What follows belongs to an exercise in optimizing a design on an open flow for small area; a production flow would make more cautious choices. Where RTL was checked, it was by simulation tests only, not by an equivalence proof against the original. The series may have gaps, and a smaller design here may also do less where the tests do not look. The RTL of runs 6 and 7 was laid out without a check of its function.

--- flow/design.v: outline only ---
// module cordic_B: 3737 lines
module cordic_B(
  input                     clk,
  input                     rst_n,
  input  signed [31:0]      x,
  input  signed [31:0]      y,
  input                     start,
  input                     start1,
  output wire signed [31:0] angle,
  output wire signed [31:0] anglef
);
  // ...
==> flow/flow/run.sh <==
#!/bin/bash
# Own layout flow: the standard ORFS flow (standard.sh), with these changes:
#  - ABC maps the logic with an area-oriented script (flow/abc.script) in
#    place of ORFS's abc_speed.script; Yosys's synthesis script and every
#    register it makes are unchanged;
#  - port buffers use the platform's smallest buffer;
#  - clock tree synthesis inserts no dummy loads.
set -euo pipefail
here=$(pwd)
rm -rf "$here/scripts"
cp -r "$FLOW_HOME/scripts" "$here/scripts"
cp "$here/flow/abc.script" "$here/scripts/abc_speed.script"
export SCRIPTS_DIR="$here/scripts"
export BUFFER_PORTS_ARGS="-buffer_cell sky130_fd_sc_hd__buf_1"
export CTS_ARGS="-sink_clustering_enable -repair_clock_nets -sink_clustering_size 24 -sink_clustering_max_diameter 80 -buf_list sky130_fd_sc_hd__clkbuf_16 -dont_use_dummy_load"
bash standard.sh > "$here/standard_flow.log" 2>&1
==> flow/flow/abc.script <==
&get -n
&st
&dch -f
&nf -a -R 1000
&put
buffer -c
topo
stime -c
upsize -c
dnsize -c
==> flow/standard.sh <==
#!/bin/bash
# synth_recipe.tcl (not shown) runs the flow's synth.tcl, then flattens the netlist and writes it again
# the make line also repeats each setting of config.mk as NAME=value (left out here)
make -C /OpenROAD-flow-scripts/flow DESIGN_CONFIG=/design/flow/config.mk WORK_HOME=/design/flow/orfs CLKGATE_MAP_FILE= SYNTH_SCRIPT=/design/flow/synth_recipe.tcl "${@:-finish}"
==> flow/config.mk <==
export PLATFORM = sky130hd
export DESIGN_NAME = cordic_B
export DESIGN_NICKNAME = cordic_B
export VERILOG_FILES = /design/flow/design.v
export SDC_FILE = /design/flow/constraint.sdc
export NUM_CORES = 4
export LEC_CHECK = 0
export CAP_MARGIN = 20
export CORE_MARGIN = 2
export CORE_UTILIZATION = 40
export CTS_BUF_LIST = sky130_fd_sc_hd__clkbuf_16
export CTS_CLUSTER_DIAMETER = 80
export CTS_CLUSTER_SIZE = 24
export PLACE_DENSITY = 0.6
export SLEW_MARGIN = 20
==> flow/constraint.sdc <==
create_clock -name core_clock -period 6.0 [get_ports {clk}]
set_input_delay 1.2000 -clock core_clock [delete_from_list [all_inputs] [get_ports {clk}]]
set_output_delay 1.2000 -clock core_clock [all_outputs]
set_load 0.01 [all_outputs]
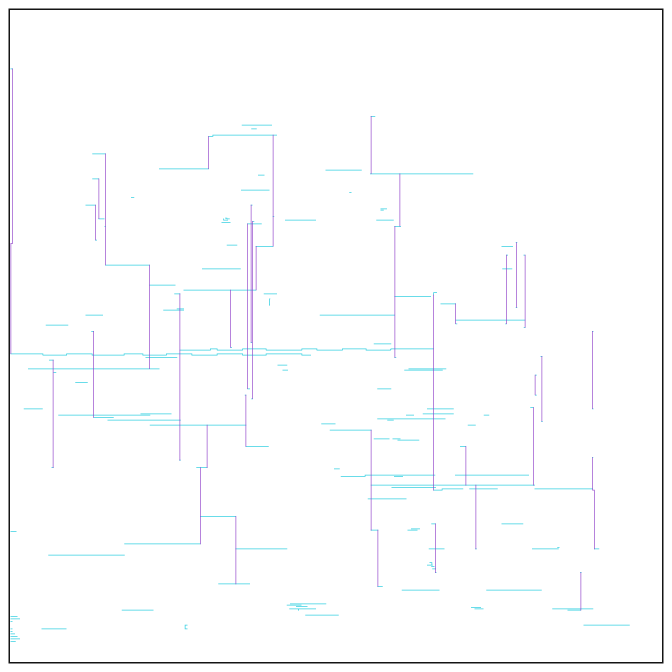
*Metal layers overlaid, run 1*
Two of the layers only.
met3: drawn in cyan, wire length 2110 microns. met4: drawn in purple, wire length 1760 microns.

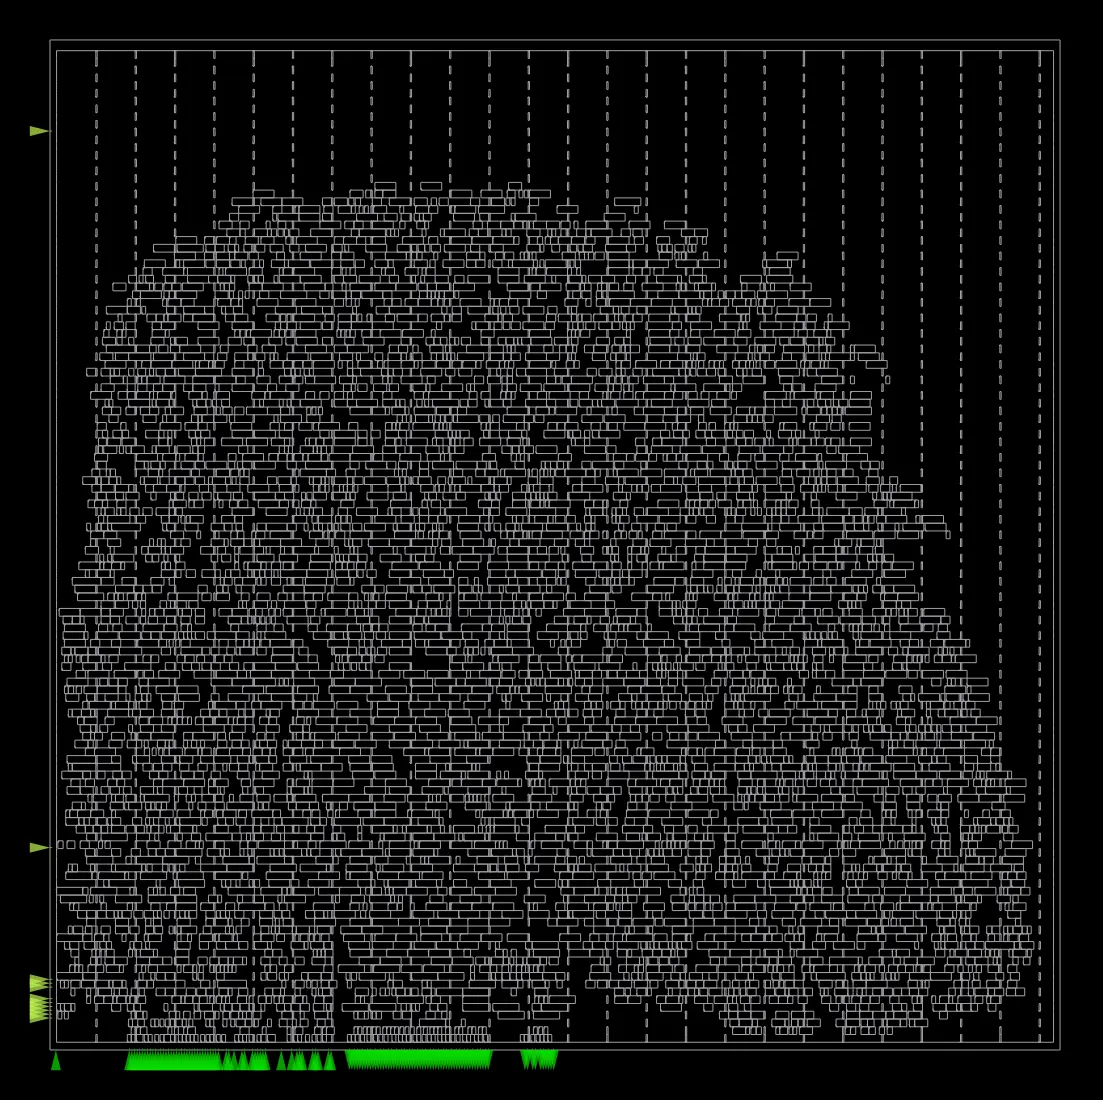
*Cell placement, run 1*
Final Util: 0.442
tapcells inserted: 1625
core area: 122000 sq um
num sequential: 805
row cnt: 128

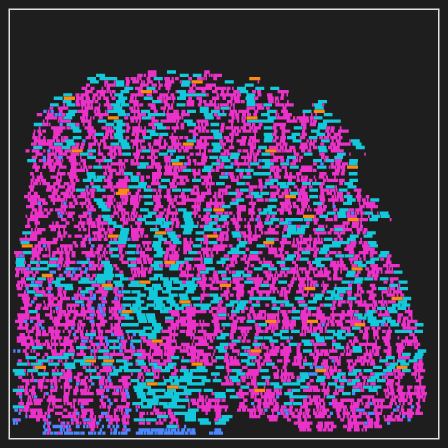
*Cells coloured by class, run 1*
cells driving clock nets: drawn in orange, cells 47. all other logic: drawn in magenta, cells 4164. other buffers and delay cells: drawn in blue, cells 298. flip-flops: drawn in cyan, cells 805.

==> results.cfg, run 1 <==
[routing]
vias_per_cell = 4.75
wire_per_inst_microns = 14.7
drtPass1Iterations = 5
drc = 0
drt-initial-drc-count = 1353
antenna_left = 0
via_count = 33000
routed_wl_mm = 102

[die]
die_y_microns = 355
dieArea_sq_um = 126000
start_util = 0.404
fp.dieW_microns = 355
ios = 132

[run]
drv_cap = 0

[layout]
num-nets-final = 6236
final_cells = 6939
layout_commonest_cell = dfxtp_1
finalInstanceArea_sq_um = 53900
mostFrequentLayoutCells = 743 x dfxtp_1, 695 x ha_1, 587 x inv_1
diodes = 0
register_area_sq_um = 16400
fillers = 11800
multiInputGateArea_sq_um = 30300
layout-drive-gt1-share = 0.0589
area_delta_synth_final_pct = 9.59

[yosys]
yosysUniqueCellTypes = 85
syn_area_sq_um = 49200
synth_edf_count = 0
synth-seq-cells = 805
yosys.area.top_type = dfxtp_1
synthCells = 5081
ys_seq_area_frac = 0.333
synthFlopType = dfxtp_1
async_flop_share = 0.0671
synth_area_per_cell_sq_um = 9.68
synthTopCellsByArea = dfxtp_1 31%, ha_1 18%, xor2_1 10%
ys_warn_count = 1
yosysTopAreaCellShare = 0.306
syn-num-nets = 6001

[clock_tree]
cts_buffer_depth = 3
h-tree-depth = 2
cts_hold_buf = 0
cts_tree = yes
clkSlewWorstSetupHoldPaths_ns = 0.09
numClockSinks = 805
cts_buffers = 47
insertion_delay_ns = 0.64
cts_root_buf = clkbuf_16

[setup_path]
start_kind = flop
cp_max_fo = 4
required_ns = 6.50
crit_arrival_ns = 6.18
reg2reg_slack_ns = 0.32
worst_path_largest_cell_delay_ns = 0.41
crit_path_frequent_cell = a21oi_2
path_class = flop to flop
slowest_stage = dfrtp_1
end_kind = flop
reg2reg_depth = 33

[place]
gp_congestion = 0.889
portBuffers = 130
place_area_sq_um = 52400
place_inst = 6881
dp_slack_ns = -0.218
dp.final_hpwl_mm = 85.6

[timing]
finClkSkew_ns = 0.0700
setup_viol = 0
slew_headroom = 0.479
fin_ws_ns = 0.321
min_period_ns = 5.68
worstMarginPinSlew_ns = 0.775
slew_viol_final = 0
finalCritPeriodShare = 0.946
rsz0062_at_grt = yes
fmax_mhz = 176
finalHoldViolCount = 0

[hold_path]
hold_class = flop to flop
whs_path_depth = 0

[global_routing]
grt_max_degree = 82
grt_overflow = 0
grt_pass1_vias = 32300
grt_pass1_wl_mm = 165
gr-usage-all-layers = 0.161
antenna_found_initial = 1

[run_status]
outcome = no timing/DRC/antenna violations
## run 1: repair_timing
action | in CTS | in global routing
pin swaps | 0 | 33
resized for setup | 5 | 50
endpoints found under the setup margin | 4 | 25
endpoints found under the hold margin | 0 | 0
gates cloned | 0 | 0
buffers inserted | 0 | 11
## run 1: worst max-delay path, delay by kind of cell (launching register included)
family,cells,cell delay [ns]
AOI/OAI and AO/OA,16,2.48
xor gates and xnor gates,4,0.77
adders and majority gates,3,0.98
buffers and inverters,1,0.08
DFF,1,0.41
and+or+nand+nor,9,0.83
## run 1: per-stage QoR
stage               hold slack [ns]   util  setup TNS [ns]
finish                        0.294  0.442               0
global placement              0.311  0.430          -0.452
CTS                           0.292  0.440               0
global route                  0.301  0.442          -0.196
floorplan                     0.310      -          -0.123
detailed placement            0.312  0.430          -0.678
## run 1: synth_stat cells, drive strengths merged, types with 8 or more instances
cell type / number
a31oi: 32
o31ai: 33
xnor2: 482
o21ai: 122
nor3: 32
ha: 696
o21bai: 11
nand4: 70
inv: 588
a211oi: 52
and2: 9
a221oi: 11
a21o: 77
a21oi: 425
and3: 31
nand3: 108
nor4: 23
fa: 156
dfrtp: 54
nand2: 293
nor2: 242
or3: 8
nor2b: 25
xor2: 566
clkbuf: 34
buf: 78
dfxtp: 751
## run 1: cell type report
class	count	share of cell area
Multi-Input combinational cell	3576	0.562
Sequential cell	805	0.304
Inverter	588	0.0409
Tap cell	1625	0.0377
Timing Repair Buffer	298	0.0334
Clock buffer	47	0.0218
## run 1: cell families after synthesis
logic type,synth area share
adders and majority gates,0.241
xor gates and xnor gates,0.188
buffers and inverters,0.0573
and+or+nand+nor,0.0813
DFF,0.333
AOI/OAI and AO/OA,0.0990
muxes,0.000636
## run 1: metal layers
| metal | global-route usage | up-vias | part of all wire | routed length [microns] |
|---|---|---|---|---|
| met2 | 0.289 | 263 | 0.50 | 50700 |
| li1 | - | 17200 | - | - |
| met1 | 0.209 | 15400 | 0.47 | 47400 |
| met5 | 0 | - | 0 | 0 |
| met4 | 0.0316 | 0 | 0.017 | 1760 |
| met3 | 0.0138 | 90 | 0.021 | 2110 |
### Local utilization, run 1

The bar under the picture is 100 microns long. The die is cut into 35 by 35 equal tiles; dark purple is low, yellow is high, 0 to 100% covered.
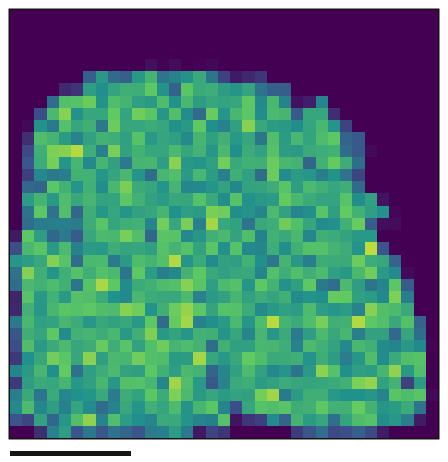

## Run 2: what changed since run 1
--- a/flow/flow/run.sh
+++ b/flow/flow/run.sh
@@ -1,3 +1,3 @@
 #!/bin/bash
-# Own layout flow: the standard ORFS flow (standard.sh), with these changes:
+# Own layout flow: the standard ORFS flow (standard.sh), with two changes:
 #  - ABC maps the logic with an area-oriented script (flow/abc.script) in
@@ -14,3 +14,3 @@
 export BUFFER_PORTS_ARGS="-buffer_cell sky130_fd_sc_hd__buf_1"
-export CTS_ARGS="-sink_clustering_enable -repair_clock_nets -sink_clustering_size 24 -sink_clustering_max_diameter 80 -buf_list sky130_fd_sc_hd__clkbuf_16 -dont_use_dummy_load"
+export CTS_ARGS="-sink_clustering_enable -repair_clock_nets -sink_clustering_size 28 -sink_clustering_max_diameter 80 -buf_list sky130_fd_sc_hd__clkbuf_16 -dont_use_dummy_load"
 bash standard.sh > "$here/standard_flow.log" 2>&1
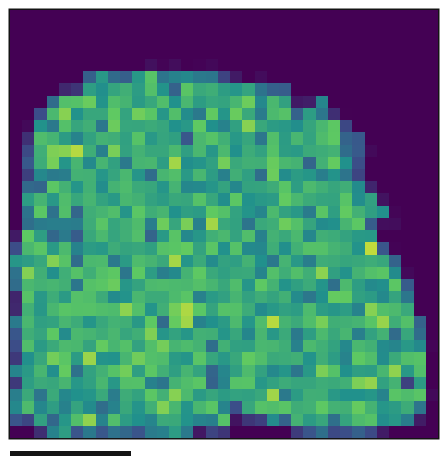
*Local utilization, run 2*
The bar under the picture is 100 microns long. The die is cut into 35 by 35 equal tiles; dark purple is low, yellow is high, 0 to 100% covered.
The mean over all tiles is 41%. The fullest tile reaches 90%. The emptiest ninth of the die: north-east.

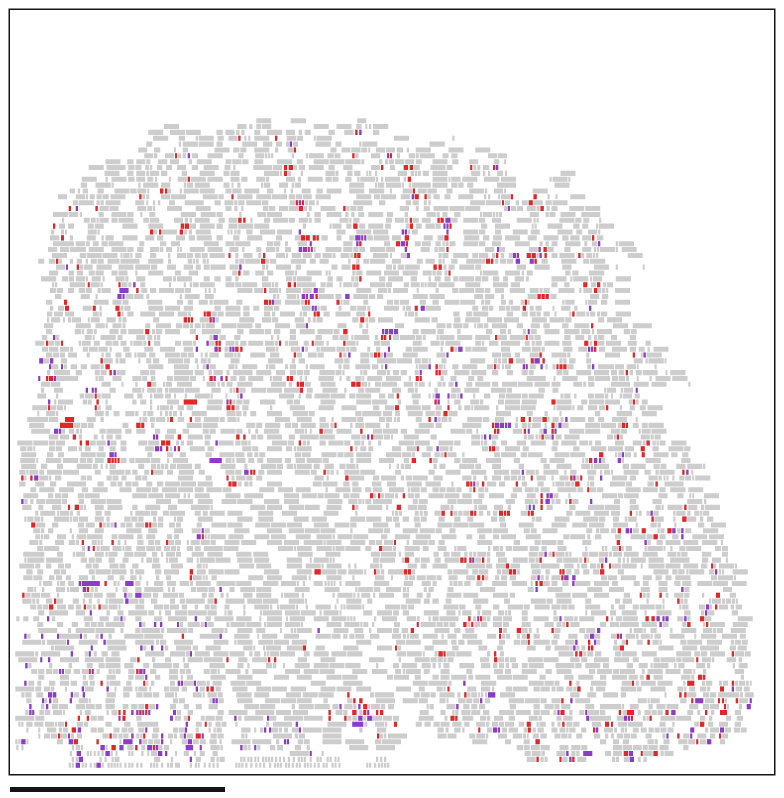
*Selected gate families, run 2*
The bar under the picture is 100 microns long.
NOR gates: drawn in purple, cells 329, most used nor2_1, where widely spread. NAND gates: drawn in red, cells 480, most used nand2_1, where widely spread.

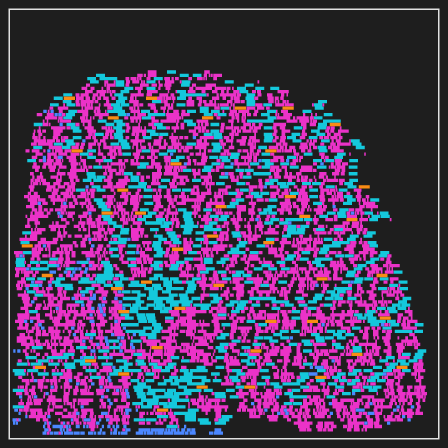
*Cells coloured by class, run 2*
cells driving clock nets: drawn in orange, cells 44. all other logic: drawn in magenta, cells 4164. other buffers and delay cells: drawn in blue, cells 299. flip-flops: drawn in cyan, cells 805.

==> run 2 against run 1 <==
Compared with the run above:
- cell count about the same
- area after synthesis unchanged
- die area did not move
- non-clock buffer count rose by 1
- largest cell class unchanged
- highest routed layer unchanged
==> results.cfg, run 2 <==
[global_routing]
grt_pass1_vias = 32300
grt_busiest_layer = met2
gr-usage-all-layers = 0.161
grt_overflow = 0
met2_usage = 0.290
antenna_found_initial = 1
use_met1 = 0.209
grt_max_degree = 82
use_met3 = 0.0150

[place]
gp_congestion = 0.889
dp.final_hpwl_mm = 85.6
place_inst = 6881
portBuffers = 130

[timing]
finalHoldViolCount = 0
fmax_mhz = 174
setup_viol = 0
finClkSkew_ns = 0.0650
finalCritPeriodShare = 0.957
min_period_ns = 5.74
worstMarginPinSlew_ns = 0.778
worst_hold_slack_ns = 0.315

[setup_path]
end_kind = flop
reg2reg_slack_ns = 0.26
required_ns = 6.49
slowest_stage = dfrtp_2
start_kind = flop
path_class = flop to flop
worst_path_largest_cell_delay_ns = 0.44
crit_arrival_ns = 6.23
crit_path_frequent_cell = a21oi_2
reg2reg_depth = 32

[yosys]
yosysTopAreaCellShare = 0.306
synth_area_per_cell_sq_um = 9.68
yosysMostFrequentCell = dfxtp_1
synthTopCellsByArea = dfxtp_1 31%, ha_1 18%, xor2_1 10%
synth-seq-cells = 805
synth_edf_count = 0
yosys.area.top_type = dfxtp_1
synth_compound_area_frac = 0.0990
syn-num-nets = 6001
synth_simple_gate_area_frac = 0.0813
synth-adder-area-share = 0.241
ys_warn_count = 1
synth.area.mux_share = 0.000636
synth.top_cells.by_count = 751 x dfxtp_1, 696 x ha_1, 587 x inv_1
synth-xor-area-share = 0.188
ys_seq_area_frac = 0.333
syn_area_sq_um = 49200
synth_top_family_by_area = adder cells
async_flop_share = 0.0671

[clock_tree]
cts_tree = yes
cts_buffer_depth = 3
numClockSinks = 805
cts_hold_buf = 0
cts_buffers = 44
clkSlewWorstSetupHoldPaths_ns = 0.10
insertion_delay_ns = 0.63
cts_root_buf = clkbuf_16
h-tree-depth = 2

[run_status]
outcome = no timing/DRC/antenna violations

[routing]
antenna_left = 0
via_count = 33100
vias_per_cell = 4.76
wire_per_inst_microns = 14.7
drtPass1Iterations = 5
drc = 0
drt-initial-drc-count = 1216

[die]
start_util = 0.404
ios = 132
dieArea_sq_um = 126000
die_y_microns = 355
fp.dieW_microns = 355

[layout]
layout_commonest_cell = dfxtp_1
num-nets-final = 6234
area_delta_synth_final_pct = 9.46
mostFrequentLayoutCells = 743 x dfxtp_1, 694 x ha_1, 587 x inv_1
fin_util = 0.442
layout-drive-gt1-share = 0.0585
final_cells = 6937

[hold_path]
hold_class = flop to flop
whs_path_depth = 0
==> run 2: cell counts after synthesis <==
No cell type changed its count.
==> run 2: critical path: cells and delay by family, from the launching register on <==
family / cells / cell delay [ns]
buf+inv: 2 / 0.24
simple gates: 7 / 0.72
xor+xnor: 4 / 0.74
flops: 1 / 0.44
fa+ha+maj: 3 / 0.94
compound gates: 16 / 2.53
==> run 2: layout make-up <==
class	count	area, sq um
Sequential cell	805	16400
Tap cell	1625	2030
Fill cell	11800	68000
Timing Repair Buffer	299	1810
Clock buffer	44	1100
Inverter	588	2210
Multi-Input combinational cell	3576	30300
==> run 2: repair_timing <==
item	in CTS	in global routing
resized for setup	6	49
endpoints found under the setup margin	6	27
pin swaps	0	31
hold endpoints to repair	0	0
buffers inserted	0	12
==> run 2: layer usage <==
layer	part of all wire	routed length, microns
met1	0.46	47300
met2	0.50	51000
met3	0.022	2260
met4	0.016	1590
met5	0	0
==> run 2: logic make-up after synthesis <==
family,Yosys count
simple gates,864
fa+ha+maj,852
flops,805
xor+xnor,1049
buf+inv,700
compound gates,808
mux,3
==> run 2: metrics by stage <==
stage	worst slack (ns)	cell area, sq um	TNS (ns)
4_1_cts	-0.0104	53500	-0.0104
5_1_grt	-0.112	53800	-0.469
2_1_floorplan	-0.0457	49300	-0.123
3_5_place_dp	-0.218	52400	-0.678
6_report	0.258	53800	0
3_3_place_gp	-0.171	52400	-0.452
### Metal layers overlaid, run 2

Two of the layers only.
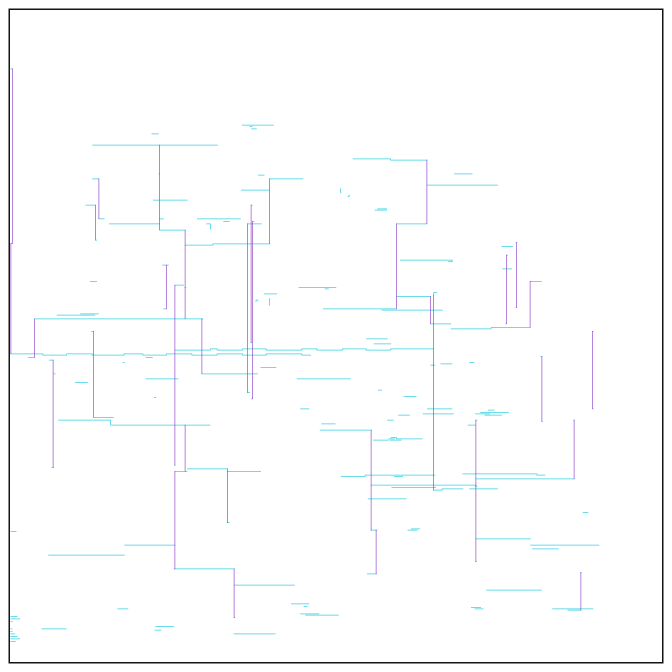

## Run 3: what changed since run 2
--- a/flow/design.v
+++ b/flow/design.v
@@ -3492,126 +3492,102 @@
 end
-wire f120_s121 = ~c11_s[1] ^ ~c11_s[2] ^ ~c11_s[5];
-wire f120_c122 = (~c11_s[1] & ~c11_s[2]) | (~c11_s[5] & (~c11_s[1] ^ ~c11_s[2]));
-wire f120_s123 = ~c11_s[6] ^ ~c11_s[8] ^ ~c11_s[9];
-wire f120_c124 = (~c11_s[6] & ~c11_s[8]) | (~c11_s[9] & (~c11_s[6] ^ ~c11_s[8]));
-wire f120_s125 = ~c11_s[10] ^ ~c11_s[11] ^ ~c11_s[13];
-wire f120_c126 = (~c11_s[10] & ~c11_s[11]) | (~c11_s[13] & (~c11_s[10] ^ ~c11_s[11]));
-wire f120_s127 = ~c11_s[1] ^ ~c11_s[4] ^ ~c11_s[7];
-wire f120_c128 = (~c11_s[1] & ~c11_s[4]) | (~c11_s[7] & (~c11_s[1] ^ ~c11_s[4]));
-wire f120_s129 = ~c11_s[9] ^ ~c11_s[12] ^ ~c11_s[13];
-wire f120_c130 = (~c11_s[9] & ~c11_s[12]) | (~c11_s[13] & (~c11_s[9] ^ ~c11_s[12]));
-wire f120_s131 = ~c11_s[2] ^ ~c11_s[4] ^ ~c11_s[6];
-wire f120_c132 = (~c11_s[2] & ~c11_s[4]) | (~c11_s[6] & (~c11_s[2] ^ ~c11_s[4]));
-wire f120_s133 = ~c11_s[8] ^ ~c11_s[11] ^ ~c11_s[12];
-wire f120_c134 = (~c11_s[8] & ~c11_s[11]) | (~c11_s[12] & (~c11_s[8] ^ ~c11_s[11]));
-wire f120_s135 = ~c11_s[13] ^ ~c11_s[14] ^ 1'b1;
-wire f120_c136 = (~c11_s[13] & ~c11_s[14]) | (1'b1 & (~c11_s[13] ^ ~c11_s[14]));
-wire f120_s137 = ~c11_s[4] ^ ~c11_s[5] ^ ~c11_s[7];
-wire f120_c138 = (~c11_s[4] & ~c11_s[5]) | (~c11_s[7] & (~c11_s[4] ^ ~c11_s[5]));
-wire f120_s139 = ~c11_s[10] ^ ~c11_s[11] ^ ~c11_s[12];
-wire f120_c140 = (~c11_s[10] & ~c11_s[11]) | (~c11_s[12] & (~c11_s[10] ^ ~c11_s[11]));
-wire f120_s141 = ~c11_s[6] ^ ~c11_s[9] ^ ~c11_s[10];
-wire f120_c142 = (~c11_s[6] & ~c11_s[9]) | (~c11_s[10] & (~c11_s[6] ^ ~c11_s[9]));
+wire f120_s121 = c11_s[1] ^ ~c11_s[2] ^ ~c11_s[5];
+wire f120_c122 = (c11_s[1] & ~c11_s[2]) | (~c11_s[5] & (c11_s[1] ^ ~c11_s[2]));
+wire f120_s123 = ~c11_s[6] ^ ~c11_s[8] ^ c11_s[9];
+wire f120_c124 = (~c11_s[6] & ~c11_s[8]) | (c11_s[9] & (~c11_s[6] ^ ~c11_s[8]));
+wire f120_s125 = ~c11_s[10] ^ ~c11_s[11] ^ c11_s[13];
+wire f120_c126 = (~c11_s[10] & ~c11_s[11]) | (c11_s[13] & (~c11_s[10] ^ ~c11_s[11]));
+wire f120_s127 = c11_s[4] ^ ~c11_s[7] ^ c11_s[12];
+wire f120_c128 = (c11_s[4] & ~c11_s[7]) | (c11_s[12] & (c11_s[4] ^ ~c11_s[7]));
+wire f120_s129 = ~c11_s[1] ^ ~c11_s[2] ^ ~c11_s[6];
+wire f120_c130 = (~c11_s[1] & ~c11_s[2]) | (~c11_s[6] & (~c11_s[1] ^ ~c11_s[2]));
+wire f120_s131 = ~c11_s[8] ^ ~c11_s[9] ^ c11_s[11];
+wire f120_c132 = (~c11_s[8] & ~c11_s[9]) | (c11_s[11] & (~c11_s[8] ^ ~c11_s[9]));
+wire f120_s133 = ~c11_s[5] ^ ~c11_s[7] ^ c11_s[10];
+wire f120_c134 = (~c11_s[5] & ~c11_s[7]) | (c11_s[10] & (~c11_s[5] ^ ~c11_s[7]));
+wire f120_s135 = ~c11_s[13] ^ 1'b1;
+wire f120_c136 = ~c11_s[13] & 1'b1;
+wire f120_s137 = ~c11_s[4] ^ ~c11_s[6] ^ c11_s[9];
+wire f120_c138 = (~c11_s[4] & ~c11_s[6]) | (c11_s[9] & (~c11_s[4] ^ ~c11_s[6]));
+wire f120_s139 = ~c11_s[12] ^ 1'b1;
+wire f120_c140 = ~c11_s[12] & 1'b1;
+wire f120_s141 = ~c11_s[2] ^ ~c11_s[5] ^ c11_s[8];
+wire f120_c142 = (~c11_s[2] & ~c11_s[5]) | (c11_s[8] & (~c11_s[2] ^ ~c11_s[5]));
 wire f120_s143 = ~c11_s[11] ^ 1'b1;
 wire f120_c144 = ~c11_s[11] & 1'b1;
-wire f120_s145 = ~c11_s[2] ^ ~c11_s[5] ^ ~c11_s[8];
-wire f120_c146 = (~c11_s[2] & ~c11_s[5]) | (~c11_s[8] & (~c11_s[2] ^ ~c11_s[5]));
-wire f120_s147 = ~c11_s[9] ^ ~c11_s[10] ^ 1'b1;
-wire f120_c148 = (~c11_s[9] & ~c11_s[10]) | (1'b1 & (~c11_s[9] ^ ~c11_s[10]));
-wire f120_s149 = ~c11_s[1] ^ ~c11_s[4] ^ ~c11_s[7];
-wire f120_c150 = (~c11_s[1] & ~c11_s[4]) | (~c11_s[7] & (~c11_s[1] ^ ~c11_s[4]));
-wire f120_s151 = ~c11_s[8] ^ ~c11_s[9];
-wire f120_c152 = ~c11_s[8] & ~c11_s[9];
-wire f120_s153 = ~c11_s[3] ^ ~c11_s[6] ^ ~c11_s[7];
-wire f120_c154 = (~c11_s[3] & ~c11_s[6]) | (~c11_s[7] & (~c11_s[3] ^ ~c11_s[6]));
-wire f120_s155 = ~c11_s[5] ^ ~c11_s[6] ^ ~c11_s[7];
-wire f120_c156 = (~c11_s[5] & ~c11_s[6]) | (~c11_s[7] & (~c11_s[5] ^ ~c11_s[6]));
-wire f120_s157 = ~c11_s[1] ^ ~c11_s[4] ^ ~c11_s[5];
-wire f120_c158 = (~c11_s[1] & ~c11_s[4]) | (~c11_s[5] & (~c11_s[1] ^ ~c11_s[4]));
-wire f120_s159 = ~c11_s[0] ^ ~c11_s[3] ^ ~c11_s[4];
-wire f120_c160 = (~c11_s[0] & ~c11_s[3]) | (~c11_s[4] & (~c11_s[0] ^ ~c11_s[3]));
-wire f120_s161 = ~c11_s[1] ^ ~c11_s[2] ^ ~c11_s[3];
-wire f120_c162 = (~c11_s[1] & ~c11_s[2]) | (~c11_s[3] & (~c11_s[1] ^ ~c11_s[2]));
-wire f120_s163 = ~c11_s[4] ^ 1'b1;
-wire f120_c164 = ~c11_s[4] & 1'b1;
-wire f120_s165 = ~c11_s[0] ^ ~c11_s[2] ^ ~c11_s[3];
-wire f120_c166 = (~c11_s[0] & ~c11_s[2]) | (~c11_s[3] & (~c11_s[0] ^ ~c11_s[2]));
-wire f120_s167 = ~c11_s[0] ^ ~c11_s[1] ^ ~c11_s[2];
-wire f120_c168 = (~c11_s[0] & ~c11_s[1]) | (~c11_s[2] & (~c11_s[0] ^ ~c11_s[1]));
-wire f120_s169 = f120_s121 ^ f120_s123 ^ f120_s125;
-wire f120_c170 = (f120_s121 & f120_s123) | (f120_s125 & (f120_s121 ^ f120_s123));
-wire f120_s171 = f120_c122 ^ f120_c124 ^ f120_c126;
-wire f120_c172 = (f120_c122 & f120_c124) | (f120_c126 & (f120_c122 ^ f120_c124));
-wire f120_s173 = f120_s127 ^ f120_s129 ^ ~c11_s[15];
-wire f120_c174 = (f120_s127 & f120_s129) | (~c11_s[15] & (f120_s127 ^ f120_s129));
-wire f120_s175 = f120_c128 ^ f120_c130 ^ f120_s131;
-wire f120_c176 = (f120_c128 & f120_c130) | (f120_s131 & (f120_c128 ^ f120_c130));
-wire f120_s177 = f120_s133 ^ f120_s135;
-wire f120_c178 = f120_s133 & f120_s135;
-wire f120_s179 = f120_c132 ^ f120_c134 ^ f120_c136;
-wire f120_c180 = (f120_c132 & f120_c134) | (f120_c136 & (f120_c132 ^ f120_c134));
-wire f120_s181 = f120_s137 ^ f120_s139 ^ 1'b1;
-wire f120_c182 = (f120_s137 & f120_s139) | (1'b1 & (f120_s137 ^ f120_s139));
-wire f120_s183 = f120_c138 ^ f120_c140 ^ f120_s141;
-wire f120_c184 = (f120_c138 & f120_c140) | (f120_s141 & (f120_c138 ^ f120_c140));
-wire f120_s185 = f120_c142 ^ f120_c144 ^ f120_s145;
-wire f120_c186 = (f120_c142 & f120_c144) | (f120_s145 & (f120_c142 ^ f120_c144));
-wire f120_s187 = f120_c146 ^ f120_c148 ^ f120_s149;
-wire f120_c188 = (f120_c146 & f120_c148) | (f120_s149 & (f120_c146 ^ f120_c148));
-wire f120_s189 = f120_c150 ^ f120_c152 ^ f120_s153;
-wire f120_c190 = (f120_c150 & f120_c152) | (f120_s153 & (f120_c150 ^ f120_c152));
-wire f120_s191 = f120_c156 ^ f120_s157 ^ ~c11_s[6];
-wire f120_c192 = (f120_c156 & f120_s157) | (~c11_s[6] & (f120_c156 ^ f120_s157));
-wire f120_s193 = f120_c158 ^ f120_s159 ^ ~c11_s[5];
-wire f120_c194 = (f120_c158 & f120_s159) | (~c11_s[5] & (f120_c158 ^ f120_s159));
-wire f120_s195 = f120_c160 ^ f120_s161 ^ f120_s163;
-wire f120_c196 = (f120_c160 & f120_s161) | (f120_s163 & (f120_c160 ^ f120_s161));
-wire f120_s197 = f120_c162 ^ f120_c164 ^ f120_s165;
-wire f120_c198 = (f120_c162 & f120_c164) | (f120_s165 & (f120_c162 ^ f120_c164));
-wire f120_s199 = f120_c166 ^ f120_s167 ^ 1'b1;
-wire f120_c200 = (f120_c166 & f120_s167) | (1'b1 & (f120_c166 ^ f120_s167));
-wire f120_s201 = f120_c170 ^ f120_s171 ^ f120_s173;
-wire f120_c202 = (f120_c170 & f120_s171) | (f120_s173 & (f120_c170 ^ f120_s171));
-wire f120_s203 = f120_c172 ^ f120_c174 ^ f120_s175;
-wire f120_c204 = (f120_c172 & f120_c174) | (f120_s175 & (f120_c172 ^ f120_c174));
-wire f120_s205 = f120_c176 ^ f120_c178 ^ f120_s179;
-wire f120_c206 = (f120_c176 & f120_c178) | (f120_s179 & (f120_c176 ^ f120_c178));
-wire f120_s207 = f120_c180 ^ f120_c182 ^ f120_s183;
-wire f120_c208 = (f120_c180 & f120_c182) | (f120_s183 & (f120_c180 ^ f120_c182));
-wire f120_s209 = f120_c184 ^ f120_s185 ^ f120_s147;
-wire f120_c210 = (f120_c184 & f120_s185) | (f120_s147 & (f120_c184 ^ f120_s185));
-wire f120_s211 = f120_c186 ^ f120_s187 ^ f120_s151;
-wire f120_c212 = (f120_c186 & f120_s187) | (f120_s151 & (f120_c186 ^ f120_s187));
-wire f120_s213 = f120_c188 ^ f120_s189 ^ ~c11_s[8];
-wire f120_c214 = (f120_c188 & f120_s189) | (~c11_s[8] & (f120_c188 ^ f120_s189));
-wire f120_s215 = f120_c190 ^ f120_c154 ^ f120_s155;
-wire f120_c216 = (f120_c190 & f120_c154) | (f120_s155 & (f120_c190 ^ f120_c154));
-wire f120_s217 = f120_c196 ^ f120_s197 ^ 1'b1;
-wire f120_c218 = (f120_c196 & f120_s197) | (1'b1 & (f120_c196 ^ f120_s197));
-wire f120_s219 = f120_c200 ^ f120_c168 ^ ~c11_s[1];
-wire f120_c220 = (f120_c200 & f120_c168) | (~c11_s[1] & (f120_c200 ^ f120_c168));
-wire f120_s221 = f120_c202 ^ f120_s203 ^ f120_s177;
-wire f120_c222 = (f120_c202 & f120_s203) | (f120_s177 & (f120_c202 ^ f120_s203));
-wire f120_s223 = f120_c204 ^ f120_s205 ^ f120_s181;
-wire f120_c224 = (f120_c204 & f120_s205) | (f120_s181 & (f120_c204 ^ f120_s205));
-wire f120_s225 = f120_c206 ^ f120_s207 ^ f120_s143;
-wire f120_c226 = (f120_c206 & f120_s207) | (f120_s143 & (f120_c206 ^ f120_s207));
-wire f120_s227 = f120_c218 ^ f120_c198 ^ f120_s199;
-wire f120_c228 = (f120_c218 & f120_c198) | (f120_s199 & (f120_c218 ^ f120_c198));
-wire f120_s229 = f120_c226 ^ f120_c208 ^ f120_s209;
-wire f120_c230 = (f120_c226 & f120_c208) | (f120_s209 & (f120_c226 ^ f120_c208));
-wire f120_s231 = f120_c230 ^ f120_c210 ^ f120_s211;
-wire f120_c232 = (f120_c230 & f120_c210) | (f120_s211 & (f120_c230 ^ f120_c210));
-wire f120_s233 = f120_c232 ^ f120_c212 ^ f120_s213;
-wire f120_c234 = (f120_c232 & f120_c212) | (f120_s213 & (f120_c232 ^ f120_c212));
-wire f120_s235 = f120_c234 ^ f120_c214 ^ f120_s215;
-wire f120_c236 = (f120_c234 & f120_c214) | (f120_s215 & (f120_c234 ^ f120_c214));
-wire f120_s237 = f120_c236 ^ f120_c216 ^ f120_s191;
-wire f120_c238 = (f120_c236 & f120_c216) | (f120_s191 & (f120_c236 ^ f120_c216));
-wire f120_s239 = f120_c238 ^ f120_c192 ^ f120_s193;
-wire f120_c240 = (f120_c238 & f120_c192) | (f120_s193 & (f120_c238 ^ f120_c192));
-wire f120_s241 = f120_c240 ^ f120_c194 ^ f120_s195;
-wire f120_c242 = (f120_c240 & f120_c194) | (f120_s195 & (f120_c240 ^ f120_c194));
-wire [10:0] f120_lo_a = {1'b0, f120_s235, f120_s233, f120_s231, f120_s229, f120_c224, f120_c222, f120_s221, f120_s201, f120_s169, 1'b1};
-wire [10:0] f120_lo_b = {1'b0, 1'b0, 1'b0, 1'b0, 1'b0, f120_s225, f120_s223, 1'b0, 1'b0, 1'b0, 1'b0};
+wire f120_s145 = ~c11_s[1] ^ ~c11_s[4] ^ c11_s[7];
+wire f120_c146 = (~c11_s[1] & ~c11_s[4]) | (c11_s[7] & (~c11_s[1] ^ ~c11_s[4]));
+wire f120_s147 = ~c11_s[3] ^ c11_s[6] ^ ~c11_s[9];
+wire f120_c148 = (~c11_s[3] & c11_s[6]) | (~c11_s[9] & (~c11_s[3] ^ c11_s[6]));
+wire f120_s149 = ~c11_s[1] ^ c11_s[4] ^ ~c11_s[7];
+wire f120_c150 = (~c11_s[1] & c11_s[4]) | (~c11_s[7] & (~c11_s[1] ^ c11_s[4]));
+wire f120_s151 = ~c11_s[0] ^ c11_s[3] ^ ~c11_s[6];
+wire f120_c152 = (~c11_s[0] & c11_s[3]) | (~c11_s[6] & (~c11_s[0] ^ c11_s[3]));
+wire f120_s153 = ~c11_s[1] ^ c11_s[2] ^ ~c11_s[5];
+wire f120_c154 = (~c11_s[1] & c11_s[2]) | (~c11_s[5] & (~c11_s[1] ^ c11_s[2]));
+wire f120_s155 = c11_s[0] ^ ~c11_s[4] ^ 1'b1;
+wire f120_c156 = (c11_s[0] & ~c11_s[4]) | (1'b1 & (c11_s[0] ^ ~c11_s[4]));
+wire f120_s157 = c11_s[1] ^ ~c11_s[3] ^ 1'b1;
+wire f120_c158 = (c11_s[1] & ~c11_s[3]) | (1'b1 & (c11_s[1] ^ ~c11_s[3]));
+wire f120_s159 = f120_s121 ^ f120_s123 ^ f120_s125;
+wire f120_c160 = (f120_s121 & f120_s123) | (f120_s125 & (f120_s121 ^ f120_s123));
+wire f120_s161 = f120_c122 ^ f120_c124 ^ f120_c126;
+wire f120_c162 = (f120_c122 & f120_c124) | (f120_c126 & (f120_c122 ^ f120_c124));
+wire f120_s163 = f120_s127 ^ ~c11_s[15];
+wire f120_c164 = f120_s127 & ~c11_s[15];
+wire f120_s165 = f120_c128 ^ f120_s129 ^ f120_s131;
+wire f120_c166 = (f120_c128 & f120_s129) | (f120_s131 & (f120_c128 ^ f120_s129));
+wire f120_s167 = f120_c130 ^ f120_c132 ^ f120_s133;
+wire f120_c168 = (f120_c130 & f120_c132) | (f120_s133 & (f120_c130 ^ f120_c132));
+wire f120_s169 = f120_c134 ^ f120_c136 ^ f120_s137;
+wire f120_c170 = (f120_c134 & f120_c136) | (f120_s137 & (f120_c134 ^ f120_c136));
+wire f120_s171 = f120_c138 ^ f120_c140 ^ f120_s141;
+wire f120_c172 = (f120_c138 & f120_c140) | (f120_s141 & (f120_c138 ^ f120_c140));
+wire f120_s173 = f120_c142 ^ f120_c144 ^ f120_s145;
+wire f120_c174 = (f120_c142 & f120_c144) | (f120_s145 & (f120_c142 ^ f120_c144));
+wire f120_s175 = f120_c148 ^ c11_s[5] ^ ~c11_s[8];
+wire f120_c176 = (f120_c148 & c11_s[5]) | (~c11_s[8] & (f120_c148 ^ c11_s[5]));
+wire f120_s177 = f120_c152 ^ f120_s153 ^ 1'b1;
+wire f120_c178 = (f120_c152 & f120_s153) | (1'b1 & (f120_c152 ^ f120_s153));
+wire f120_s179 = f120_c158 ^ c11_s[0] ^ ~c11_s[2];
+wire f120_c180 = (f120_c158 & c11_s[0]) | (~c11_s[2] & (f120_c158 ^ c11_s[0]));
+wire f120_s181 = f120_c160 ^ f120_s161 ^ f120_s163;
+wire f120_c182 = (f120_c160 & f120_s161) | (f120_s163 & (f120_c160 ^ f120_s161));
+wire f120_s183 = f120_c162 ^ f120_c164 ^ f120_s165;
+wire f120_c184 = (f120_c162 & f120_c164) | (f120_s165 & (f120_c162 ^ f120_c164));
+wire f120_s185 = f120_c166 ^ f120_s167 ^ f120_s135;
+wire f120_c186 = (f120_c166 & f120_s167) | (f120_s135 & (f120_c166 ^ f120_s167));
+wire f120_s187 = f120_c168 ^ f120_s169 ^ f120_s139;
+wire f120_c188 = (f120_c168 & f120_s169) | (f120_s139 & (f120_c168 ^ f120_s169));
+wire f120_s189 = f120_c170 ^ f120_s171 ^ f120_s143;
+wire f120_c190 = (f120_c170 & f120_s171) | (f120_s143 & (f120_c170 ^ f120_s171));
+wire f120_s191 = f120_c172 ^ f120_s173 ^ ~c11_s[10];
+wire f120_c192 = (f120_c172 & f120_s173) | (~c11_s[10] & (f120_c172 ^ f120_s173));
+wire f120_s193 = f120_c174 ^ f120_c146 ^ f120_s147;
+wire f120_c194 = (f120_c174 & f120_c146) | (f120_s147 & (f120_c174 ^ f120_c146));
+wire f120_s195 = f120_c178 ^ f120_c154 ^ f120_s155;
+wire f120_c196 = (f120_c178 & f120_c154) | (f120_s155 & (f120_c178 ^ f120_c154));
+wire f120_s197 = f120_c180 ^ ~c11_s[1] ^ 1'b1;
+wire f120_c198 = (f120_c180 & ~c11_s[1]) | (1'b1 & (f120_c180 ^ ~c11_s[1]));
+wire f120_s199 = f120_c182 ^ f120_s183 ^ ~c11_s[14];
+wire f120_c200 = (f120_c182 & f120_s183) | (~c11_s[14] & (f120_c182 ^ f120_s183));
+wire f120_s201 = f120_c196 ^ f120_c156 ^ f120_s157;
+wire f120_c202 = (f120_c196 & f120_c156) | (f120_s157 & (f120_c196 ^ f120_c156));
+wire f120_s203 = f120_c200 ^ f120_c184 ^ f120_s185;
+wire f120_c204 = (f120_c200 & f120_c184) | (f120_s185 & (f120_c200 ^ f120_c184));
+wire f120_s205 = f120_c204 ^ f120_c186 ^ f120_s187;
+wire f120_c206 = (f120_c204 & f120_c186) | (f120_s187 & (f120_c204 ^ f120_c186));
+wire f120_s207 = f120_c206 ^ f120_c188 ^ f120_s189;
+wire f120_c208 = (f120_c206 & f120_c188) | (f120_s189 & (f120_c206 ^ f120_c188));
+wire f120_s209 = f120_c208 ^ f120_c190 ^ f120_s191;
+wire f120_c210 = (f120_c208 & f120_c190) | (f120_s191 & (f120_c208 ^ f120_c190));
+wire f120_s211 = f120_c210 ^ f120_c192 ^ f120_s193;
+wire f120_c212 = (f120_c210 & f120_c192) | (f120_s193 & (f120_c210 ^ f120_c192));
+wire f120_s213 = f120_c212 ^ f120_c194 ^ f120_s175;
+wire f120_c214 = (f120_c212 & f120_c194) | (f120_s175 & (f120_c212 ^ f120_c194));
+wire f120_s215 = f120_c214 ^ f120_c176 ^ f120_s149;
+wire f120_c216 = (f120_c214 & f120_c176) | (f120_s149 & (f120_c214 ^ f120_c176));
+wire f120_s217 = f120_c216 ^ f120_c150 ^ f120_s151;
+wire f120_c218 = (f120_c216 & f120_c150) | (f120_s151 & (f120_c216 ^ f120_c150));
+wire [10:0] f120_lo_a = {1'b0, f120_s213, f120_s211, f120_s209, f120_s207, f120_s205, f120_s203, f120_s199, f120_s181, f120_s159, 1'b1};
+wire [10:0] f120_lo_b = {1'b0, 1'b0, 1'b0, 1'b0, 1'b0, 1'b0, 1'b0, 1'b0, 1'b0, 1'b1, 1'b0};
 wire [10:0] f120_lo_p = f120_lo_a ^ f120_lo_b;
@@ -3653,32 +3629,32 @@
 always @(posedge clk) begin
-  c12_r0 <= {1'b1, f120_c220, f120_c228, f120_s227, f120_c242, f120_s241, f120_s239, f120_s237};
-  c12_r1 <= {1'b0, ~c11_s[0], f120_s219, 1'b0, f120_s217, 1'b0, 1'b0, 1'b0};
+  c12_r0 <= {f120_c198, f120_s197, f120_c202, f120_s201, f120_s195, f120_c218, f120_s217, f120_s215};
+  c12_r1 <= {~c11_s[0], 1'b0, f120_s179, 1'b0, 1'b0, f120_s177, 1'b0, 1'b0};
   c12_ci <= f120_ci;
 end
-wire [7:0] f243_a = c12_r0;
-wire [7:0] f243_b = c12_r1;
-wire [7:0] f243_p = f243_a ^ f243_b;
-wire [7:0] f243_g = f243_a & f243_b;
-wire f243_G1 = f243_g[0] | (f243_p[0] & c12_ci);
-wire f243_G2 = f243_g[2] | (f243_p[2] & f243_g[1]);
-wire f243_P2 = f243_p[2] & f243_p[1];
-wire f243_G3 = f243_g[4] | (f243_p[4] & f243_g[3]);
-wire f243_P3 = f243_p[4] & f243_p[3];
-wire f243_G4 = f243_g[6] | (f243_p[6] & f243_g[5]);
-wire f243_P4 = f243_p[6] & f243_p[5];
-wire f243_G5 = f243_g[1] | (f243_p[1] & f243_G1);
-wire f243_G6 = f243_G2 | (f243_P2 & f243_G1);
-wire f243_G7 = f243_g[5] | (f243_p[5] & f243_G3);
-wire f243_P7 = f243_p[5] & f243_P3;
-wire f243_G8 = f243_G4 | (f243_P4 & f243_G3);
-wire f243_P8 = f243_P4 & f243_P3;
-wire f243_G9 = f243_g[3] | (f243_p[3] & f243_G6);
-wire f243_G10 = f243_G3 | (f243_P3 & f243_G6);
-wire f243_G11 = f243_G7 | (f243_P7 & f243_G6);
-wire f243_G12 = f243_G8 | (f243_P8 & f243_G6);
-wire f243_G13 = f243_g[7] | (f243_p[7] & f243_G12);
-wire [7:0] f243 = {f243_p[7] ^ f243_G12, f243_p[6] ^ f243_G11, f243_p[5] ^ f243_G10, f243_p[4] ^ f243_G9, f243_p[3] ^ f243_G6, f243_p[2] ^ f243_G5, f243_p[1] ^ f243_G1, f243_p[0] ^ c12_ci};
+wire [7:0] f219_a = c12_r0;
+wire [7:0] f219_b = c12_r1;
+wire [7:0] f219_p = f219_a ^ f219_b;
+wire [7:0] f219_g = f219_a & f219_b;
+wire f219_G1 = f219_g[0] | (f219_p[0] & c12_ci);
+wire f219_G2 = f219_g[2] | (f219_p[2] & f219_g[1]);
+wire f219_P2 = f219_p[2] & f219_p[1];
+wire f219_G3 = f219_g[4] | (f219_p[4] & f219_g[3]);
+wire f219_P3 = f219_p[4] & f219_p[3];
+wire f219_G4 = f219_g[6] | (f219_p[6] & f219_g[5]);
+wire f219_P4 = f219_p[6] & f219_p[5];
+wire f219_G5 = f219_g[1] | (f219_p[1] & f219_G1);
+wire f219_G6 = f219_G2 | (f219_P2 & f219_G1);
+wire f219_G7 = f219_g[5] | (f219_p[5] & f219_G3);
+wire f219_P7 = f219_p[5] & f219_P3;
+wire f219_G8 = f219_G4 | (f219_P4 & f219_G3);
+wire f219_P8 = f219_P4 & f219_P3;
+wire f219_G9 = f219_g[3] | (f219_p[3] & f219_G6);
+wire f219_G10 = f219_G3 | (f219_P3 & f219_G6);
+wire f219_G11 = f219_G7 | (f219_P7 & f219_G6);
+wire f219_G12 = f219_G8 | (f219_P8 & f219_G6);
+wire f219_G13 = f219_g[7] | (f219_p[7] & f219_G12);
+wire [7:0] f219 = {f219_p[7] ^ f219_G12, f219_p[6] ^ f219_G11, f219_p[5] ^ f219_G10, f219_p[4] ^ f219_G9, f219_p[3] ^ f219_G6, f219_p[2] ^ f219_G5, f219_p[1] ^ f219_G1, f219_p[0] ^ c12_ci};
 reg [7:0] c13_f;
 always @(posedge clk) begin
-  c13_f <= f243;
+  c13_f <= f219;
 end
--- a/flow/flow/run.sh
+++ b/flow/flow/run.sh
@@ -1,3 +1,3 @@
 #!/bin/bash
-# Own layout flow: the standard ORFS flow (standard.sh), with two changes:
+# Own layout flow: the standard ORFS flow (standard.sh), with these changes:
 #  - ABC maps the logic with an area-oriented script (flow/abc.script) in
@@ -14,3 +14,3 @@
 export BUFFER_PORTS_ARGS="-buffer_cell sky130_fd_sc_hd__buf_1"
-export CTS_ARGS="-sink_clustering_enable -repair_clock_nets -sink_clustering_size 28 -sink_clustering_max_diameter 80 -buf_list sky130_fd_sc_hd__clkbuf_16 -dont_use_dummy_load"
+export CTS_ARGS="-sink_clustering_enable -repair_clock_nets -sink_clustering_size 24 -sink_clustering_max_diameter 80 -buf_list sky130_fd_sc_hd__clkbuf_16 -dont_use_dummy_load"
 bash standard.sh > "$here/standard_flow.log" 2>&1
==> flow/flow/abc.script (replaced) <==
&get -n
&st
&dch -f -x
&nf -R 1000
&put
buffer -c
topo
stime -c
upsize -c
dnsize -c
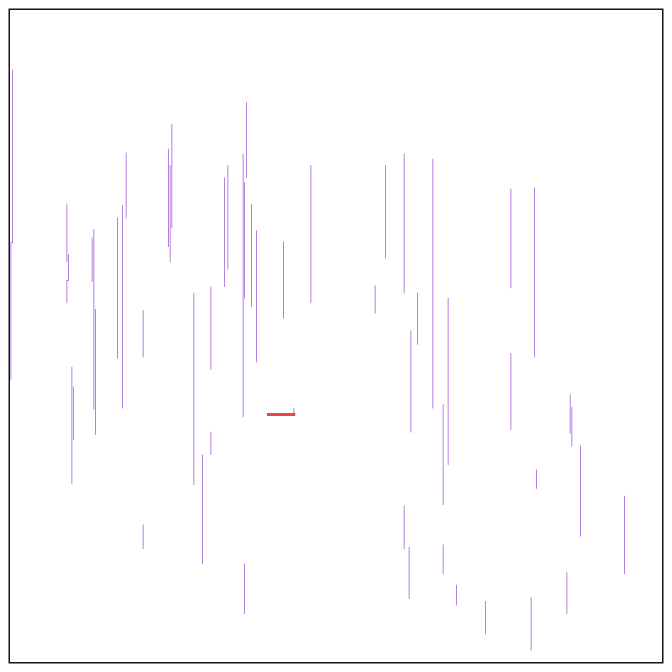
*Metal layers overlaid, run 3*
Two of the layers only.
met4: drawn in purple, wire length 2770 microns. met5: drawn in red, wire length 13.8 microns.

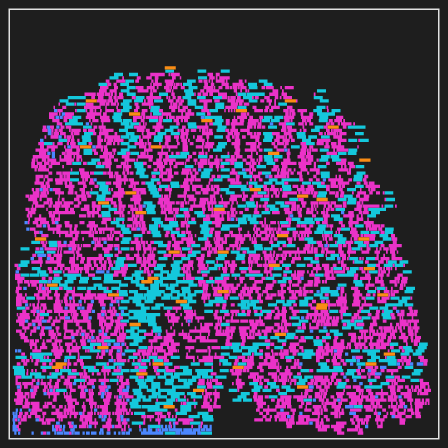
*Cells coloured by class, run 3*
cells driving clock nets: drawn in orange, cells 47. all other logic: drawn in magenta, cells 4131. other buffers and delay cells: drawn in blue, cells 294. flip-flops: drawn in cyan, cells 806.

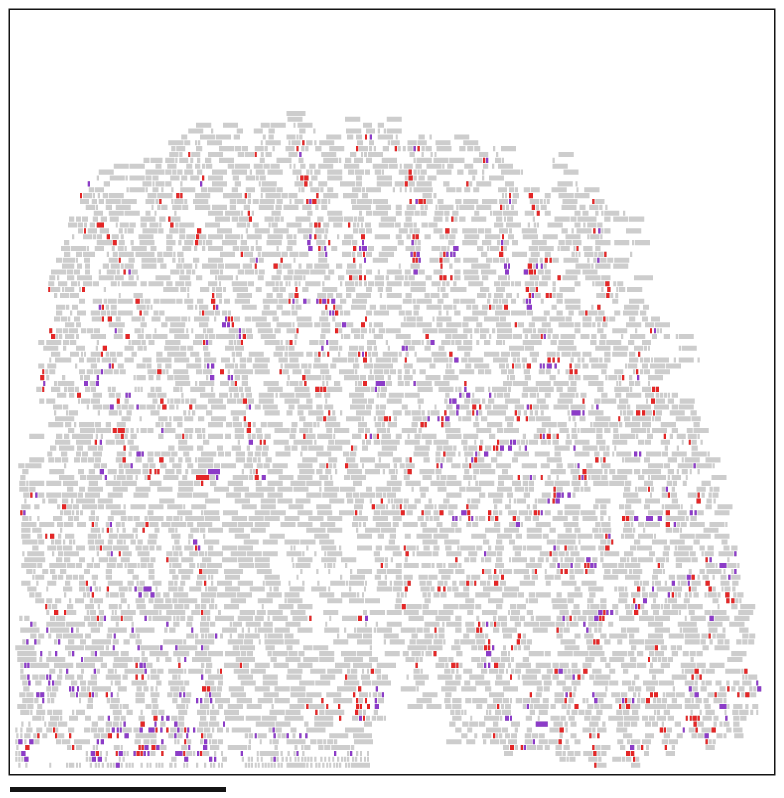
*Selected gate families, run 3*
The bar under the picture is 100 microns long.
NAND gates: drawn in red, cells 472, most used nand2_1, where widely spread. NOR gates: drawn in purple, cells 335, most used nor2_1, where widely spread.

==> run 3 against run 2 <==
Compared with the run above:
- synthesized cell count fell by 0.61%
- cell area fell by 0.53%
- wire length rose by 0.29%
- clock skew fell by 0.011 ns
- cell count fell by 0.48%
- count of clock-buffer cells in the layout rose by 3
- critical path depth fell by 17
- worst setup slack improved by 0.021 ns
- register-to-register slack improved by 0.02 ns
- largest cell class unchanged
- highest routed layer is now met5
==> results.cfg, run 3 <==
[clock_tree]
cts_hold_buf = 0
clkSlewWorstSetupHoldPaths_ns = 0.09
cts_buffer_depth = 3
cts_buffers = 47
cts_tree = yes

[layout]
layout-drive-gt1-share = 0.0574
fillers = 11800
num-nets-final = 6186
mostFrequentLayoutCells = 744 x dfxtp_1, 690 x ha_1, 577 x inv_1
final_cells = 6904
area_delta_synth_final_pct = 9.35

[global_routing]
antenna_found_initial = 3
grt_overflow = 0
grt_max_degree = 82
grt_pass1_wl_mm = 166
grt_pass1_vias = 32800

[timing]
finClkSkew_ns = 0.0545
min_period_ns = 5.72
worstMarginPinSlew_ns = 0.809
fin_ws_ns = 0.279
finalHoldViolCount = 0
fmax_mhz = 175
setup_tns_ns = 0

[die]
dieArea_sq_um = 125000
fp.dieW_microns = 354
rows = 128
ios = 132

[routing]
drt-initial-drc-count = 1372
via_count = 32700
drc = 0

[run_status]
outcome = no timing/DRC/antenna violations

[yosys]
synthTopCellsByArea = dfxtp_1 31%, ha_1 18%, xor2_1 10%
synthFlopType = dfxtp_1
yosys.area.top_type = dfxtp_1
yosysMostFrequentCell = dfxtp_1
yosysUniqueCellTypes = 82
yosysTopAreaCellShare = 0.307
async_flop_share = 0.0670

[setup_path]
crit_family = adder cells
required_ns = 6.51
slowest_stage = fa_1

[place]
portBuffers = 130
place_inst = 6851

[hold_path]
hold_class = flop to flop

[power_and_ir_drop]
run 3: cell families (layout without fill, tap and decap cells):
kind of cell               count (synthesis)  in the layout  synth area share
AOI/OAI and AO/OA                        812            812             0.101
xor gates and xnor gates                1049           1049             0.190
adders and majority gates                838            838             0.237
buffers and inverters                    691            919            0.0569
DFF                                      806            806             0.335
muxes                                      2              2          0.000511
other                                      0              1                 0
and+or+nand+nor                          852            852            0.0806
run 3: per-layer routing:
metal  wire (microns)  vias up  track usage  share of wire
met1            46900    15200        0.206           0.46
met4             2770        2       0.0458          0.027
met2            50200      291        0.291           0.49
met3             2570      125       0.0175          0.025
met5               13        -            0        0.00013
li1                 -    17100            -              -
run 3: repair_timing:
item                                   CTS  global route
setup buffers                            0             5
endpoints found under the hold margin    0             0
resized for setup                        3            38
setup endpoints to repair                4            26
pin swaps                                0            19
run 3: cell type report:
class	count	share of cell area
multi-input cells	3553	0.560
well taps	1625	0.0380
diodes	1	0.0000467
inverters	578	0.0405
clock buffers	47	0.0220
flip-flops and latches	806	0.307
repair buffers	294	0.0333
run 3: per-stage QoR:
step | cell area (sq um) | hold slack (ns)
after detailed placement | 52200 | 0.312
after CTS | 53400 | 0.313
after floorplan | 49000 | 0.310
final | 53600 | 0.313
after global routing | 53500 | 0.326
after global placement | 52200 | 0.310
### Cell placement, run 3

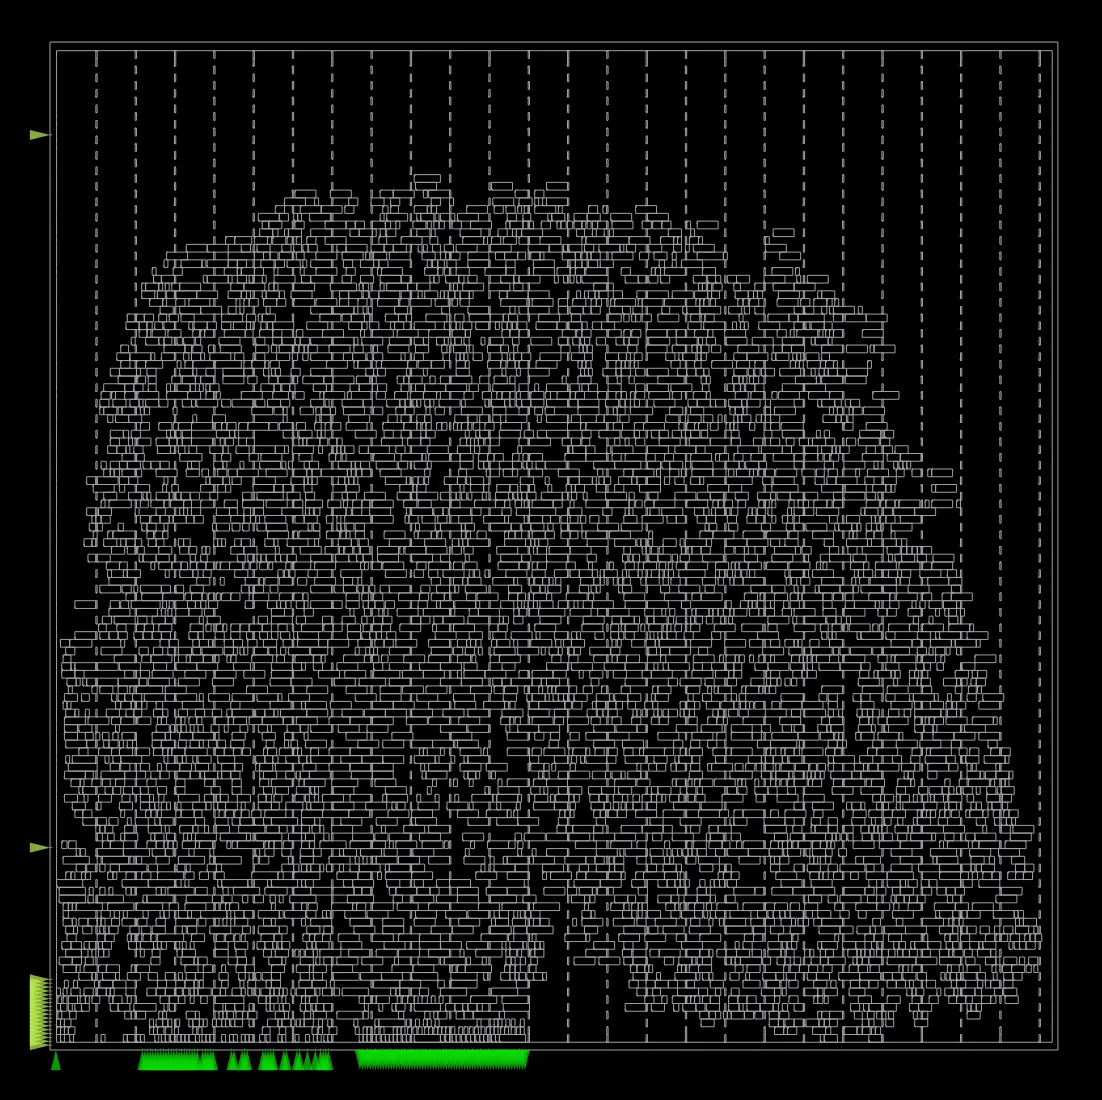

## Run 4: what changed since run 3
==> flow/flow/abc.script (replaced) <==
&get -n
&st
&dch -f
&nf -a -R 1000
&put
buffer -c
topo
stime -c
upsize -c
dnsize -c
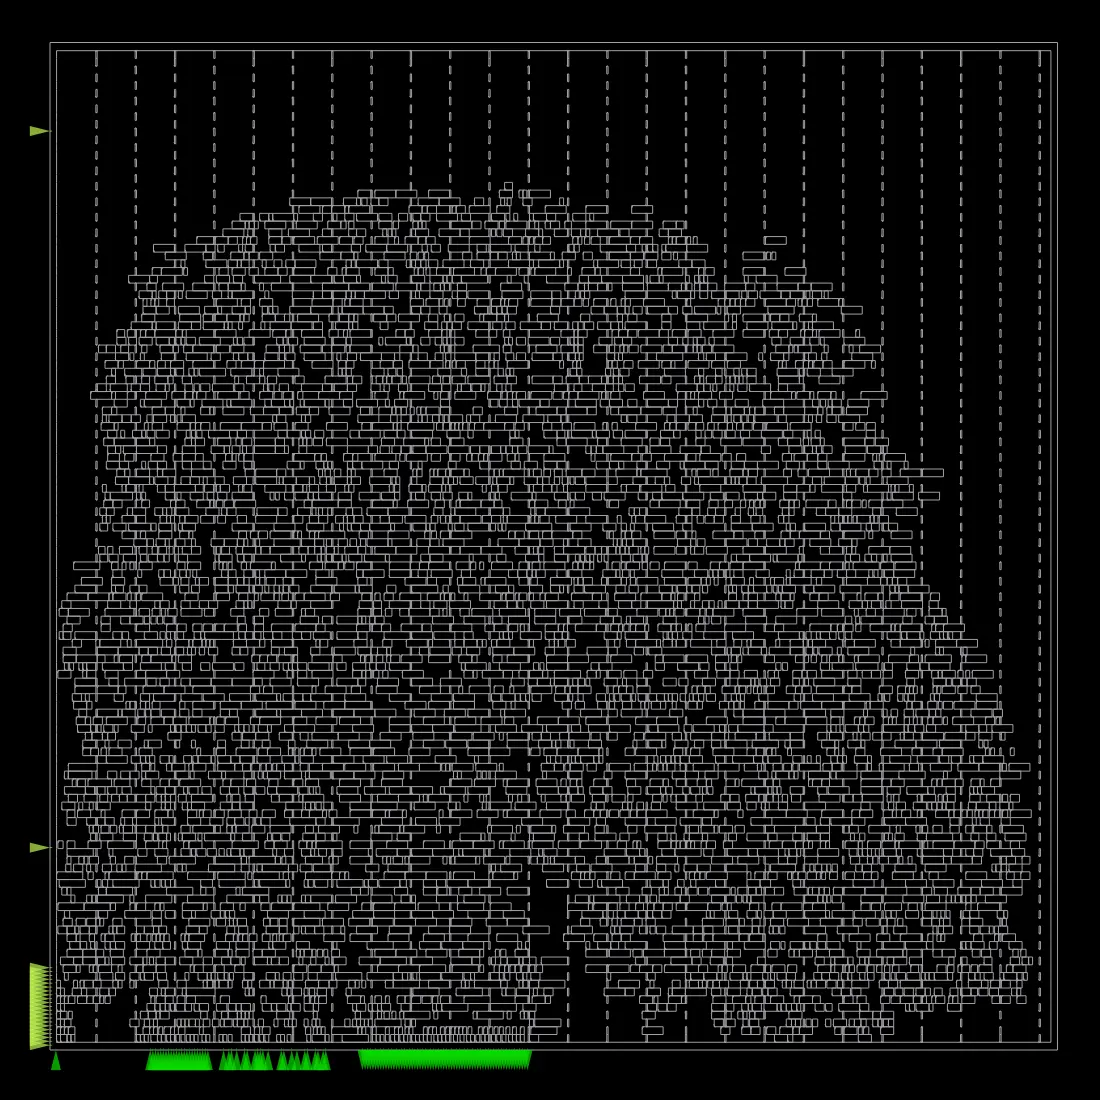
*Cell placement, run 4*
sequential share of cell area: 0.308
Final Util: 0.438
fill count: 11700
final cell count without fillers: 6872

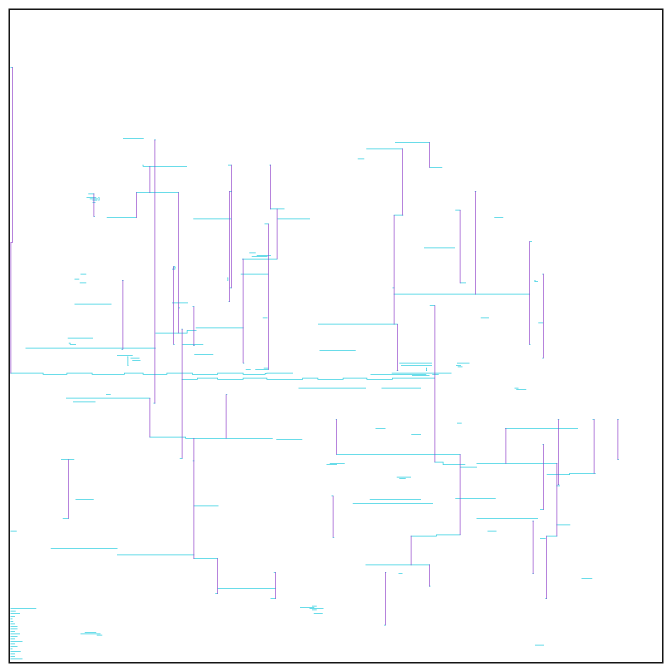
*Metal layers overlaid, run 4*
Two of the layers only.
met3: drawn in cyan, wire length 2040 microns. met4: drawn in purple, wire length 1880 microns.

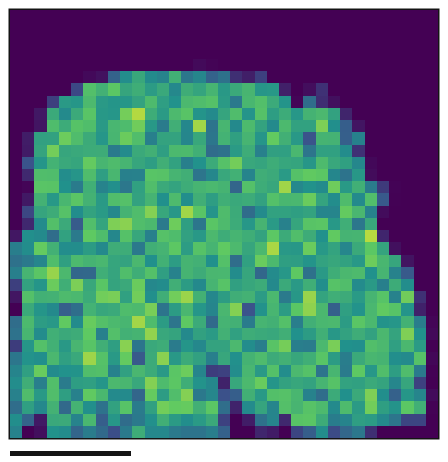
*Local utilization, run 4*
The bar under the picture is 100 microns long. The die is cut into 35 by 35 equal tiles; dark purple is low, yellow is high, 0 to 100% covered.
The fullest tile reaches 89%. The densest ninth of the die: centre. 5.5% of the tiles are over 75% full. 26% of the tiles are nearly empty. The emptiest ninth of the die: north-east.

==> run 4 against run 3 <==
Compared with the run above:
- critical path depth unchanged
- worst hold slack worse by 0.0023 ns
- clock skew up 0.0089 ns
- register-to-register slack better by 0.05 ns
- count of clock-buffer cells in the layout down 1
- non-clock buffer count down 22
- area after synthesis about the same
- still clean on timing, DRC and antenna
- flip-flop and latch count unchanged
- cell area down 0.49%
- utilization down 0.16 points
- via count down 0.33%
==> results.cfg, run 4 <==
[die]
rows = 128
dieArea_sq_um = 125000
fp.dieW_microns = 354
ios = 132
start_util = 0.403
fp.coreArea_sq_um = 122000
die_y_microns = 354

[yosys]
synth_area_per_cell_sq_um = 9.70
synthTopCellsByArea = dfxtp_1 31%, ha_1 18%, xor2_1 10%
yosysUniqueCellTypes = 83
yosysMostFrequentCell = dfxtp_1
syn_area_sq_um = 48900
synth-seq-cells = 806
synthCells = 5043
ys_seq_area_frac = 0.335
synthFlopType = dfxtp_1
ys_warn_count = 1
syn-num-nets = 5949
synth.top_cells.by_count = 752 x dfxtp_1, 690 x ha_1, 571 x xor2_1
yosys.area.top_type = dfxtp_1

[clock_tree]
insertion_delay_ns = 0.62
cts_buffers = 46
cts_tree = yes
h-tree-depth = 2
cts_root_buf = clkbuf_16
cts_hold_buf = 0
clkSlewWorstSetupHoldPaths_ns = 0.09
cts_buffer_depth = 3
numClockSinks = 806

[setup_path]
crit_path_frequent_cell = fa_1
crit_family = adder cells
reg2reg_depth = 15
crit_arrival_ns = 6.17
reg2reg_slack_ns = 0.33
start_kind = flop
end_kind = flop
cp_max_fo = 5
path_class = flop to flop
slowest_stage = fa_1
worst_path_largest_cell_delay_ns = 0.62

[routing]
drtPass1Iterations = 5
vias_per_cell = 4.74
wire_per_inst_microns = 14.7
drc = 0
antenna_left = 0
drt-initial-drc-count = 1265

[timing]
setup_tns_ns = 0
finClkSkew_ns = 0.0634
rsz0062_at_grt = yes
slew_headroom = 0.421
worst_hold_slack_ns = 0.310
setup_viol = 0
fmax_mhz = 176
finalCritPeriodShare = 0.946
min_period_ns = 5.67

[place]
gp_congestion = 0.865

[layout]
mostFrequentLayoutCells = 745 x dfxtp_1, 689 x ha_1, 567 x inv_1, 567 x xor2_1, 463 x xnor2_1
num-nets-final = 6155
layout_commonest_cell = dfxtp_1
area_delta_synth_final_pct = 8.91

[global_routing]
grt_pass1_wl_mm = 164
grt_pass1_vias = 32400
grt_max_degree = 82
grt_overflow = 0
gr-usage-all-layers = 0.159

[run_status]
outcome = no timing/DRC/antenna violations

[hold_path]
whs_path_depth = 0
hold_class = flop to flop

[run]
drv_cap = 0
-- run 4: cell families after synthesis --
logic type | Yosys count | share of synthesized area
xor+xnor | 1045 | 0.189
flops | 806 | 0.335
buf+inv | 684 | 0.0566
simple gates | 850 | 0.0810
mux | 2 | 0.000435
compound gates | 818 | 0.101
fa+ha+maj | 838 | 0.237
-- run 4: cell type report --
type / instances / area (sq um)
Multi-Input combinational cell: 3553 / 30000
Timing Repair Buffer: 272 / 1590
Tap cell: 1625 / 2030
Inverter: 570 / 2140
Fill cell: 11700 / 68300
Sequential cell: 806 / 16400
Clock buffer: 46 / 1150
-- run 4: metal layers --
metal,vias to the layer above,routed length (microns),track usage
met5,-,0,0
met4,0,1880,0.0332
met3,105,2040,0.0136
met2,284,50000,0.290
met1,15100,46900,0.205
li1,17100,-,-
-- run 4: stage by stage --
stage                     std cells  cell area, sq um  setup slack, ns   util
final                          6872             53300            0.327  0.438
after floorplan                5043             49000           0.0375      -
after global routing           6872             53300          -0.0368  0.438
after global placement         6823             51900           -0.127  0.427
after CTS                      6869             53100           0.0595  0.437
after detailed placement       6823             51900          -0.0780  0.427
-- run 4: timing repair --
item / in CTS / in global routing
endpoints found under the setup margin: 5 / 18
pin swaps: 0 / 19
gates resized for setup: 5 / 37
hold endpoints to repair: 0 / 0
setup buffers: 0 / 3
-- run 4: worst register-to-register path: cells and delay by family (launching register included) --
family     cells  cell delay (ns)
fa+ha+maj     12             4.84
flops          1             0.39
buf+inv        3             0.31
### Selected gate families, run 4

The bar under the picture is 100 microns long.
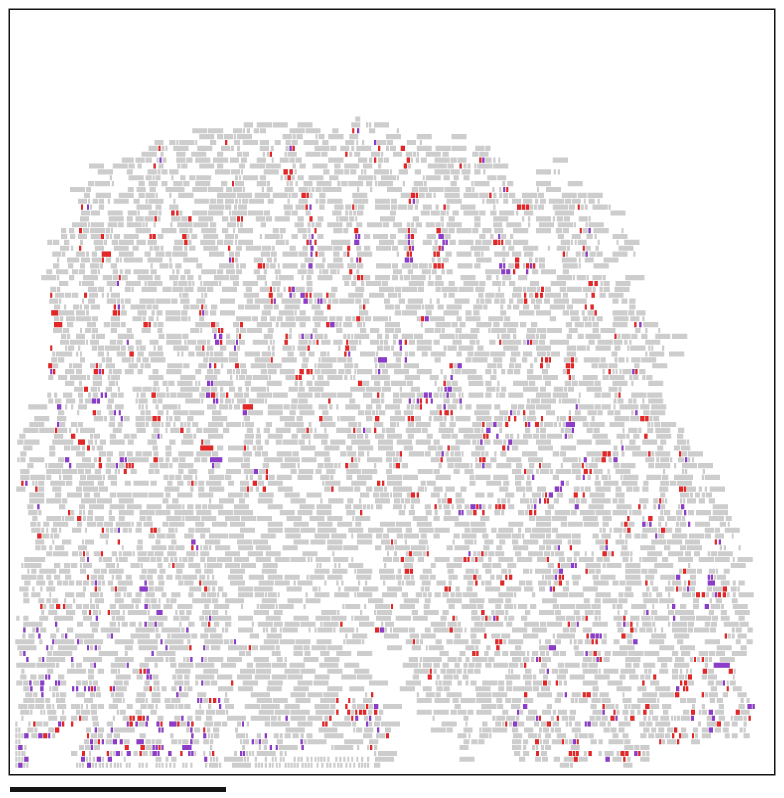

## Run 5: what changed since run 4
--- a/flow/flow/run.sh
+++ b/flow/flow/run.sh
@@ -14,3 +14,3 @@
 export BUFFER_PORTS_ARGS="-buffer_cell sky130_fd_sc_hd__buf_1"
-export CTS_ARGS="-sink_clustering_enable -repair_clock_nets -sink_clustering_size 24 -sink_clustering_max_diameter 80 -buf_list sky130_fd_sc_hd__clkbuf_16 -dont_use_dummy_load"
+export CTS_ARGS="-sink_clustering_enable -repair_clock_nets -sink_clustering_size 16 -sink_clustering_max_diameter 60 -buf_list sky130_fd_sc_hd__clkbuf_8 -dont_use_dummy_load"
 bash standard.sh > "$here/standard_flow.log" 2>&1
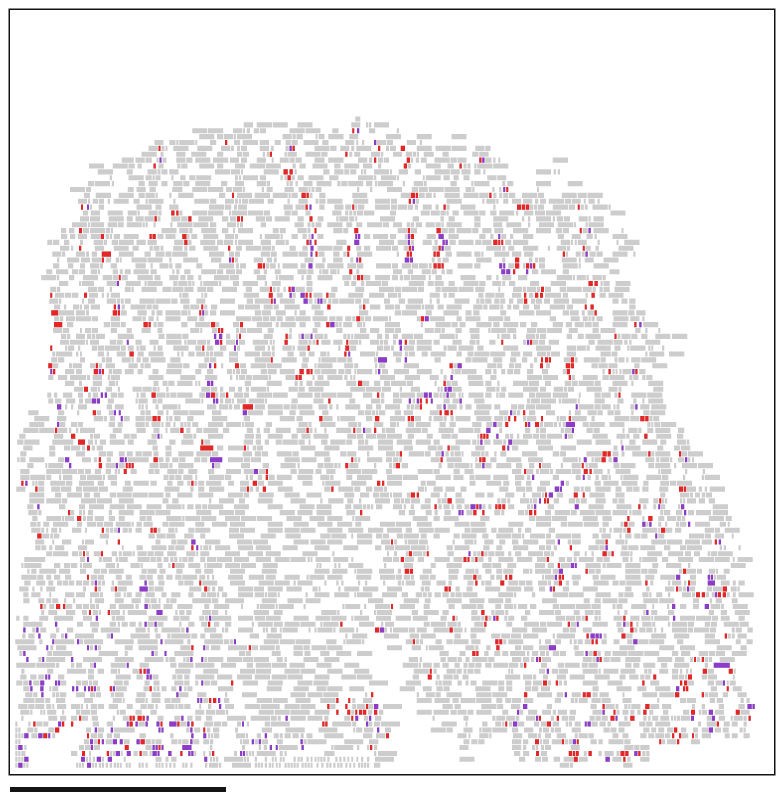
*Selected gate families, run 5*
The bar under the picture is 100 microns long.
NOR gates: drawn in purple, cells 324, most used nor2_1, where widely spread. NAND gates: drawn in red, cells 475, most used nand2_1, where widely spread.

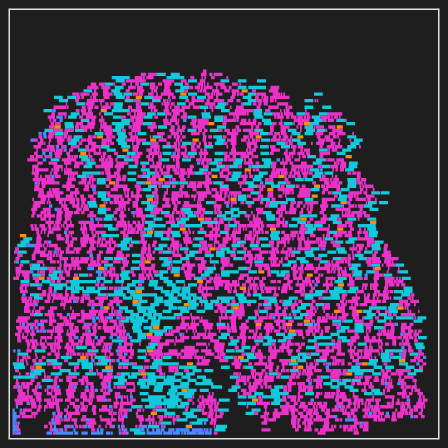
*Cells coloured by class, run 5*
other buffers and delay cells: drawn in blue, cells 270. flip-flops: drawn in cyan, cells 806. cells driving clock nets: drawn in orange, cells 79. all other logic: drawn in magenta, cells 4123.

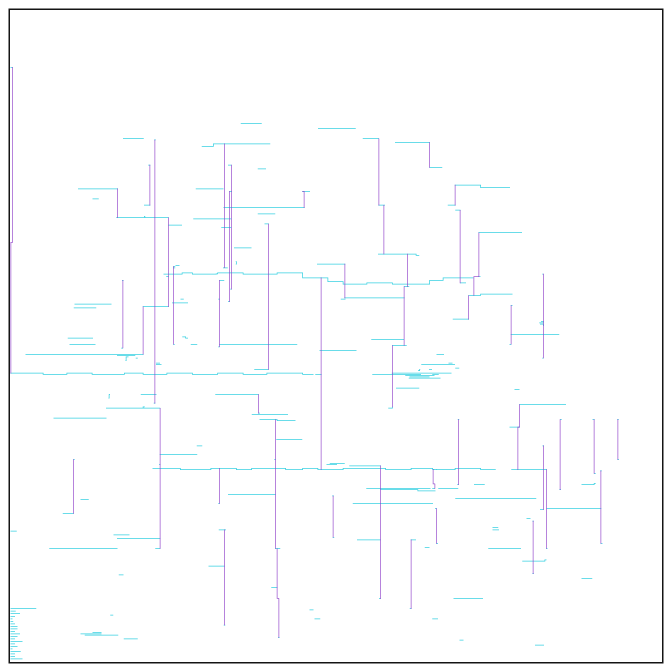
*Metal layers overlaid, run 5*
Two of the layers only.
met4: drawn in purple, wire length 2040 microns. met3: drawn in cyan, wire length 2290 microns.

==> run 5 against run 4 <==
Compared with the run above:
- count of clock-buffer cells in the layout increased by 33
- maximum frequency increased by 0.11%
- register-to-register slack about the same
- utilization decreased by 0.081 points
- cell area decreased by 0.19%
- sequential share of layout area increased by 0.057 points
- via count increased by 0.51%
- worst hold slack got worse by 0.024 ns
- critical path type unchanged
==> results.cfg, run 5 <==
[setup_path]
cp_max_fo = 5
path_class = flop to flop
crit_arrival_ns = 6.26
cp_num_buf_inv = 3
reg2reg_slack_ns = 0.33

[yosys]
yosysTopAreaCellShare = 0.308
synth_edf_count = 0
syn-num-nets = 5949
synthCells = 5043
synthFlopType = dfxtp_1
synthTopCellsByArea = dfxtp_1 31%, ha_1 18%, xor2_1 10%
synth.top_cells.by_count = 752 x dfxtp_1, 690 x ha_1, 571 x xor2_1
syn_area_sq_um = 48900

[die]
dieArea_sq_um = 125000

[hold_path]
hold_class = flop to flop
whs_path_depth = 0

[clock_tree]
clkSlewWorstSetupHoldPaths_ns = 0.09
numClockSinks = 806
cts_hold_buf = 0

[routing]
via_count = 32700
drtPass1Iterations = 5
vias_per_cell = 4.74
wire_per_inst_microns = 14.6

[layout]
layout_commonest_cell = dfxtp_1
mostFrequentLayoutCells = 745 x dfxtp_1, 689 x ha_1, 568 x inv_1
layout-drive-gt1-share = 0.0582
register_area_sq_um = 16400
multiInputGateArea_sq_um = 29900

[place]
portBuffers = 130
dp.final_hpwl_mm = 84.7
gp_congestion = 0.865
place_inst = 6823

[timing]
setup_viol = 0
slew_headroom = 0.379
fmax_mhz = 176
worst_hold_slack_ns = 0.286
finClkSkew_ns = 0.0778
setup_tns_ns = 0

[global_routing]
grt_max_degree = 82
gr-usage-all-layers = 0.160
antenna_found_initial = 5
grt_pass1_wl_mm = 165
grt_overflow = 0

[run]
drv_cap = 0

[run_status]
outcome = no timing/DRC/antenna violations
-- run 5: stage by stage --
step                      cell area (sq um)  setup slack, ns  utilization
final                                 53200            0.333        0.438
after CTS                             53100           0.0411        0.436
after floorplan                       49000           0.0375            -
after detailed placement              51900          -0.0780        0.427
after global routing                  53200           -0.111        0.438
after global placement                51900           -0.127        0.427
-- run 5: final cells by class --
type | instances | share of cell area
inverter | 570 | 0.0402
tap | 1625 | 0.0382
sequential | 806 | 0.309
antenna | 1 | 0.0000470
multi-input combinational | 3553 | 0.563
timing repair buffer | 270 | 0.0296
clock buffer | 79 | 0.0204
-- run 5: logic make-up (layout without fill, tap and decap cells) --
group                      after synthesis  count (layout)  synth area share
AOI/OAI and AO/OA                      818             818             0.101
xor gates and xnor gates              1045            1045             0.189
adders and majority gates              838             838             0.237
buffers and inverters                  684             919            0.0566
DFF                                    806             806             0.335
muxes                                    2               2          0.000435
other                                    0               1                 0
and+or+nand+nor                        850             850            0.0810
-- run 5: repair_timing --
item,4_1_cts,5_1_grt
cloned,0,0
pin swaps,0,14
buffers inserted,0,1
gates resized for setup,5,31
setup endpoints to repair,5,17
-- run 5: routing by layer --
layer / global-route usage / wire length, microns / vias to the layer above
li1: - / - / 17100
met1: 0.204 / 46700 / 15200
met2: 0.289 / 50000 / 312
met3: 0.0191 / 2290 / 119
met4: 0.0359 / 2040 / 0
met5: 0 / 0 / -
### Cell placement, run 5

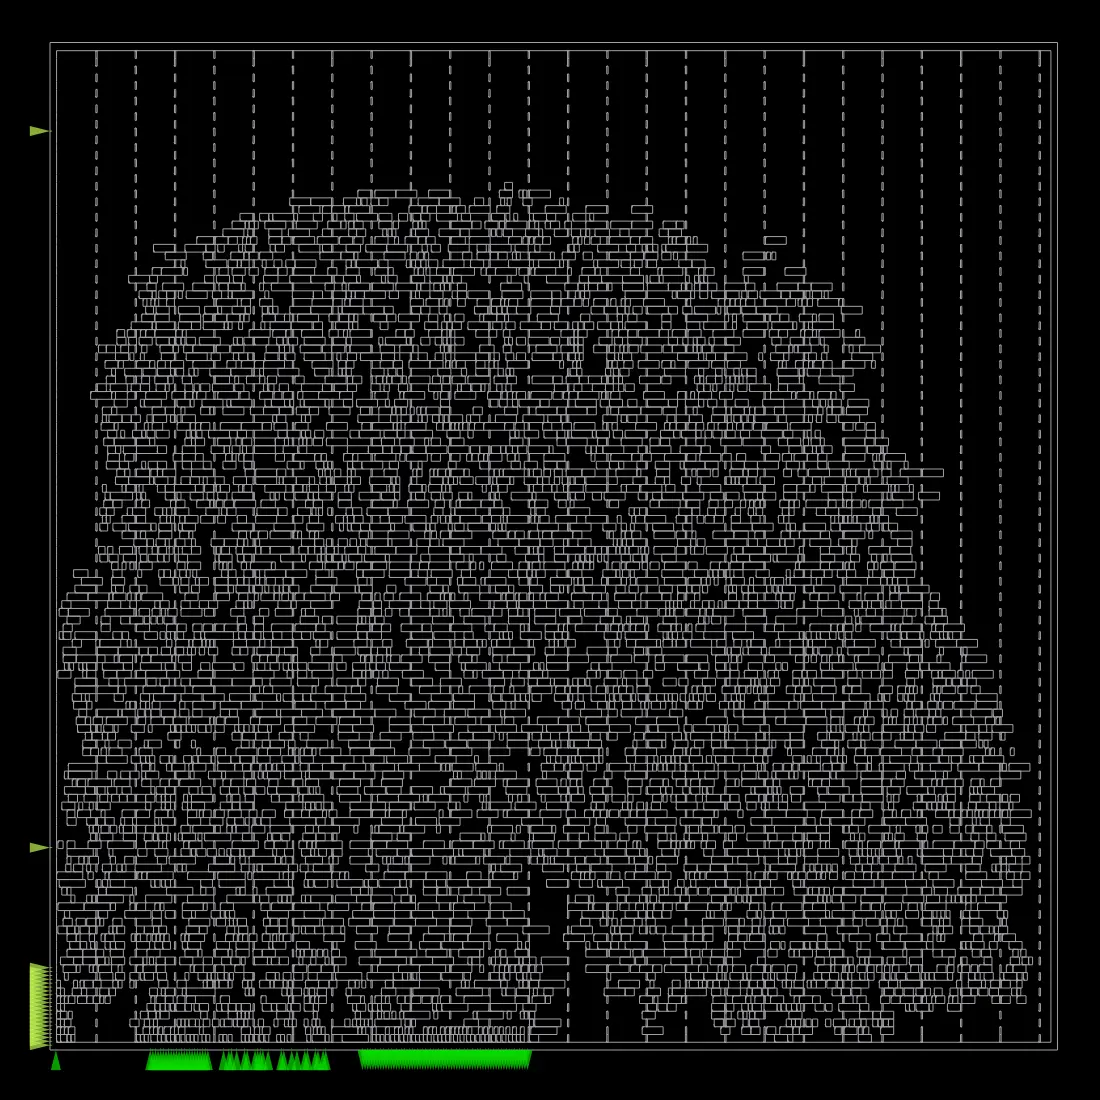

## Run 6: large edit since run 5, in outline
flow/design.v: 3713 -> 3721 lines; modules unchanged: 0
  cordic_B: edited, 3713 -> 3721 lines
==> flow/flow/run.sh (replaced) <==
#!/bin/bash
# Own layout flow: the standard ORFS flow (standard.sh), with two changes:
#  - ABC maps the logic with an area-oriented script (flow/abc.script) in
#    place of ORFS's abc_speed.script; Yosys's synthesis script and every
#    register it makes are unchanged;
#  - port buffers use the platform's smallest buffer.
set -euo pipefail
here=$(pwd)
rm -rf "$here/scripts"
cp -r "$FLOW_HOME/scripts" "$here/scripts"
cp "$here/flow/abc.script" "$here/scripts/abc_speed.script"
export SCRIPTS_DIR="$here/scripts"
export BUFFER_PORTS_ARGS="-buffer_cell sky130_fd_sc_hd__buf_1"
bash standard.sh > "$here/standard_flow.log" 2>&1
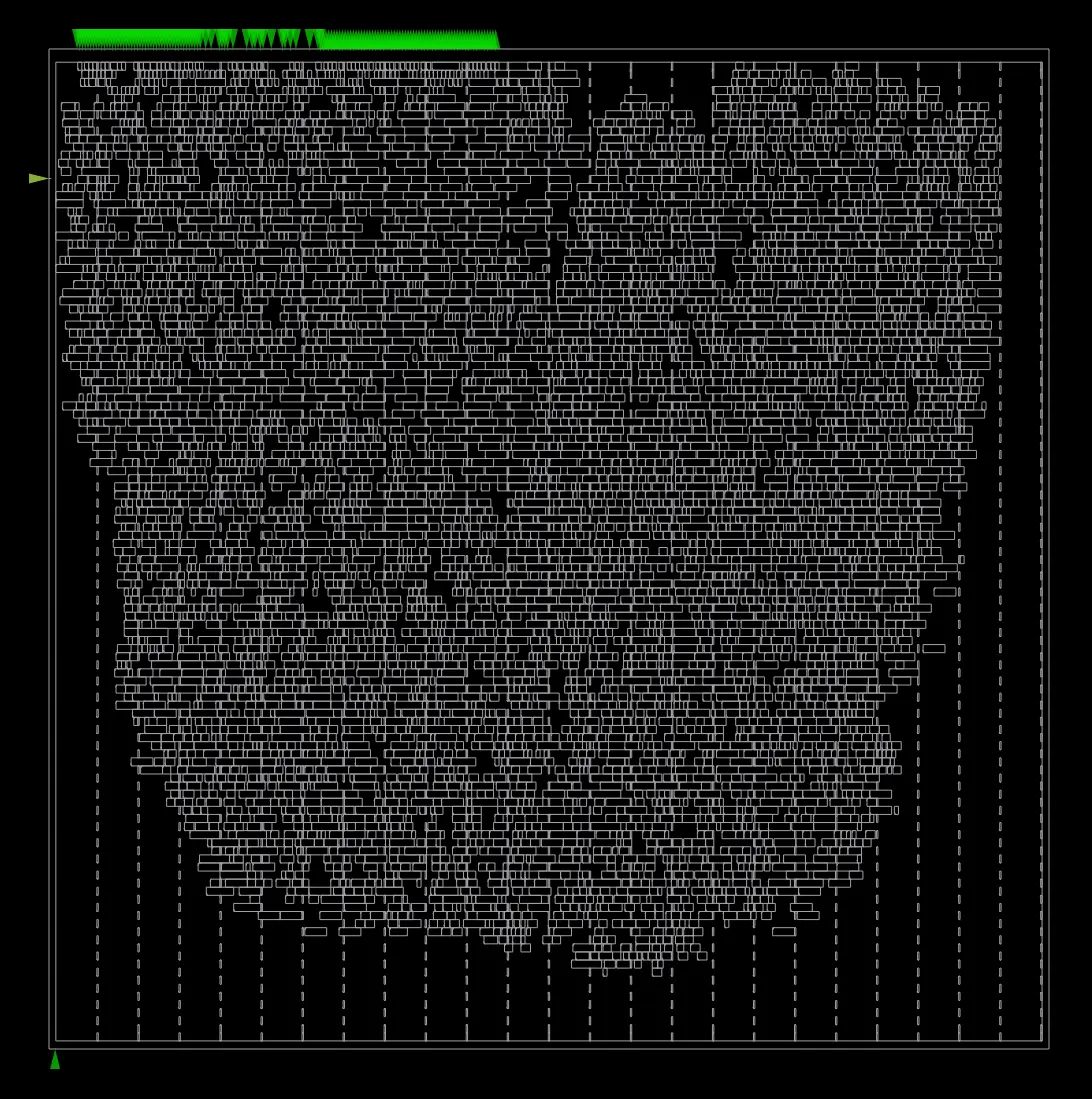
*Cell placement, run 6*
Final Util: 0.536
num sequential: 547

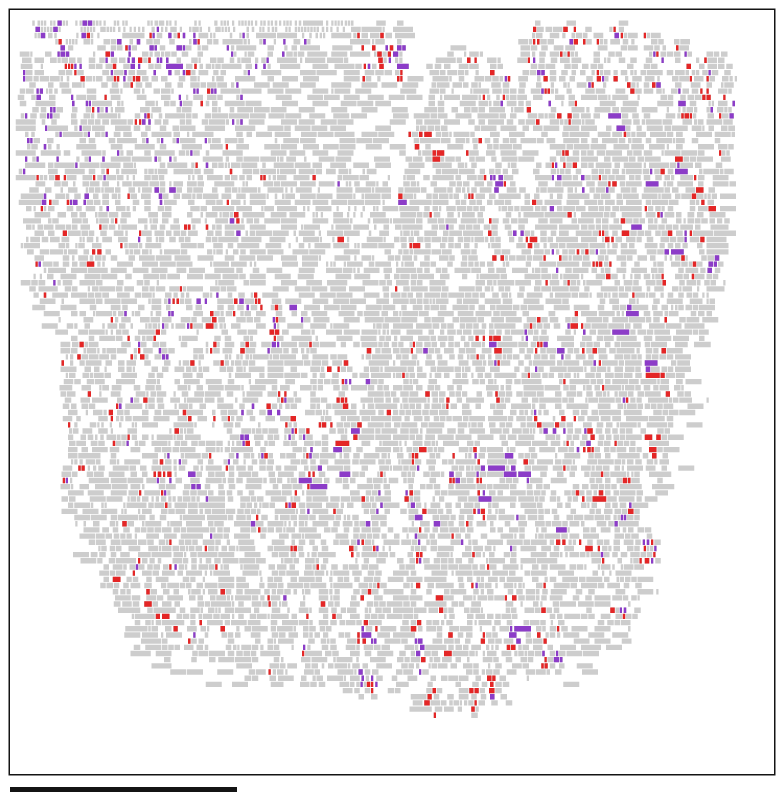
*Selected gate families, run 6*
The bar under the picture is 100 microns long.
NAND gates: drawn in red, cells 474, most used nand2_1, where widely spread. NOR gates: drawn in purple, cells 349, most used nor2_1, where widely spread.

==> run 6 against run 5 <==
Compared with the run above:
- now fails the layout checks on negative setup slack
- non-clock buffer count rose by 866
- synthesized cell count is 5.2% lower
- flip-flop and latch count is 259 lower
- wire length is 8.7% higher
- highest routed layer unchanged
- critical path type unchanged
- worst setup slack worse by 0.78 ns
- count of clock-buffer cells in the layout fell by 42
- worst hold slack improved by 0.035 ns
- area after synthesis fell by 9.7%
- global-route usage is 3.1 points higher
- cell area up 10%
==> results.cfg, run 6 <==
[die]
fp.dieW_microns = 336
fp.coreArea_sq_um = 109000
die_y_microns = 336
rows = 121

[run]
drv_cap = 0

[yosys]
synthFlopType = dfxtp_1
synth_area_per_cell_sq_um = 9.24
syn_area_sq_um = 44200
async_flop_share = 0.0987
yosysUniqueCellTypes = 96
synthCells = 4782
synth_edf_count = 0
synthTopCellsByArea = dfxtp_1 22%, ha_1 20%, xnor2_1 11%
yosys.area.top_type = dfxtp_1
yosysTopAreaCellShare = 0.223
synth.top_cells.by_count = 696 x ha_1, 565 x xnor2_1, 519 x inv_1

[timing]
finalCritPeriodShare = 1.08
fin_ws_ns = -0.451
setup_viol = 57
finClkSkew_ns = 0.0298
slew_headroom = 0.521
rsz0062_at_grt = yes
worstMarginPinSlew_ns = 0.700
slew_viol_final = 0
fmax_mhz = 155
finalHoldViolCount = 0
min_period_ns = 6.45

[layout]
num-nets-final = 6769
diodes = 0
mostFrequentLayoutCells = 913 x buf_4, 658 x ha_1, 509 x inv_1
area_delta_synth_final_pct = 32.6
final_cells = 7349
layout_commonest_cell = buf_4

[setup_path]
end_kind = flop
cp_max_fo = 5
reg2reg_depth = 37
start_kind = flop
reg2reg_slack_ns = -0.45
path_class = flop to flop
required_ns = 6.50
worst_path_largest_cell_delay_ns = 0.41
slowest_stage = a221o_1
cp_num_buf_inv = 3

[place]
gp_congestion = 0.879
dp.final_hpwl_mm = 89.1

[routing]
wire_per_inst_microns = 14.9
antenna_left = 0
via_count = 35400
drtPass1Iterations = 5
routed_wl_mm = 110
met1_length_mm = 48.7
vias_per_cell = 4.82
drt-initial-drc-count = 1490
wl_met3_mm = 2.48

[global_routing]
grt_overflow = 0
grt_pass1_vias = 36000
antenna_found_initial = 1
grt_max_degree = 82
gr-usage-all-layers = 0.191

[hold_path]
whs_path_depth = 0
hold_class = flop to flop

[clock_tree]
h-tree-depth = 2
cts_buffers = 37
clkSlewWorstSetupHoldPaths_ns = 0.09
cts_tree = yes
insertion_delay_ns = 0.61

[run_status]
outcome = failed layout checks
check-failures = negative setup slack
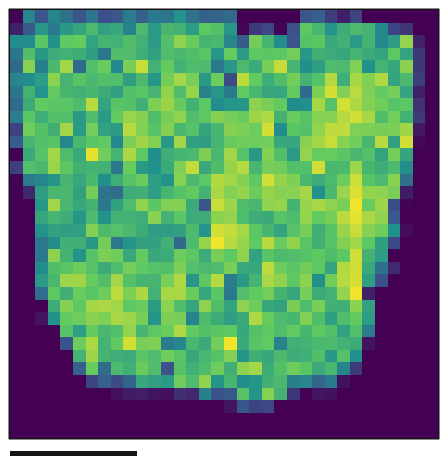
*Local utilization, run 6*
The bar under the picture is 100 microns long. The die is cut into 34 by 34 equal tiles; dark purple is low, yellow is high, 0 to 100% covered.
The densest ninth of the die: centre. 23% of the tiles are nearly empty. The mean over all tiles is 50%. 26% of the tiles are over 75% full. The emptiest ninth of the die: south-east. The fullest tile reaches 98%.

-- run 6: cell families (layout without fill, tap and decap cells) --
| kind of cell | after synthesis | count (layout) | share of synthesized area |
|---|---|---|---|
| flip-flops | 547 | 547 | 0.254 |
| XOR/XNOR | 1030 | 1030 | 0.206 |
| adder cells (fa/ha/maj) | 852 | 852 | 0.268 |
| AO/OA/AOI/OAI | 826 | 826 | 0.118 |
| AND/OR/NAND/NOR | 896 | 896 | 0.0962 |
| multiplexers | 2 | 2 | 0.000482 |
| buffers and inverters | 629 | 1720 | 0.0580 |
-- run 6: through the flow --
stage / util / TNS (ns) / instance area (sq um) / setup slack (ns) / hold WS [ns]
2_1_floorplan: - / -4.54 / 45000 / -0.614 / 0.310
3_3_place_gp: 0.486 / -22.87 / 53000 / -0.483 / 0.311
3_5_place_dp: 0.486 / -30.60 / 53000 / -0.559 / 0.312
4_1_cts: 0.519 / -6.37 / 56700 / -0.309 / 0.327
5_1_grt: 0.536 / -39.67 / 58600 / -0.807 / 0.328
6_report: 0.536 / -9.80 / 58600 / -0.451 / 0.322
-- run 6: layout make-up --
cell class	instances	area, sq um
Fill cell	9626	50600
Multi-Input combinational cell	3606	33600
Sequential cell	547	11200
Timing Repair Buffer	1136	8680
Inverter	521	1960
Tap cell	1476	1850
Clock buffer	37	926
Clock inverter	26	303
-- run 6: layer usage --
layer,global-route usage,up-vias
met5,0,-
met4,0.0477,0
met3,0.0168,147
met2,0.353,327
met1,0.237,16800
li1,-,18100
-- run 6: what timing repair did --
item / 4_1_cts / 5_1_grt
hold endpoints to repair: 0 / 0
endpoints found under the setup margin: 119 / 167
resized for setup: 281 / 246
setup buffers: 154 / 84
pin swaps: 163 / 171
gates cloned: 3 / 1
hold buffers: 0 / 0
### Metal layers overlaid, run 6

Two of the layers only.
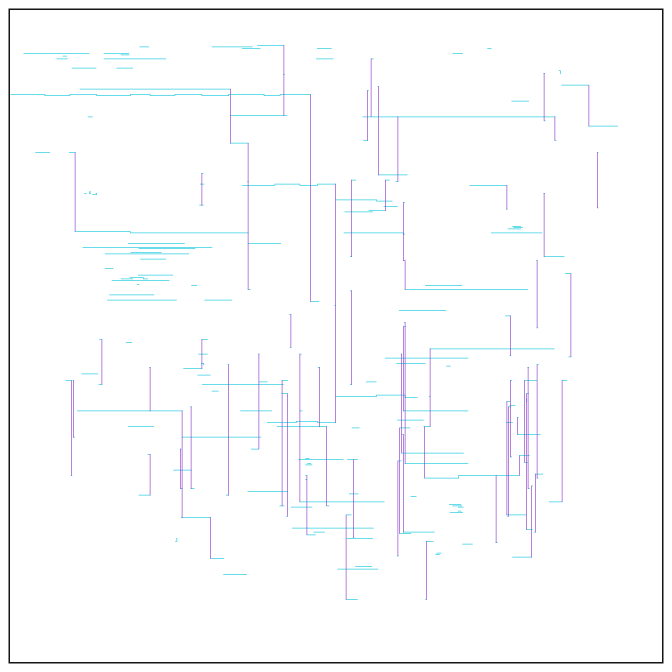

## Run 7: what changed since run 6
==> flow/flow/abc.script (replaced) <==
&get -n
&st
&dch
&nf
&st
&syn2
&if -g -K 6
&synch2
&nf
&st
&syn2
&if -g -K 6
&synch2
&nf
&st
&syn2
&if -g -K 6
&synch2
&nf
&st
&syn2
&if -g -K 6
&synch2
&nf
&st
&syn2
&if -g -K 6
&synch2
&nf
&put
buffer -c
topo
stime -c
upsize -c
dnsize -c
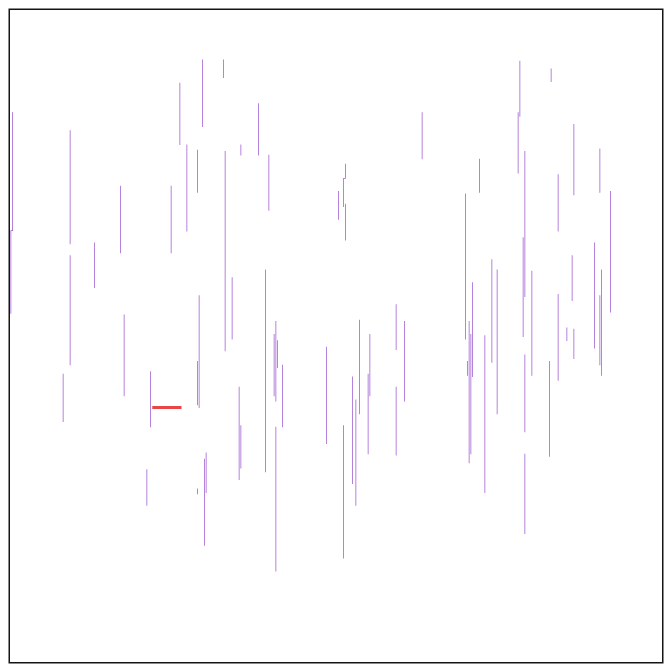
*Metal layers overlaid, run 7*
Two of the layers only.
met4: drawn in purple, wire length 3130 microns. met5: drawn in red, wire length 13.8 microns.

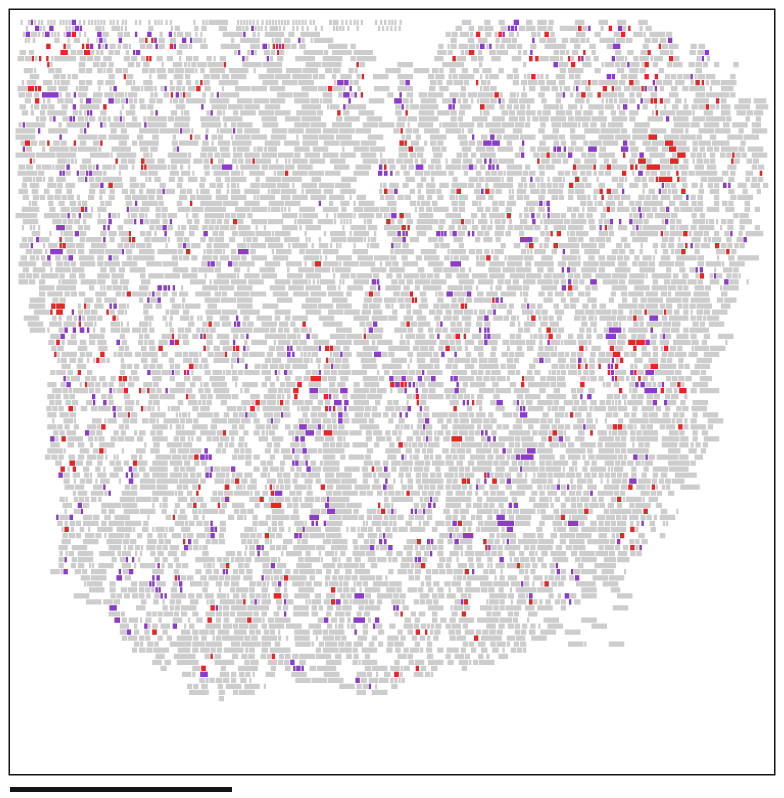
*Selected gate families, run 7*
The bar under the picture is 100 microns long.
NAND gates: drawn in red, cells 340, most used nand2_1, where widely spread. NOR gates: drawn in purple, cells 537, most used nor2_1, where widely spread.

==> run 7 against run 6 <==
Compared with the run above:
- the layout still fails its checks (negative setup slack)
- area after synthesis rose by 4.8%
- maximum frequency down 1.4%
- critical path type unchanged
- critical endpoint is now c4_x[25]
==> results.cfg, run 7 <==
[setup_path]
required_ns = 6.53
path_depth = 38
start_kind = flop
end_kind = flop
crit_path_frequent_cell = buf_4
cp_num_buf_inv = 17
reg2reg_depth = 38
cp_max_fo = 7
reg2reg_slack_ns = -0.55
crit_family = compound AO/OA/AOI/OAI gates
path_class = flop to flop

[yosys]
yosysTopAreaCellShare = 0.213
synth_area_per_cell_sq_um = 9.22
yosysMostFrequentCell = ha_1
yosysUniqueCellTypes = 99
synth_edf_count = 0
synth-seq-cells = 547
synth.top_cells.by_count = 696 x ha_1, 617 x xnor2_1, 497 x inv_1
yosys.area.top_type = dfxtp_1
syn-num-nets = 5943
synthTopCellsByArea = dfxtp_1 21%, ha_1 19%, xnor2_1 12%
synthCells = 5023

[die]
die_y_microns = 344
ios = 132
fp.dieW_microns = 344
dieArea_sq_um = 118000
fp.coreArea_sq_um = 115000

[timing]
setup_tns_ns = -22.36
fmax_mhz = 153
setup_viol = 91
worstMarginPinSlew_ns = 0.827
slew_viol_final = 0
finClkSkew_ns = 0.0347
rsz0062_at_grt = yes
fin_ws_ns = -0.545

[routing]
via_count = 37900
wl_met2_mm = 58.4
drc = 0
drt-initial-drc-count = 1693
wl_met3_mm = 2.86

[layout]
layout-drive-gt1-share = 0.273
mostFrequentLayoutCells = 1077 x buf_4, 669 x ha_1, 549 x xnor2_1
diodes = 0
area_delta_synth_final_pct = 33.0
fillers = 10300
num-nets-final = 7159
register_area_sq_um = 11200

[clock_tree]
cts_buffers = 35
clkSlewWorstSetupHoldPaths_ns = 0.09
numClockSinks = 547
insertion_delay_ns = 0.61
cts_buffer_depth = 3
cts_tree = yes

[global_routing]
antenna_found_initial = 1
grt_max_degree = 72
grt_pass1_vias = 38200

[place]
gp_congestion = 0.894
dp.final_hpwl_mm = 99.6

[run_status]
check-failures = negative setup slack
outcome = failed layout checks

[run]
drv_cap = 0

[hold_path]
hold_class = flop to flop
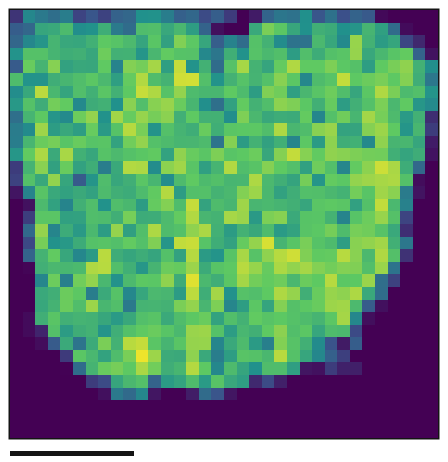
*Local utilization, run 7*
The bar under the picture is 100 microns long. The die is cut into 34 by 34 equal tiles; dark purple is low, yellow is high, 0 to 100% covered.
The fullest tile reaches 98%. 21% of the tiles are nearly empty. The densest ninth of the die: centre. 21% of the tiles are over 75% full. The mean over all tiles is 50%. The emptiest ninth of the die: south-east.

==> run 7: layer usage <==
layer  up-vias  global-route usage
met2       443               0.352
met1     17700               0.257
met4         2              0.0522
met5         -                   0
li1      19500                   -
met3       164              0.0164
==> run 7: cells by family (layout without fill, tap and decap cells) <==
logic type	after synthesis	count (layout)	share of synthesized area
AND/OR/NAND/NOR	1011	1011	0.110
adder cells (fa/ha/maj)	854	854	0.256
multiplexers	20	20	0.00449
AO/OA/AOI/OAI	969	969	0.140
buffers and inverters	613	1853	0.0550
XOR/XNOR	1009	1009	0.193
flip-flops	547	547	0.242
==> run 7: worst reg2reg max path: cells and delay by family, from the launching register on <==
kind            cells  cell delay [ns]
compound gates     13             2.30
xor+xnor            4             0.52
fa+ha+maj           3             0.98
buf+inv            17             2.20
flops               1             0.35
simple gates        1             0.13
==> run 7: stage by stage <==
step	hold slack, ns	setup slack, ns	area, sq um	cells
finish	0.316	-0.545	61600	7775
global route	0.320	-0.925	61600	7775
CTS	0.308	-0.476	59900	7728
detailed placement	0.312	-0.731	56300	7536
global placement	0.310	-0.690	56300	7536
floorplan	0.310	-0.627	47200	5023
==> run 7: repair_timing <==
| item | CTS | global route |
|---|---|---|
| hold endpoints to repair | 0 | 0 |
| gates resized for setup | 276 | 245 |
| setup buffers | 135 | 68 |
| hold buffers | 0 | 0 |
| pin swaps | 160 | 182 |
| cloned | 4 | 1 |
| setup endpoints to repair | 134 | 179 |
==> run 7: layout make-up <==
cell class	count	area share
clock buffer	36	0.0146
sequential	547	0.182
multi-input combinational	3863	0.578
tap	1512	0.0307
timing repair buffer	1293	0.158
inverter	499	0.0304
clock inverter	25	0.00510

==> gallery <==
Cells coloured by class.
picture 1
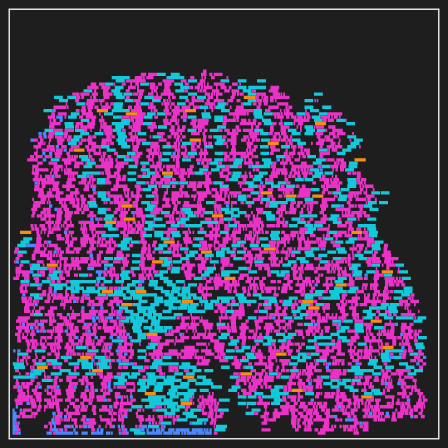
picture 2
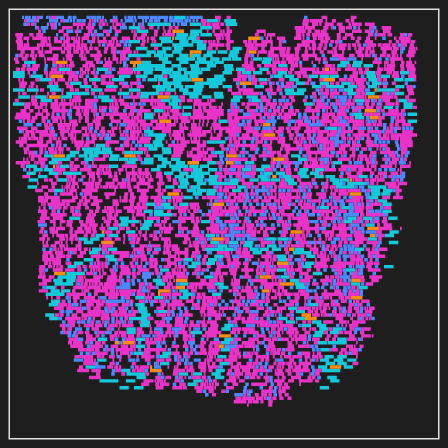
| picture | from |
|---|---|
| picture 1 | run 4 |
| picture 2 | run 6 |
The one with the most sequential cells is picture 1.
The one with the highest utilization is picture 2.

re-timing with driven ports:
No port has a modelled driver above. Below, the same layouts with a new extraction and two added sets of constraints.
Step 1 assumes that a clkbuf_16 drives the clock port and a buf_2 every other input.
Step 2 moves the port delays by t, midway between the first and last clock arrival at a register: inputs arrive t later, outputs are due t later. That takes back most of the time a late clock gives input paths.
Three values: ideal ports, drivers, drivers and shift; two values: the first two.
| run | t, ns | setup slack, ns | worst setup path after step 2 | worst slew at a driven data input, ns |
|---|---|---|---|---|
| run 1 | 0.667 | 0.321 / 0.321 / 0.020 | input to register | 0.04 |
| run 2 | 0.668 | 0.258 / 0.258 / 0.048 | input to register | 0.04 |
| run 3 | 0.672 | 0.279 / 0.279 / -0.037 | input to register | 0.04 |
| run 4 | 0.651 | 0.327 / 0.327 / 0.139 | input to register | 0.03 |
| run 5 | 0.732 | 0.333 / 0.333 / 0.036 | input to register | 0.03 |
| run 6 | 0.663 | -0.451 / -0.451 / -0.451 | register to register | 0.04 |
| run 7 | 0.659 | -0.545 / -0.545 / -0.545 | register to register | 0.05 |
With both steps, setup timing fails in run 3, where it was met with ideal ports. For run 3, which loses most, drivers alone change the setup slack by 0.000 ns; drivers and shift together by -0.316 ns.
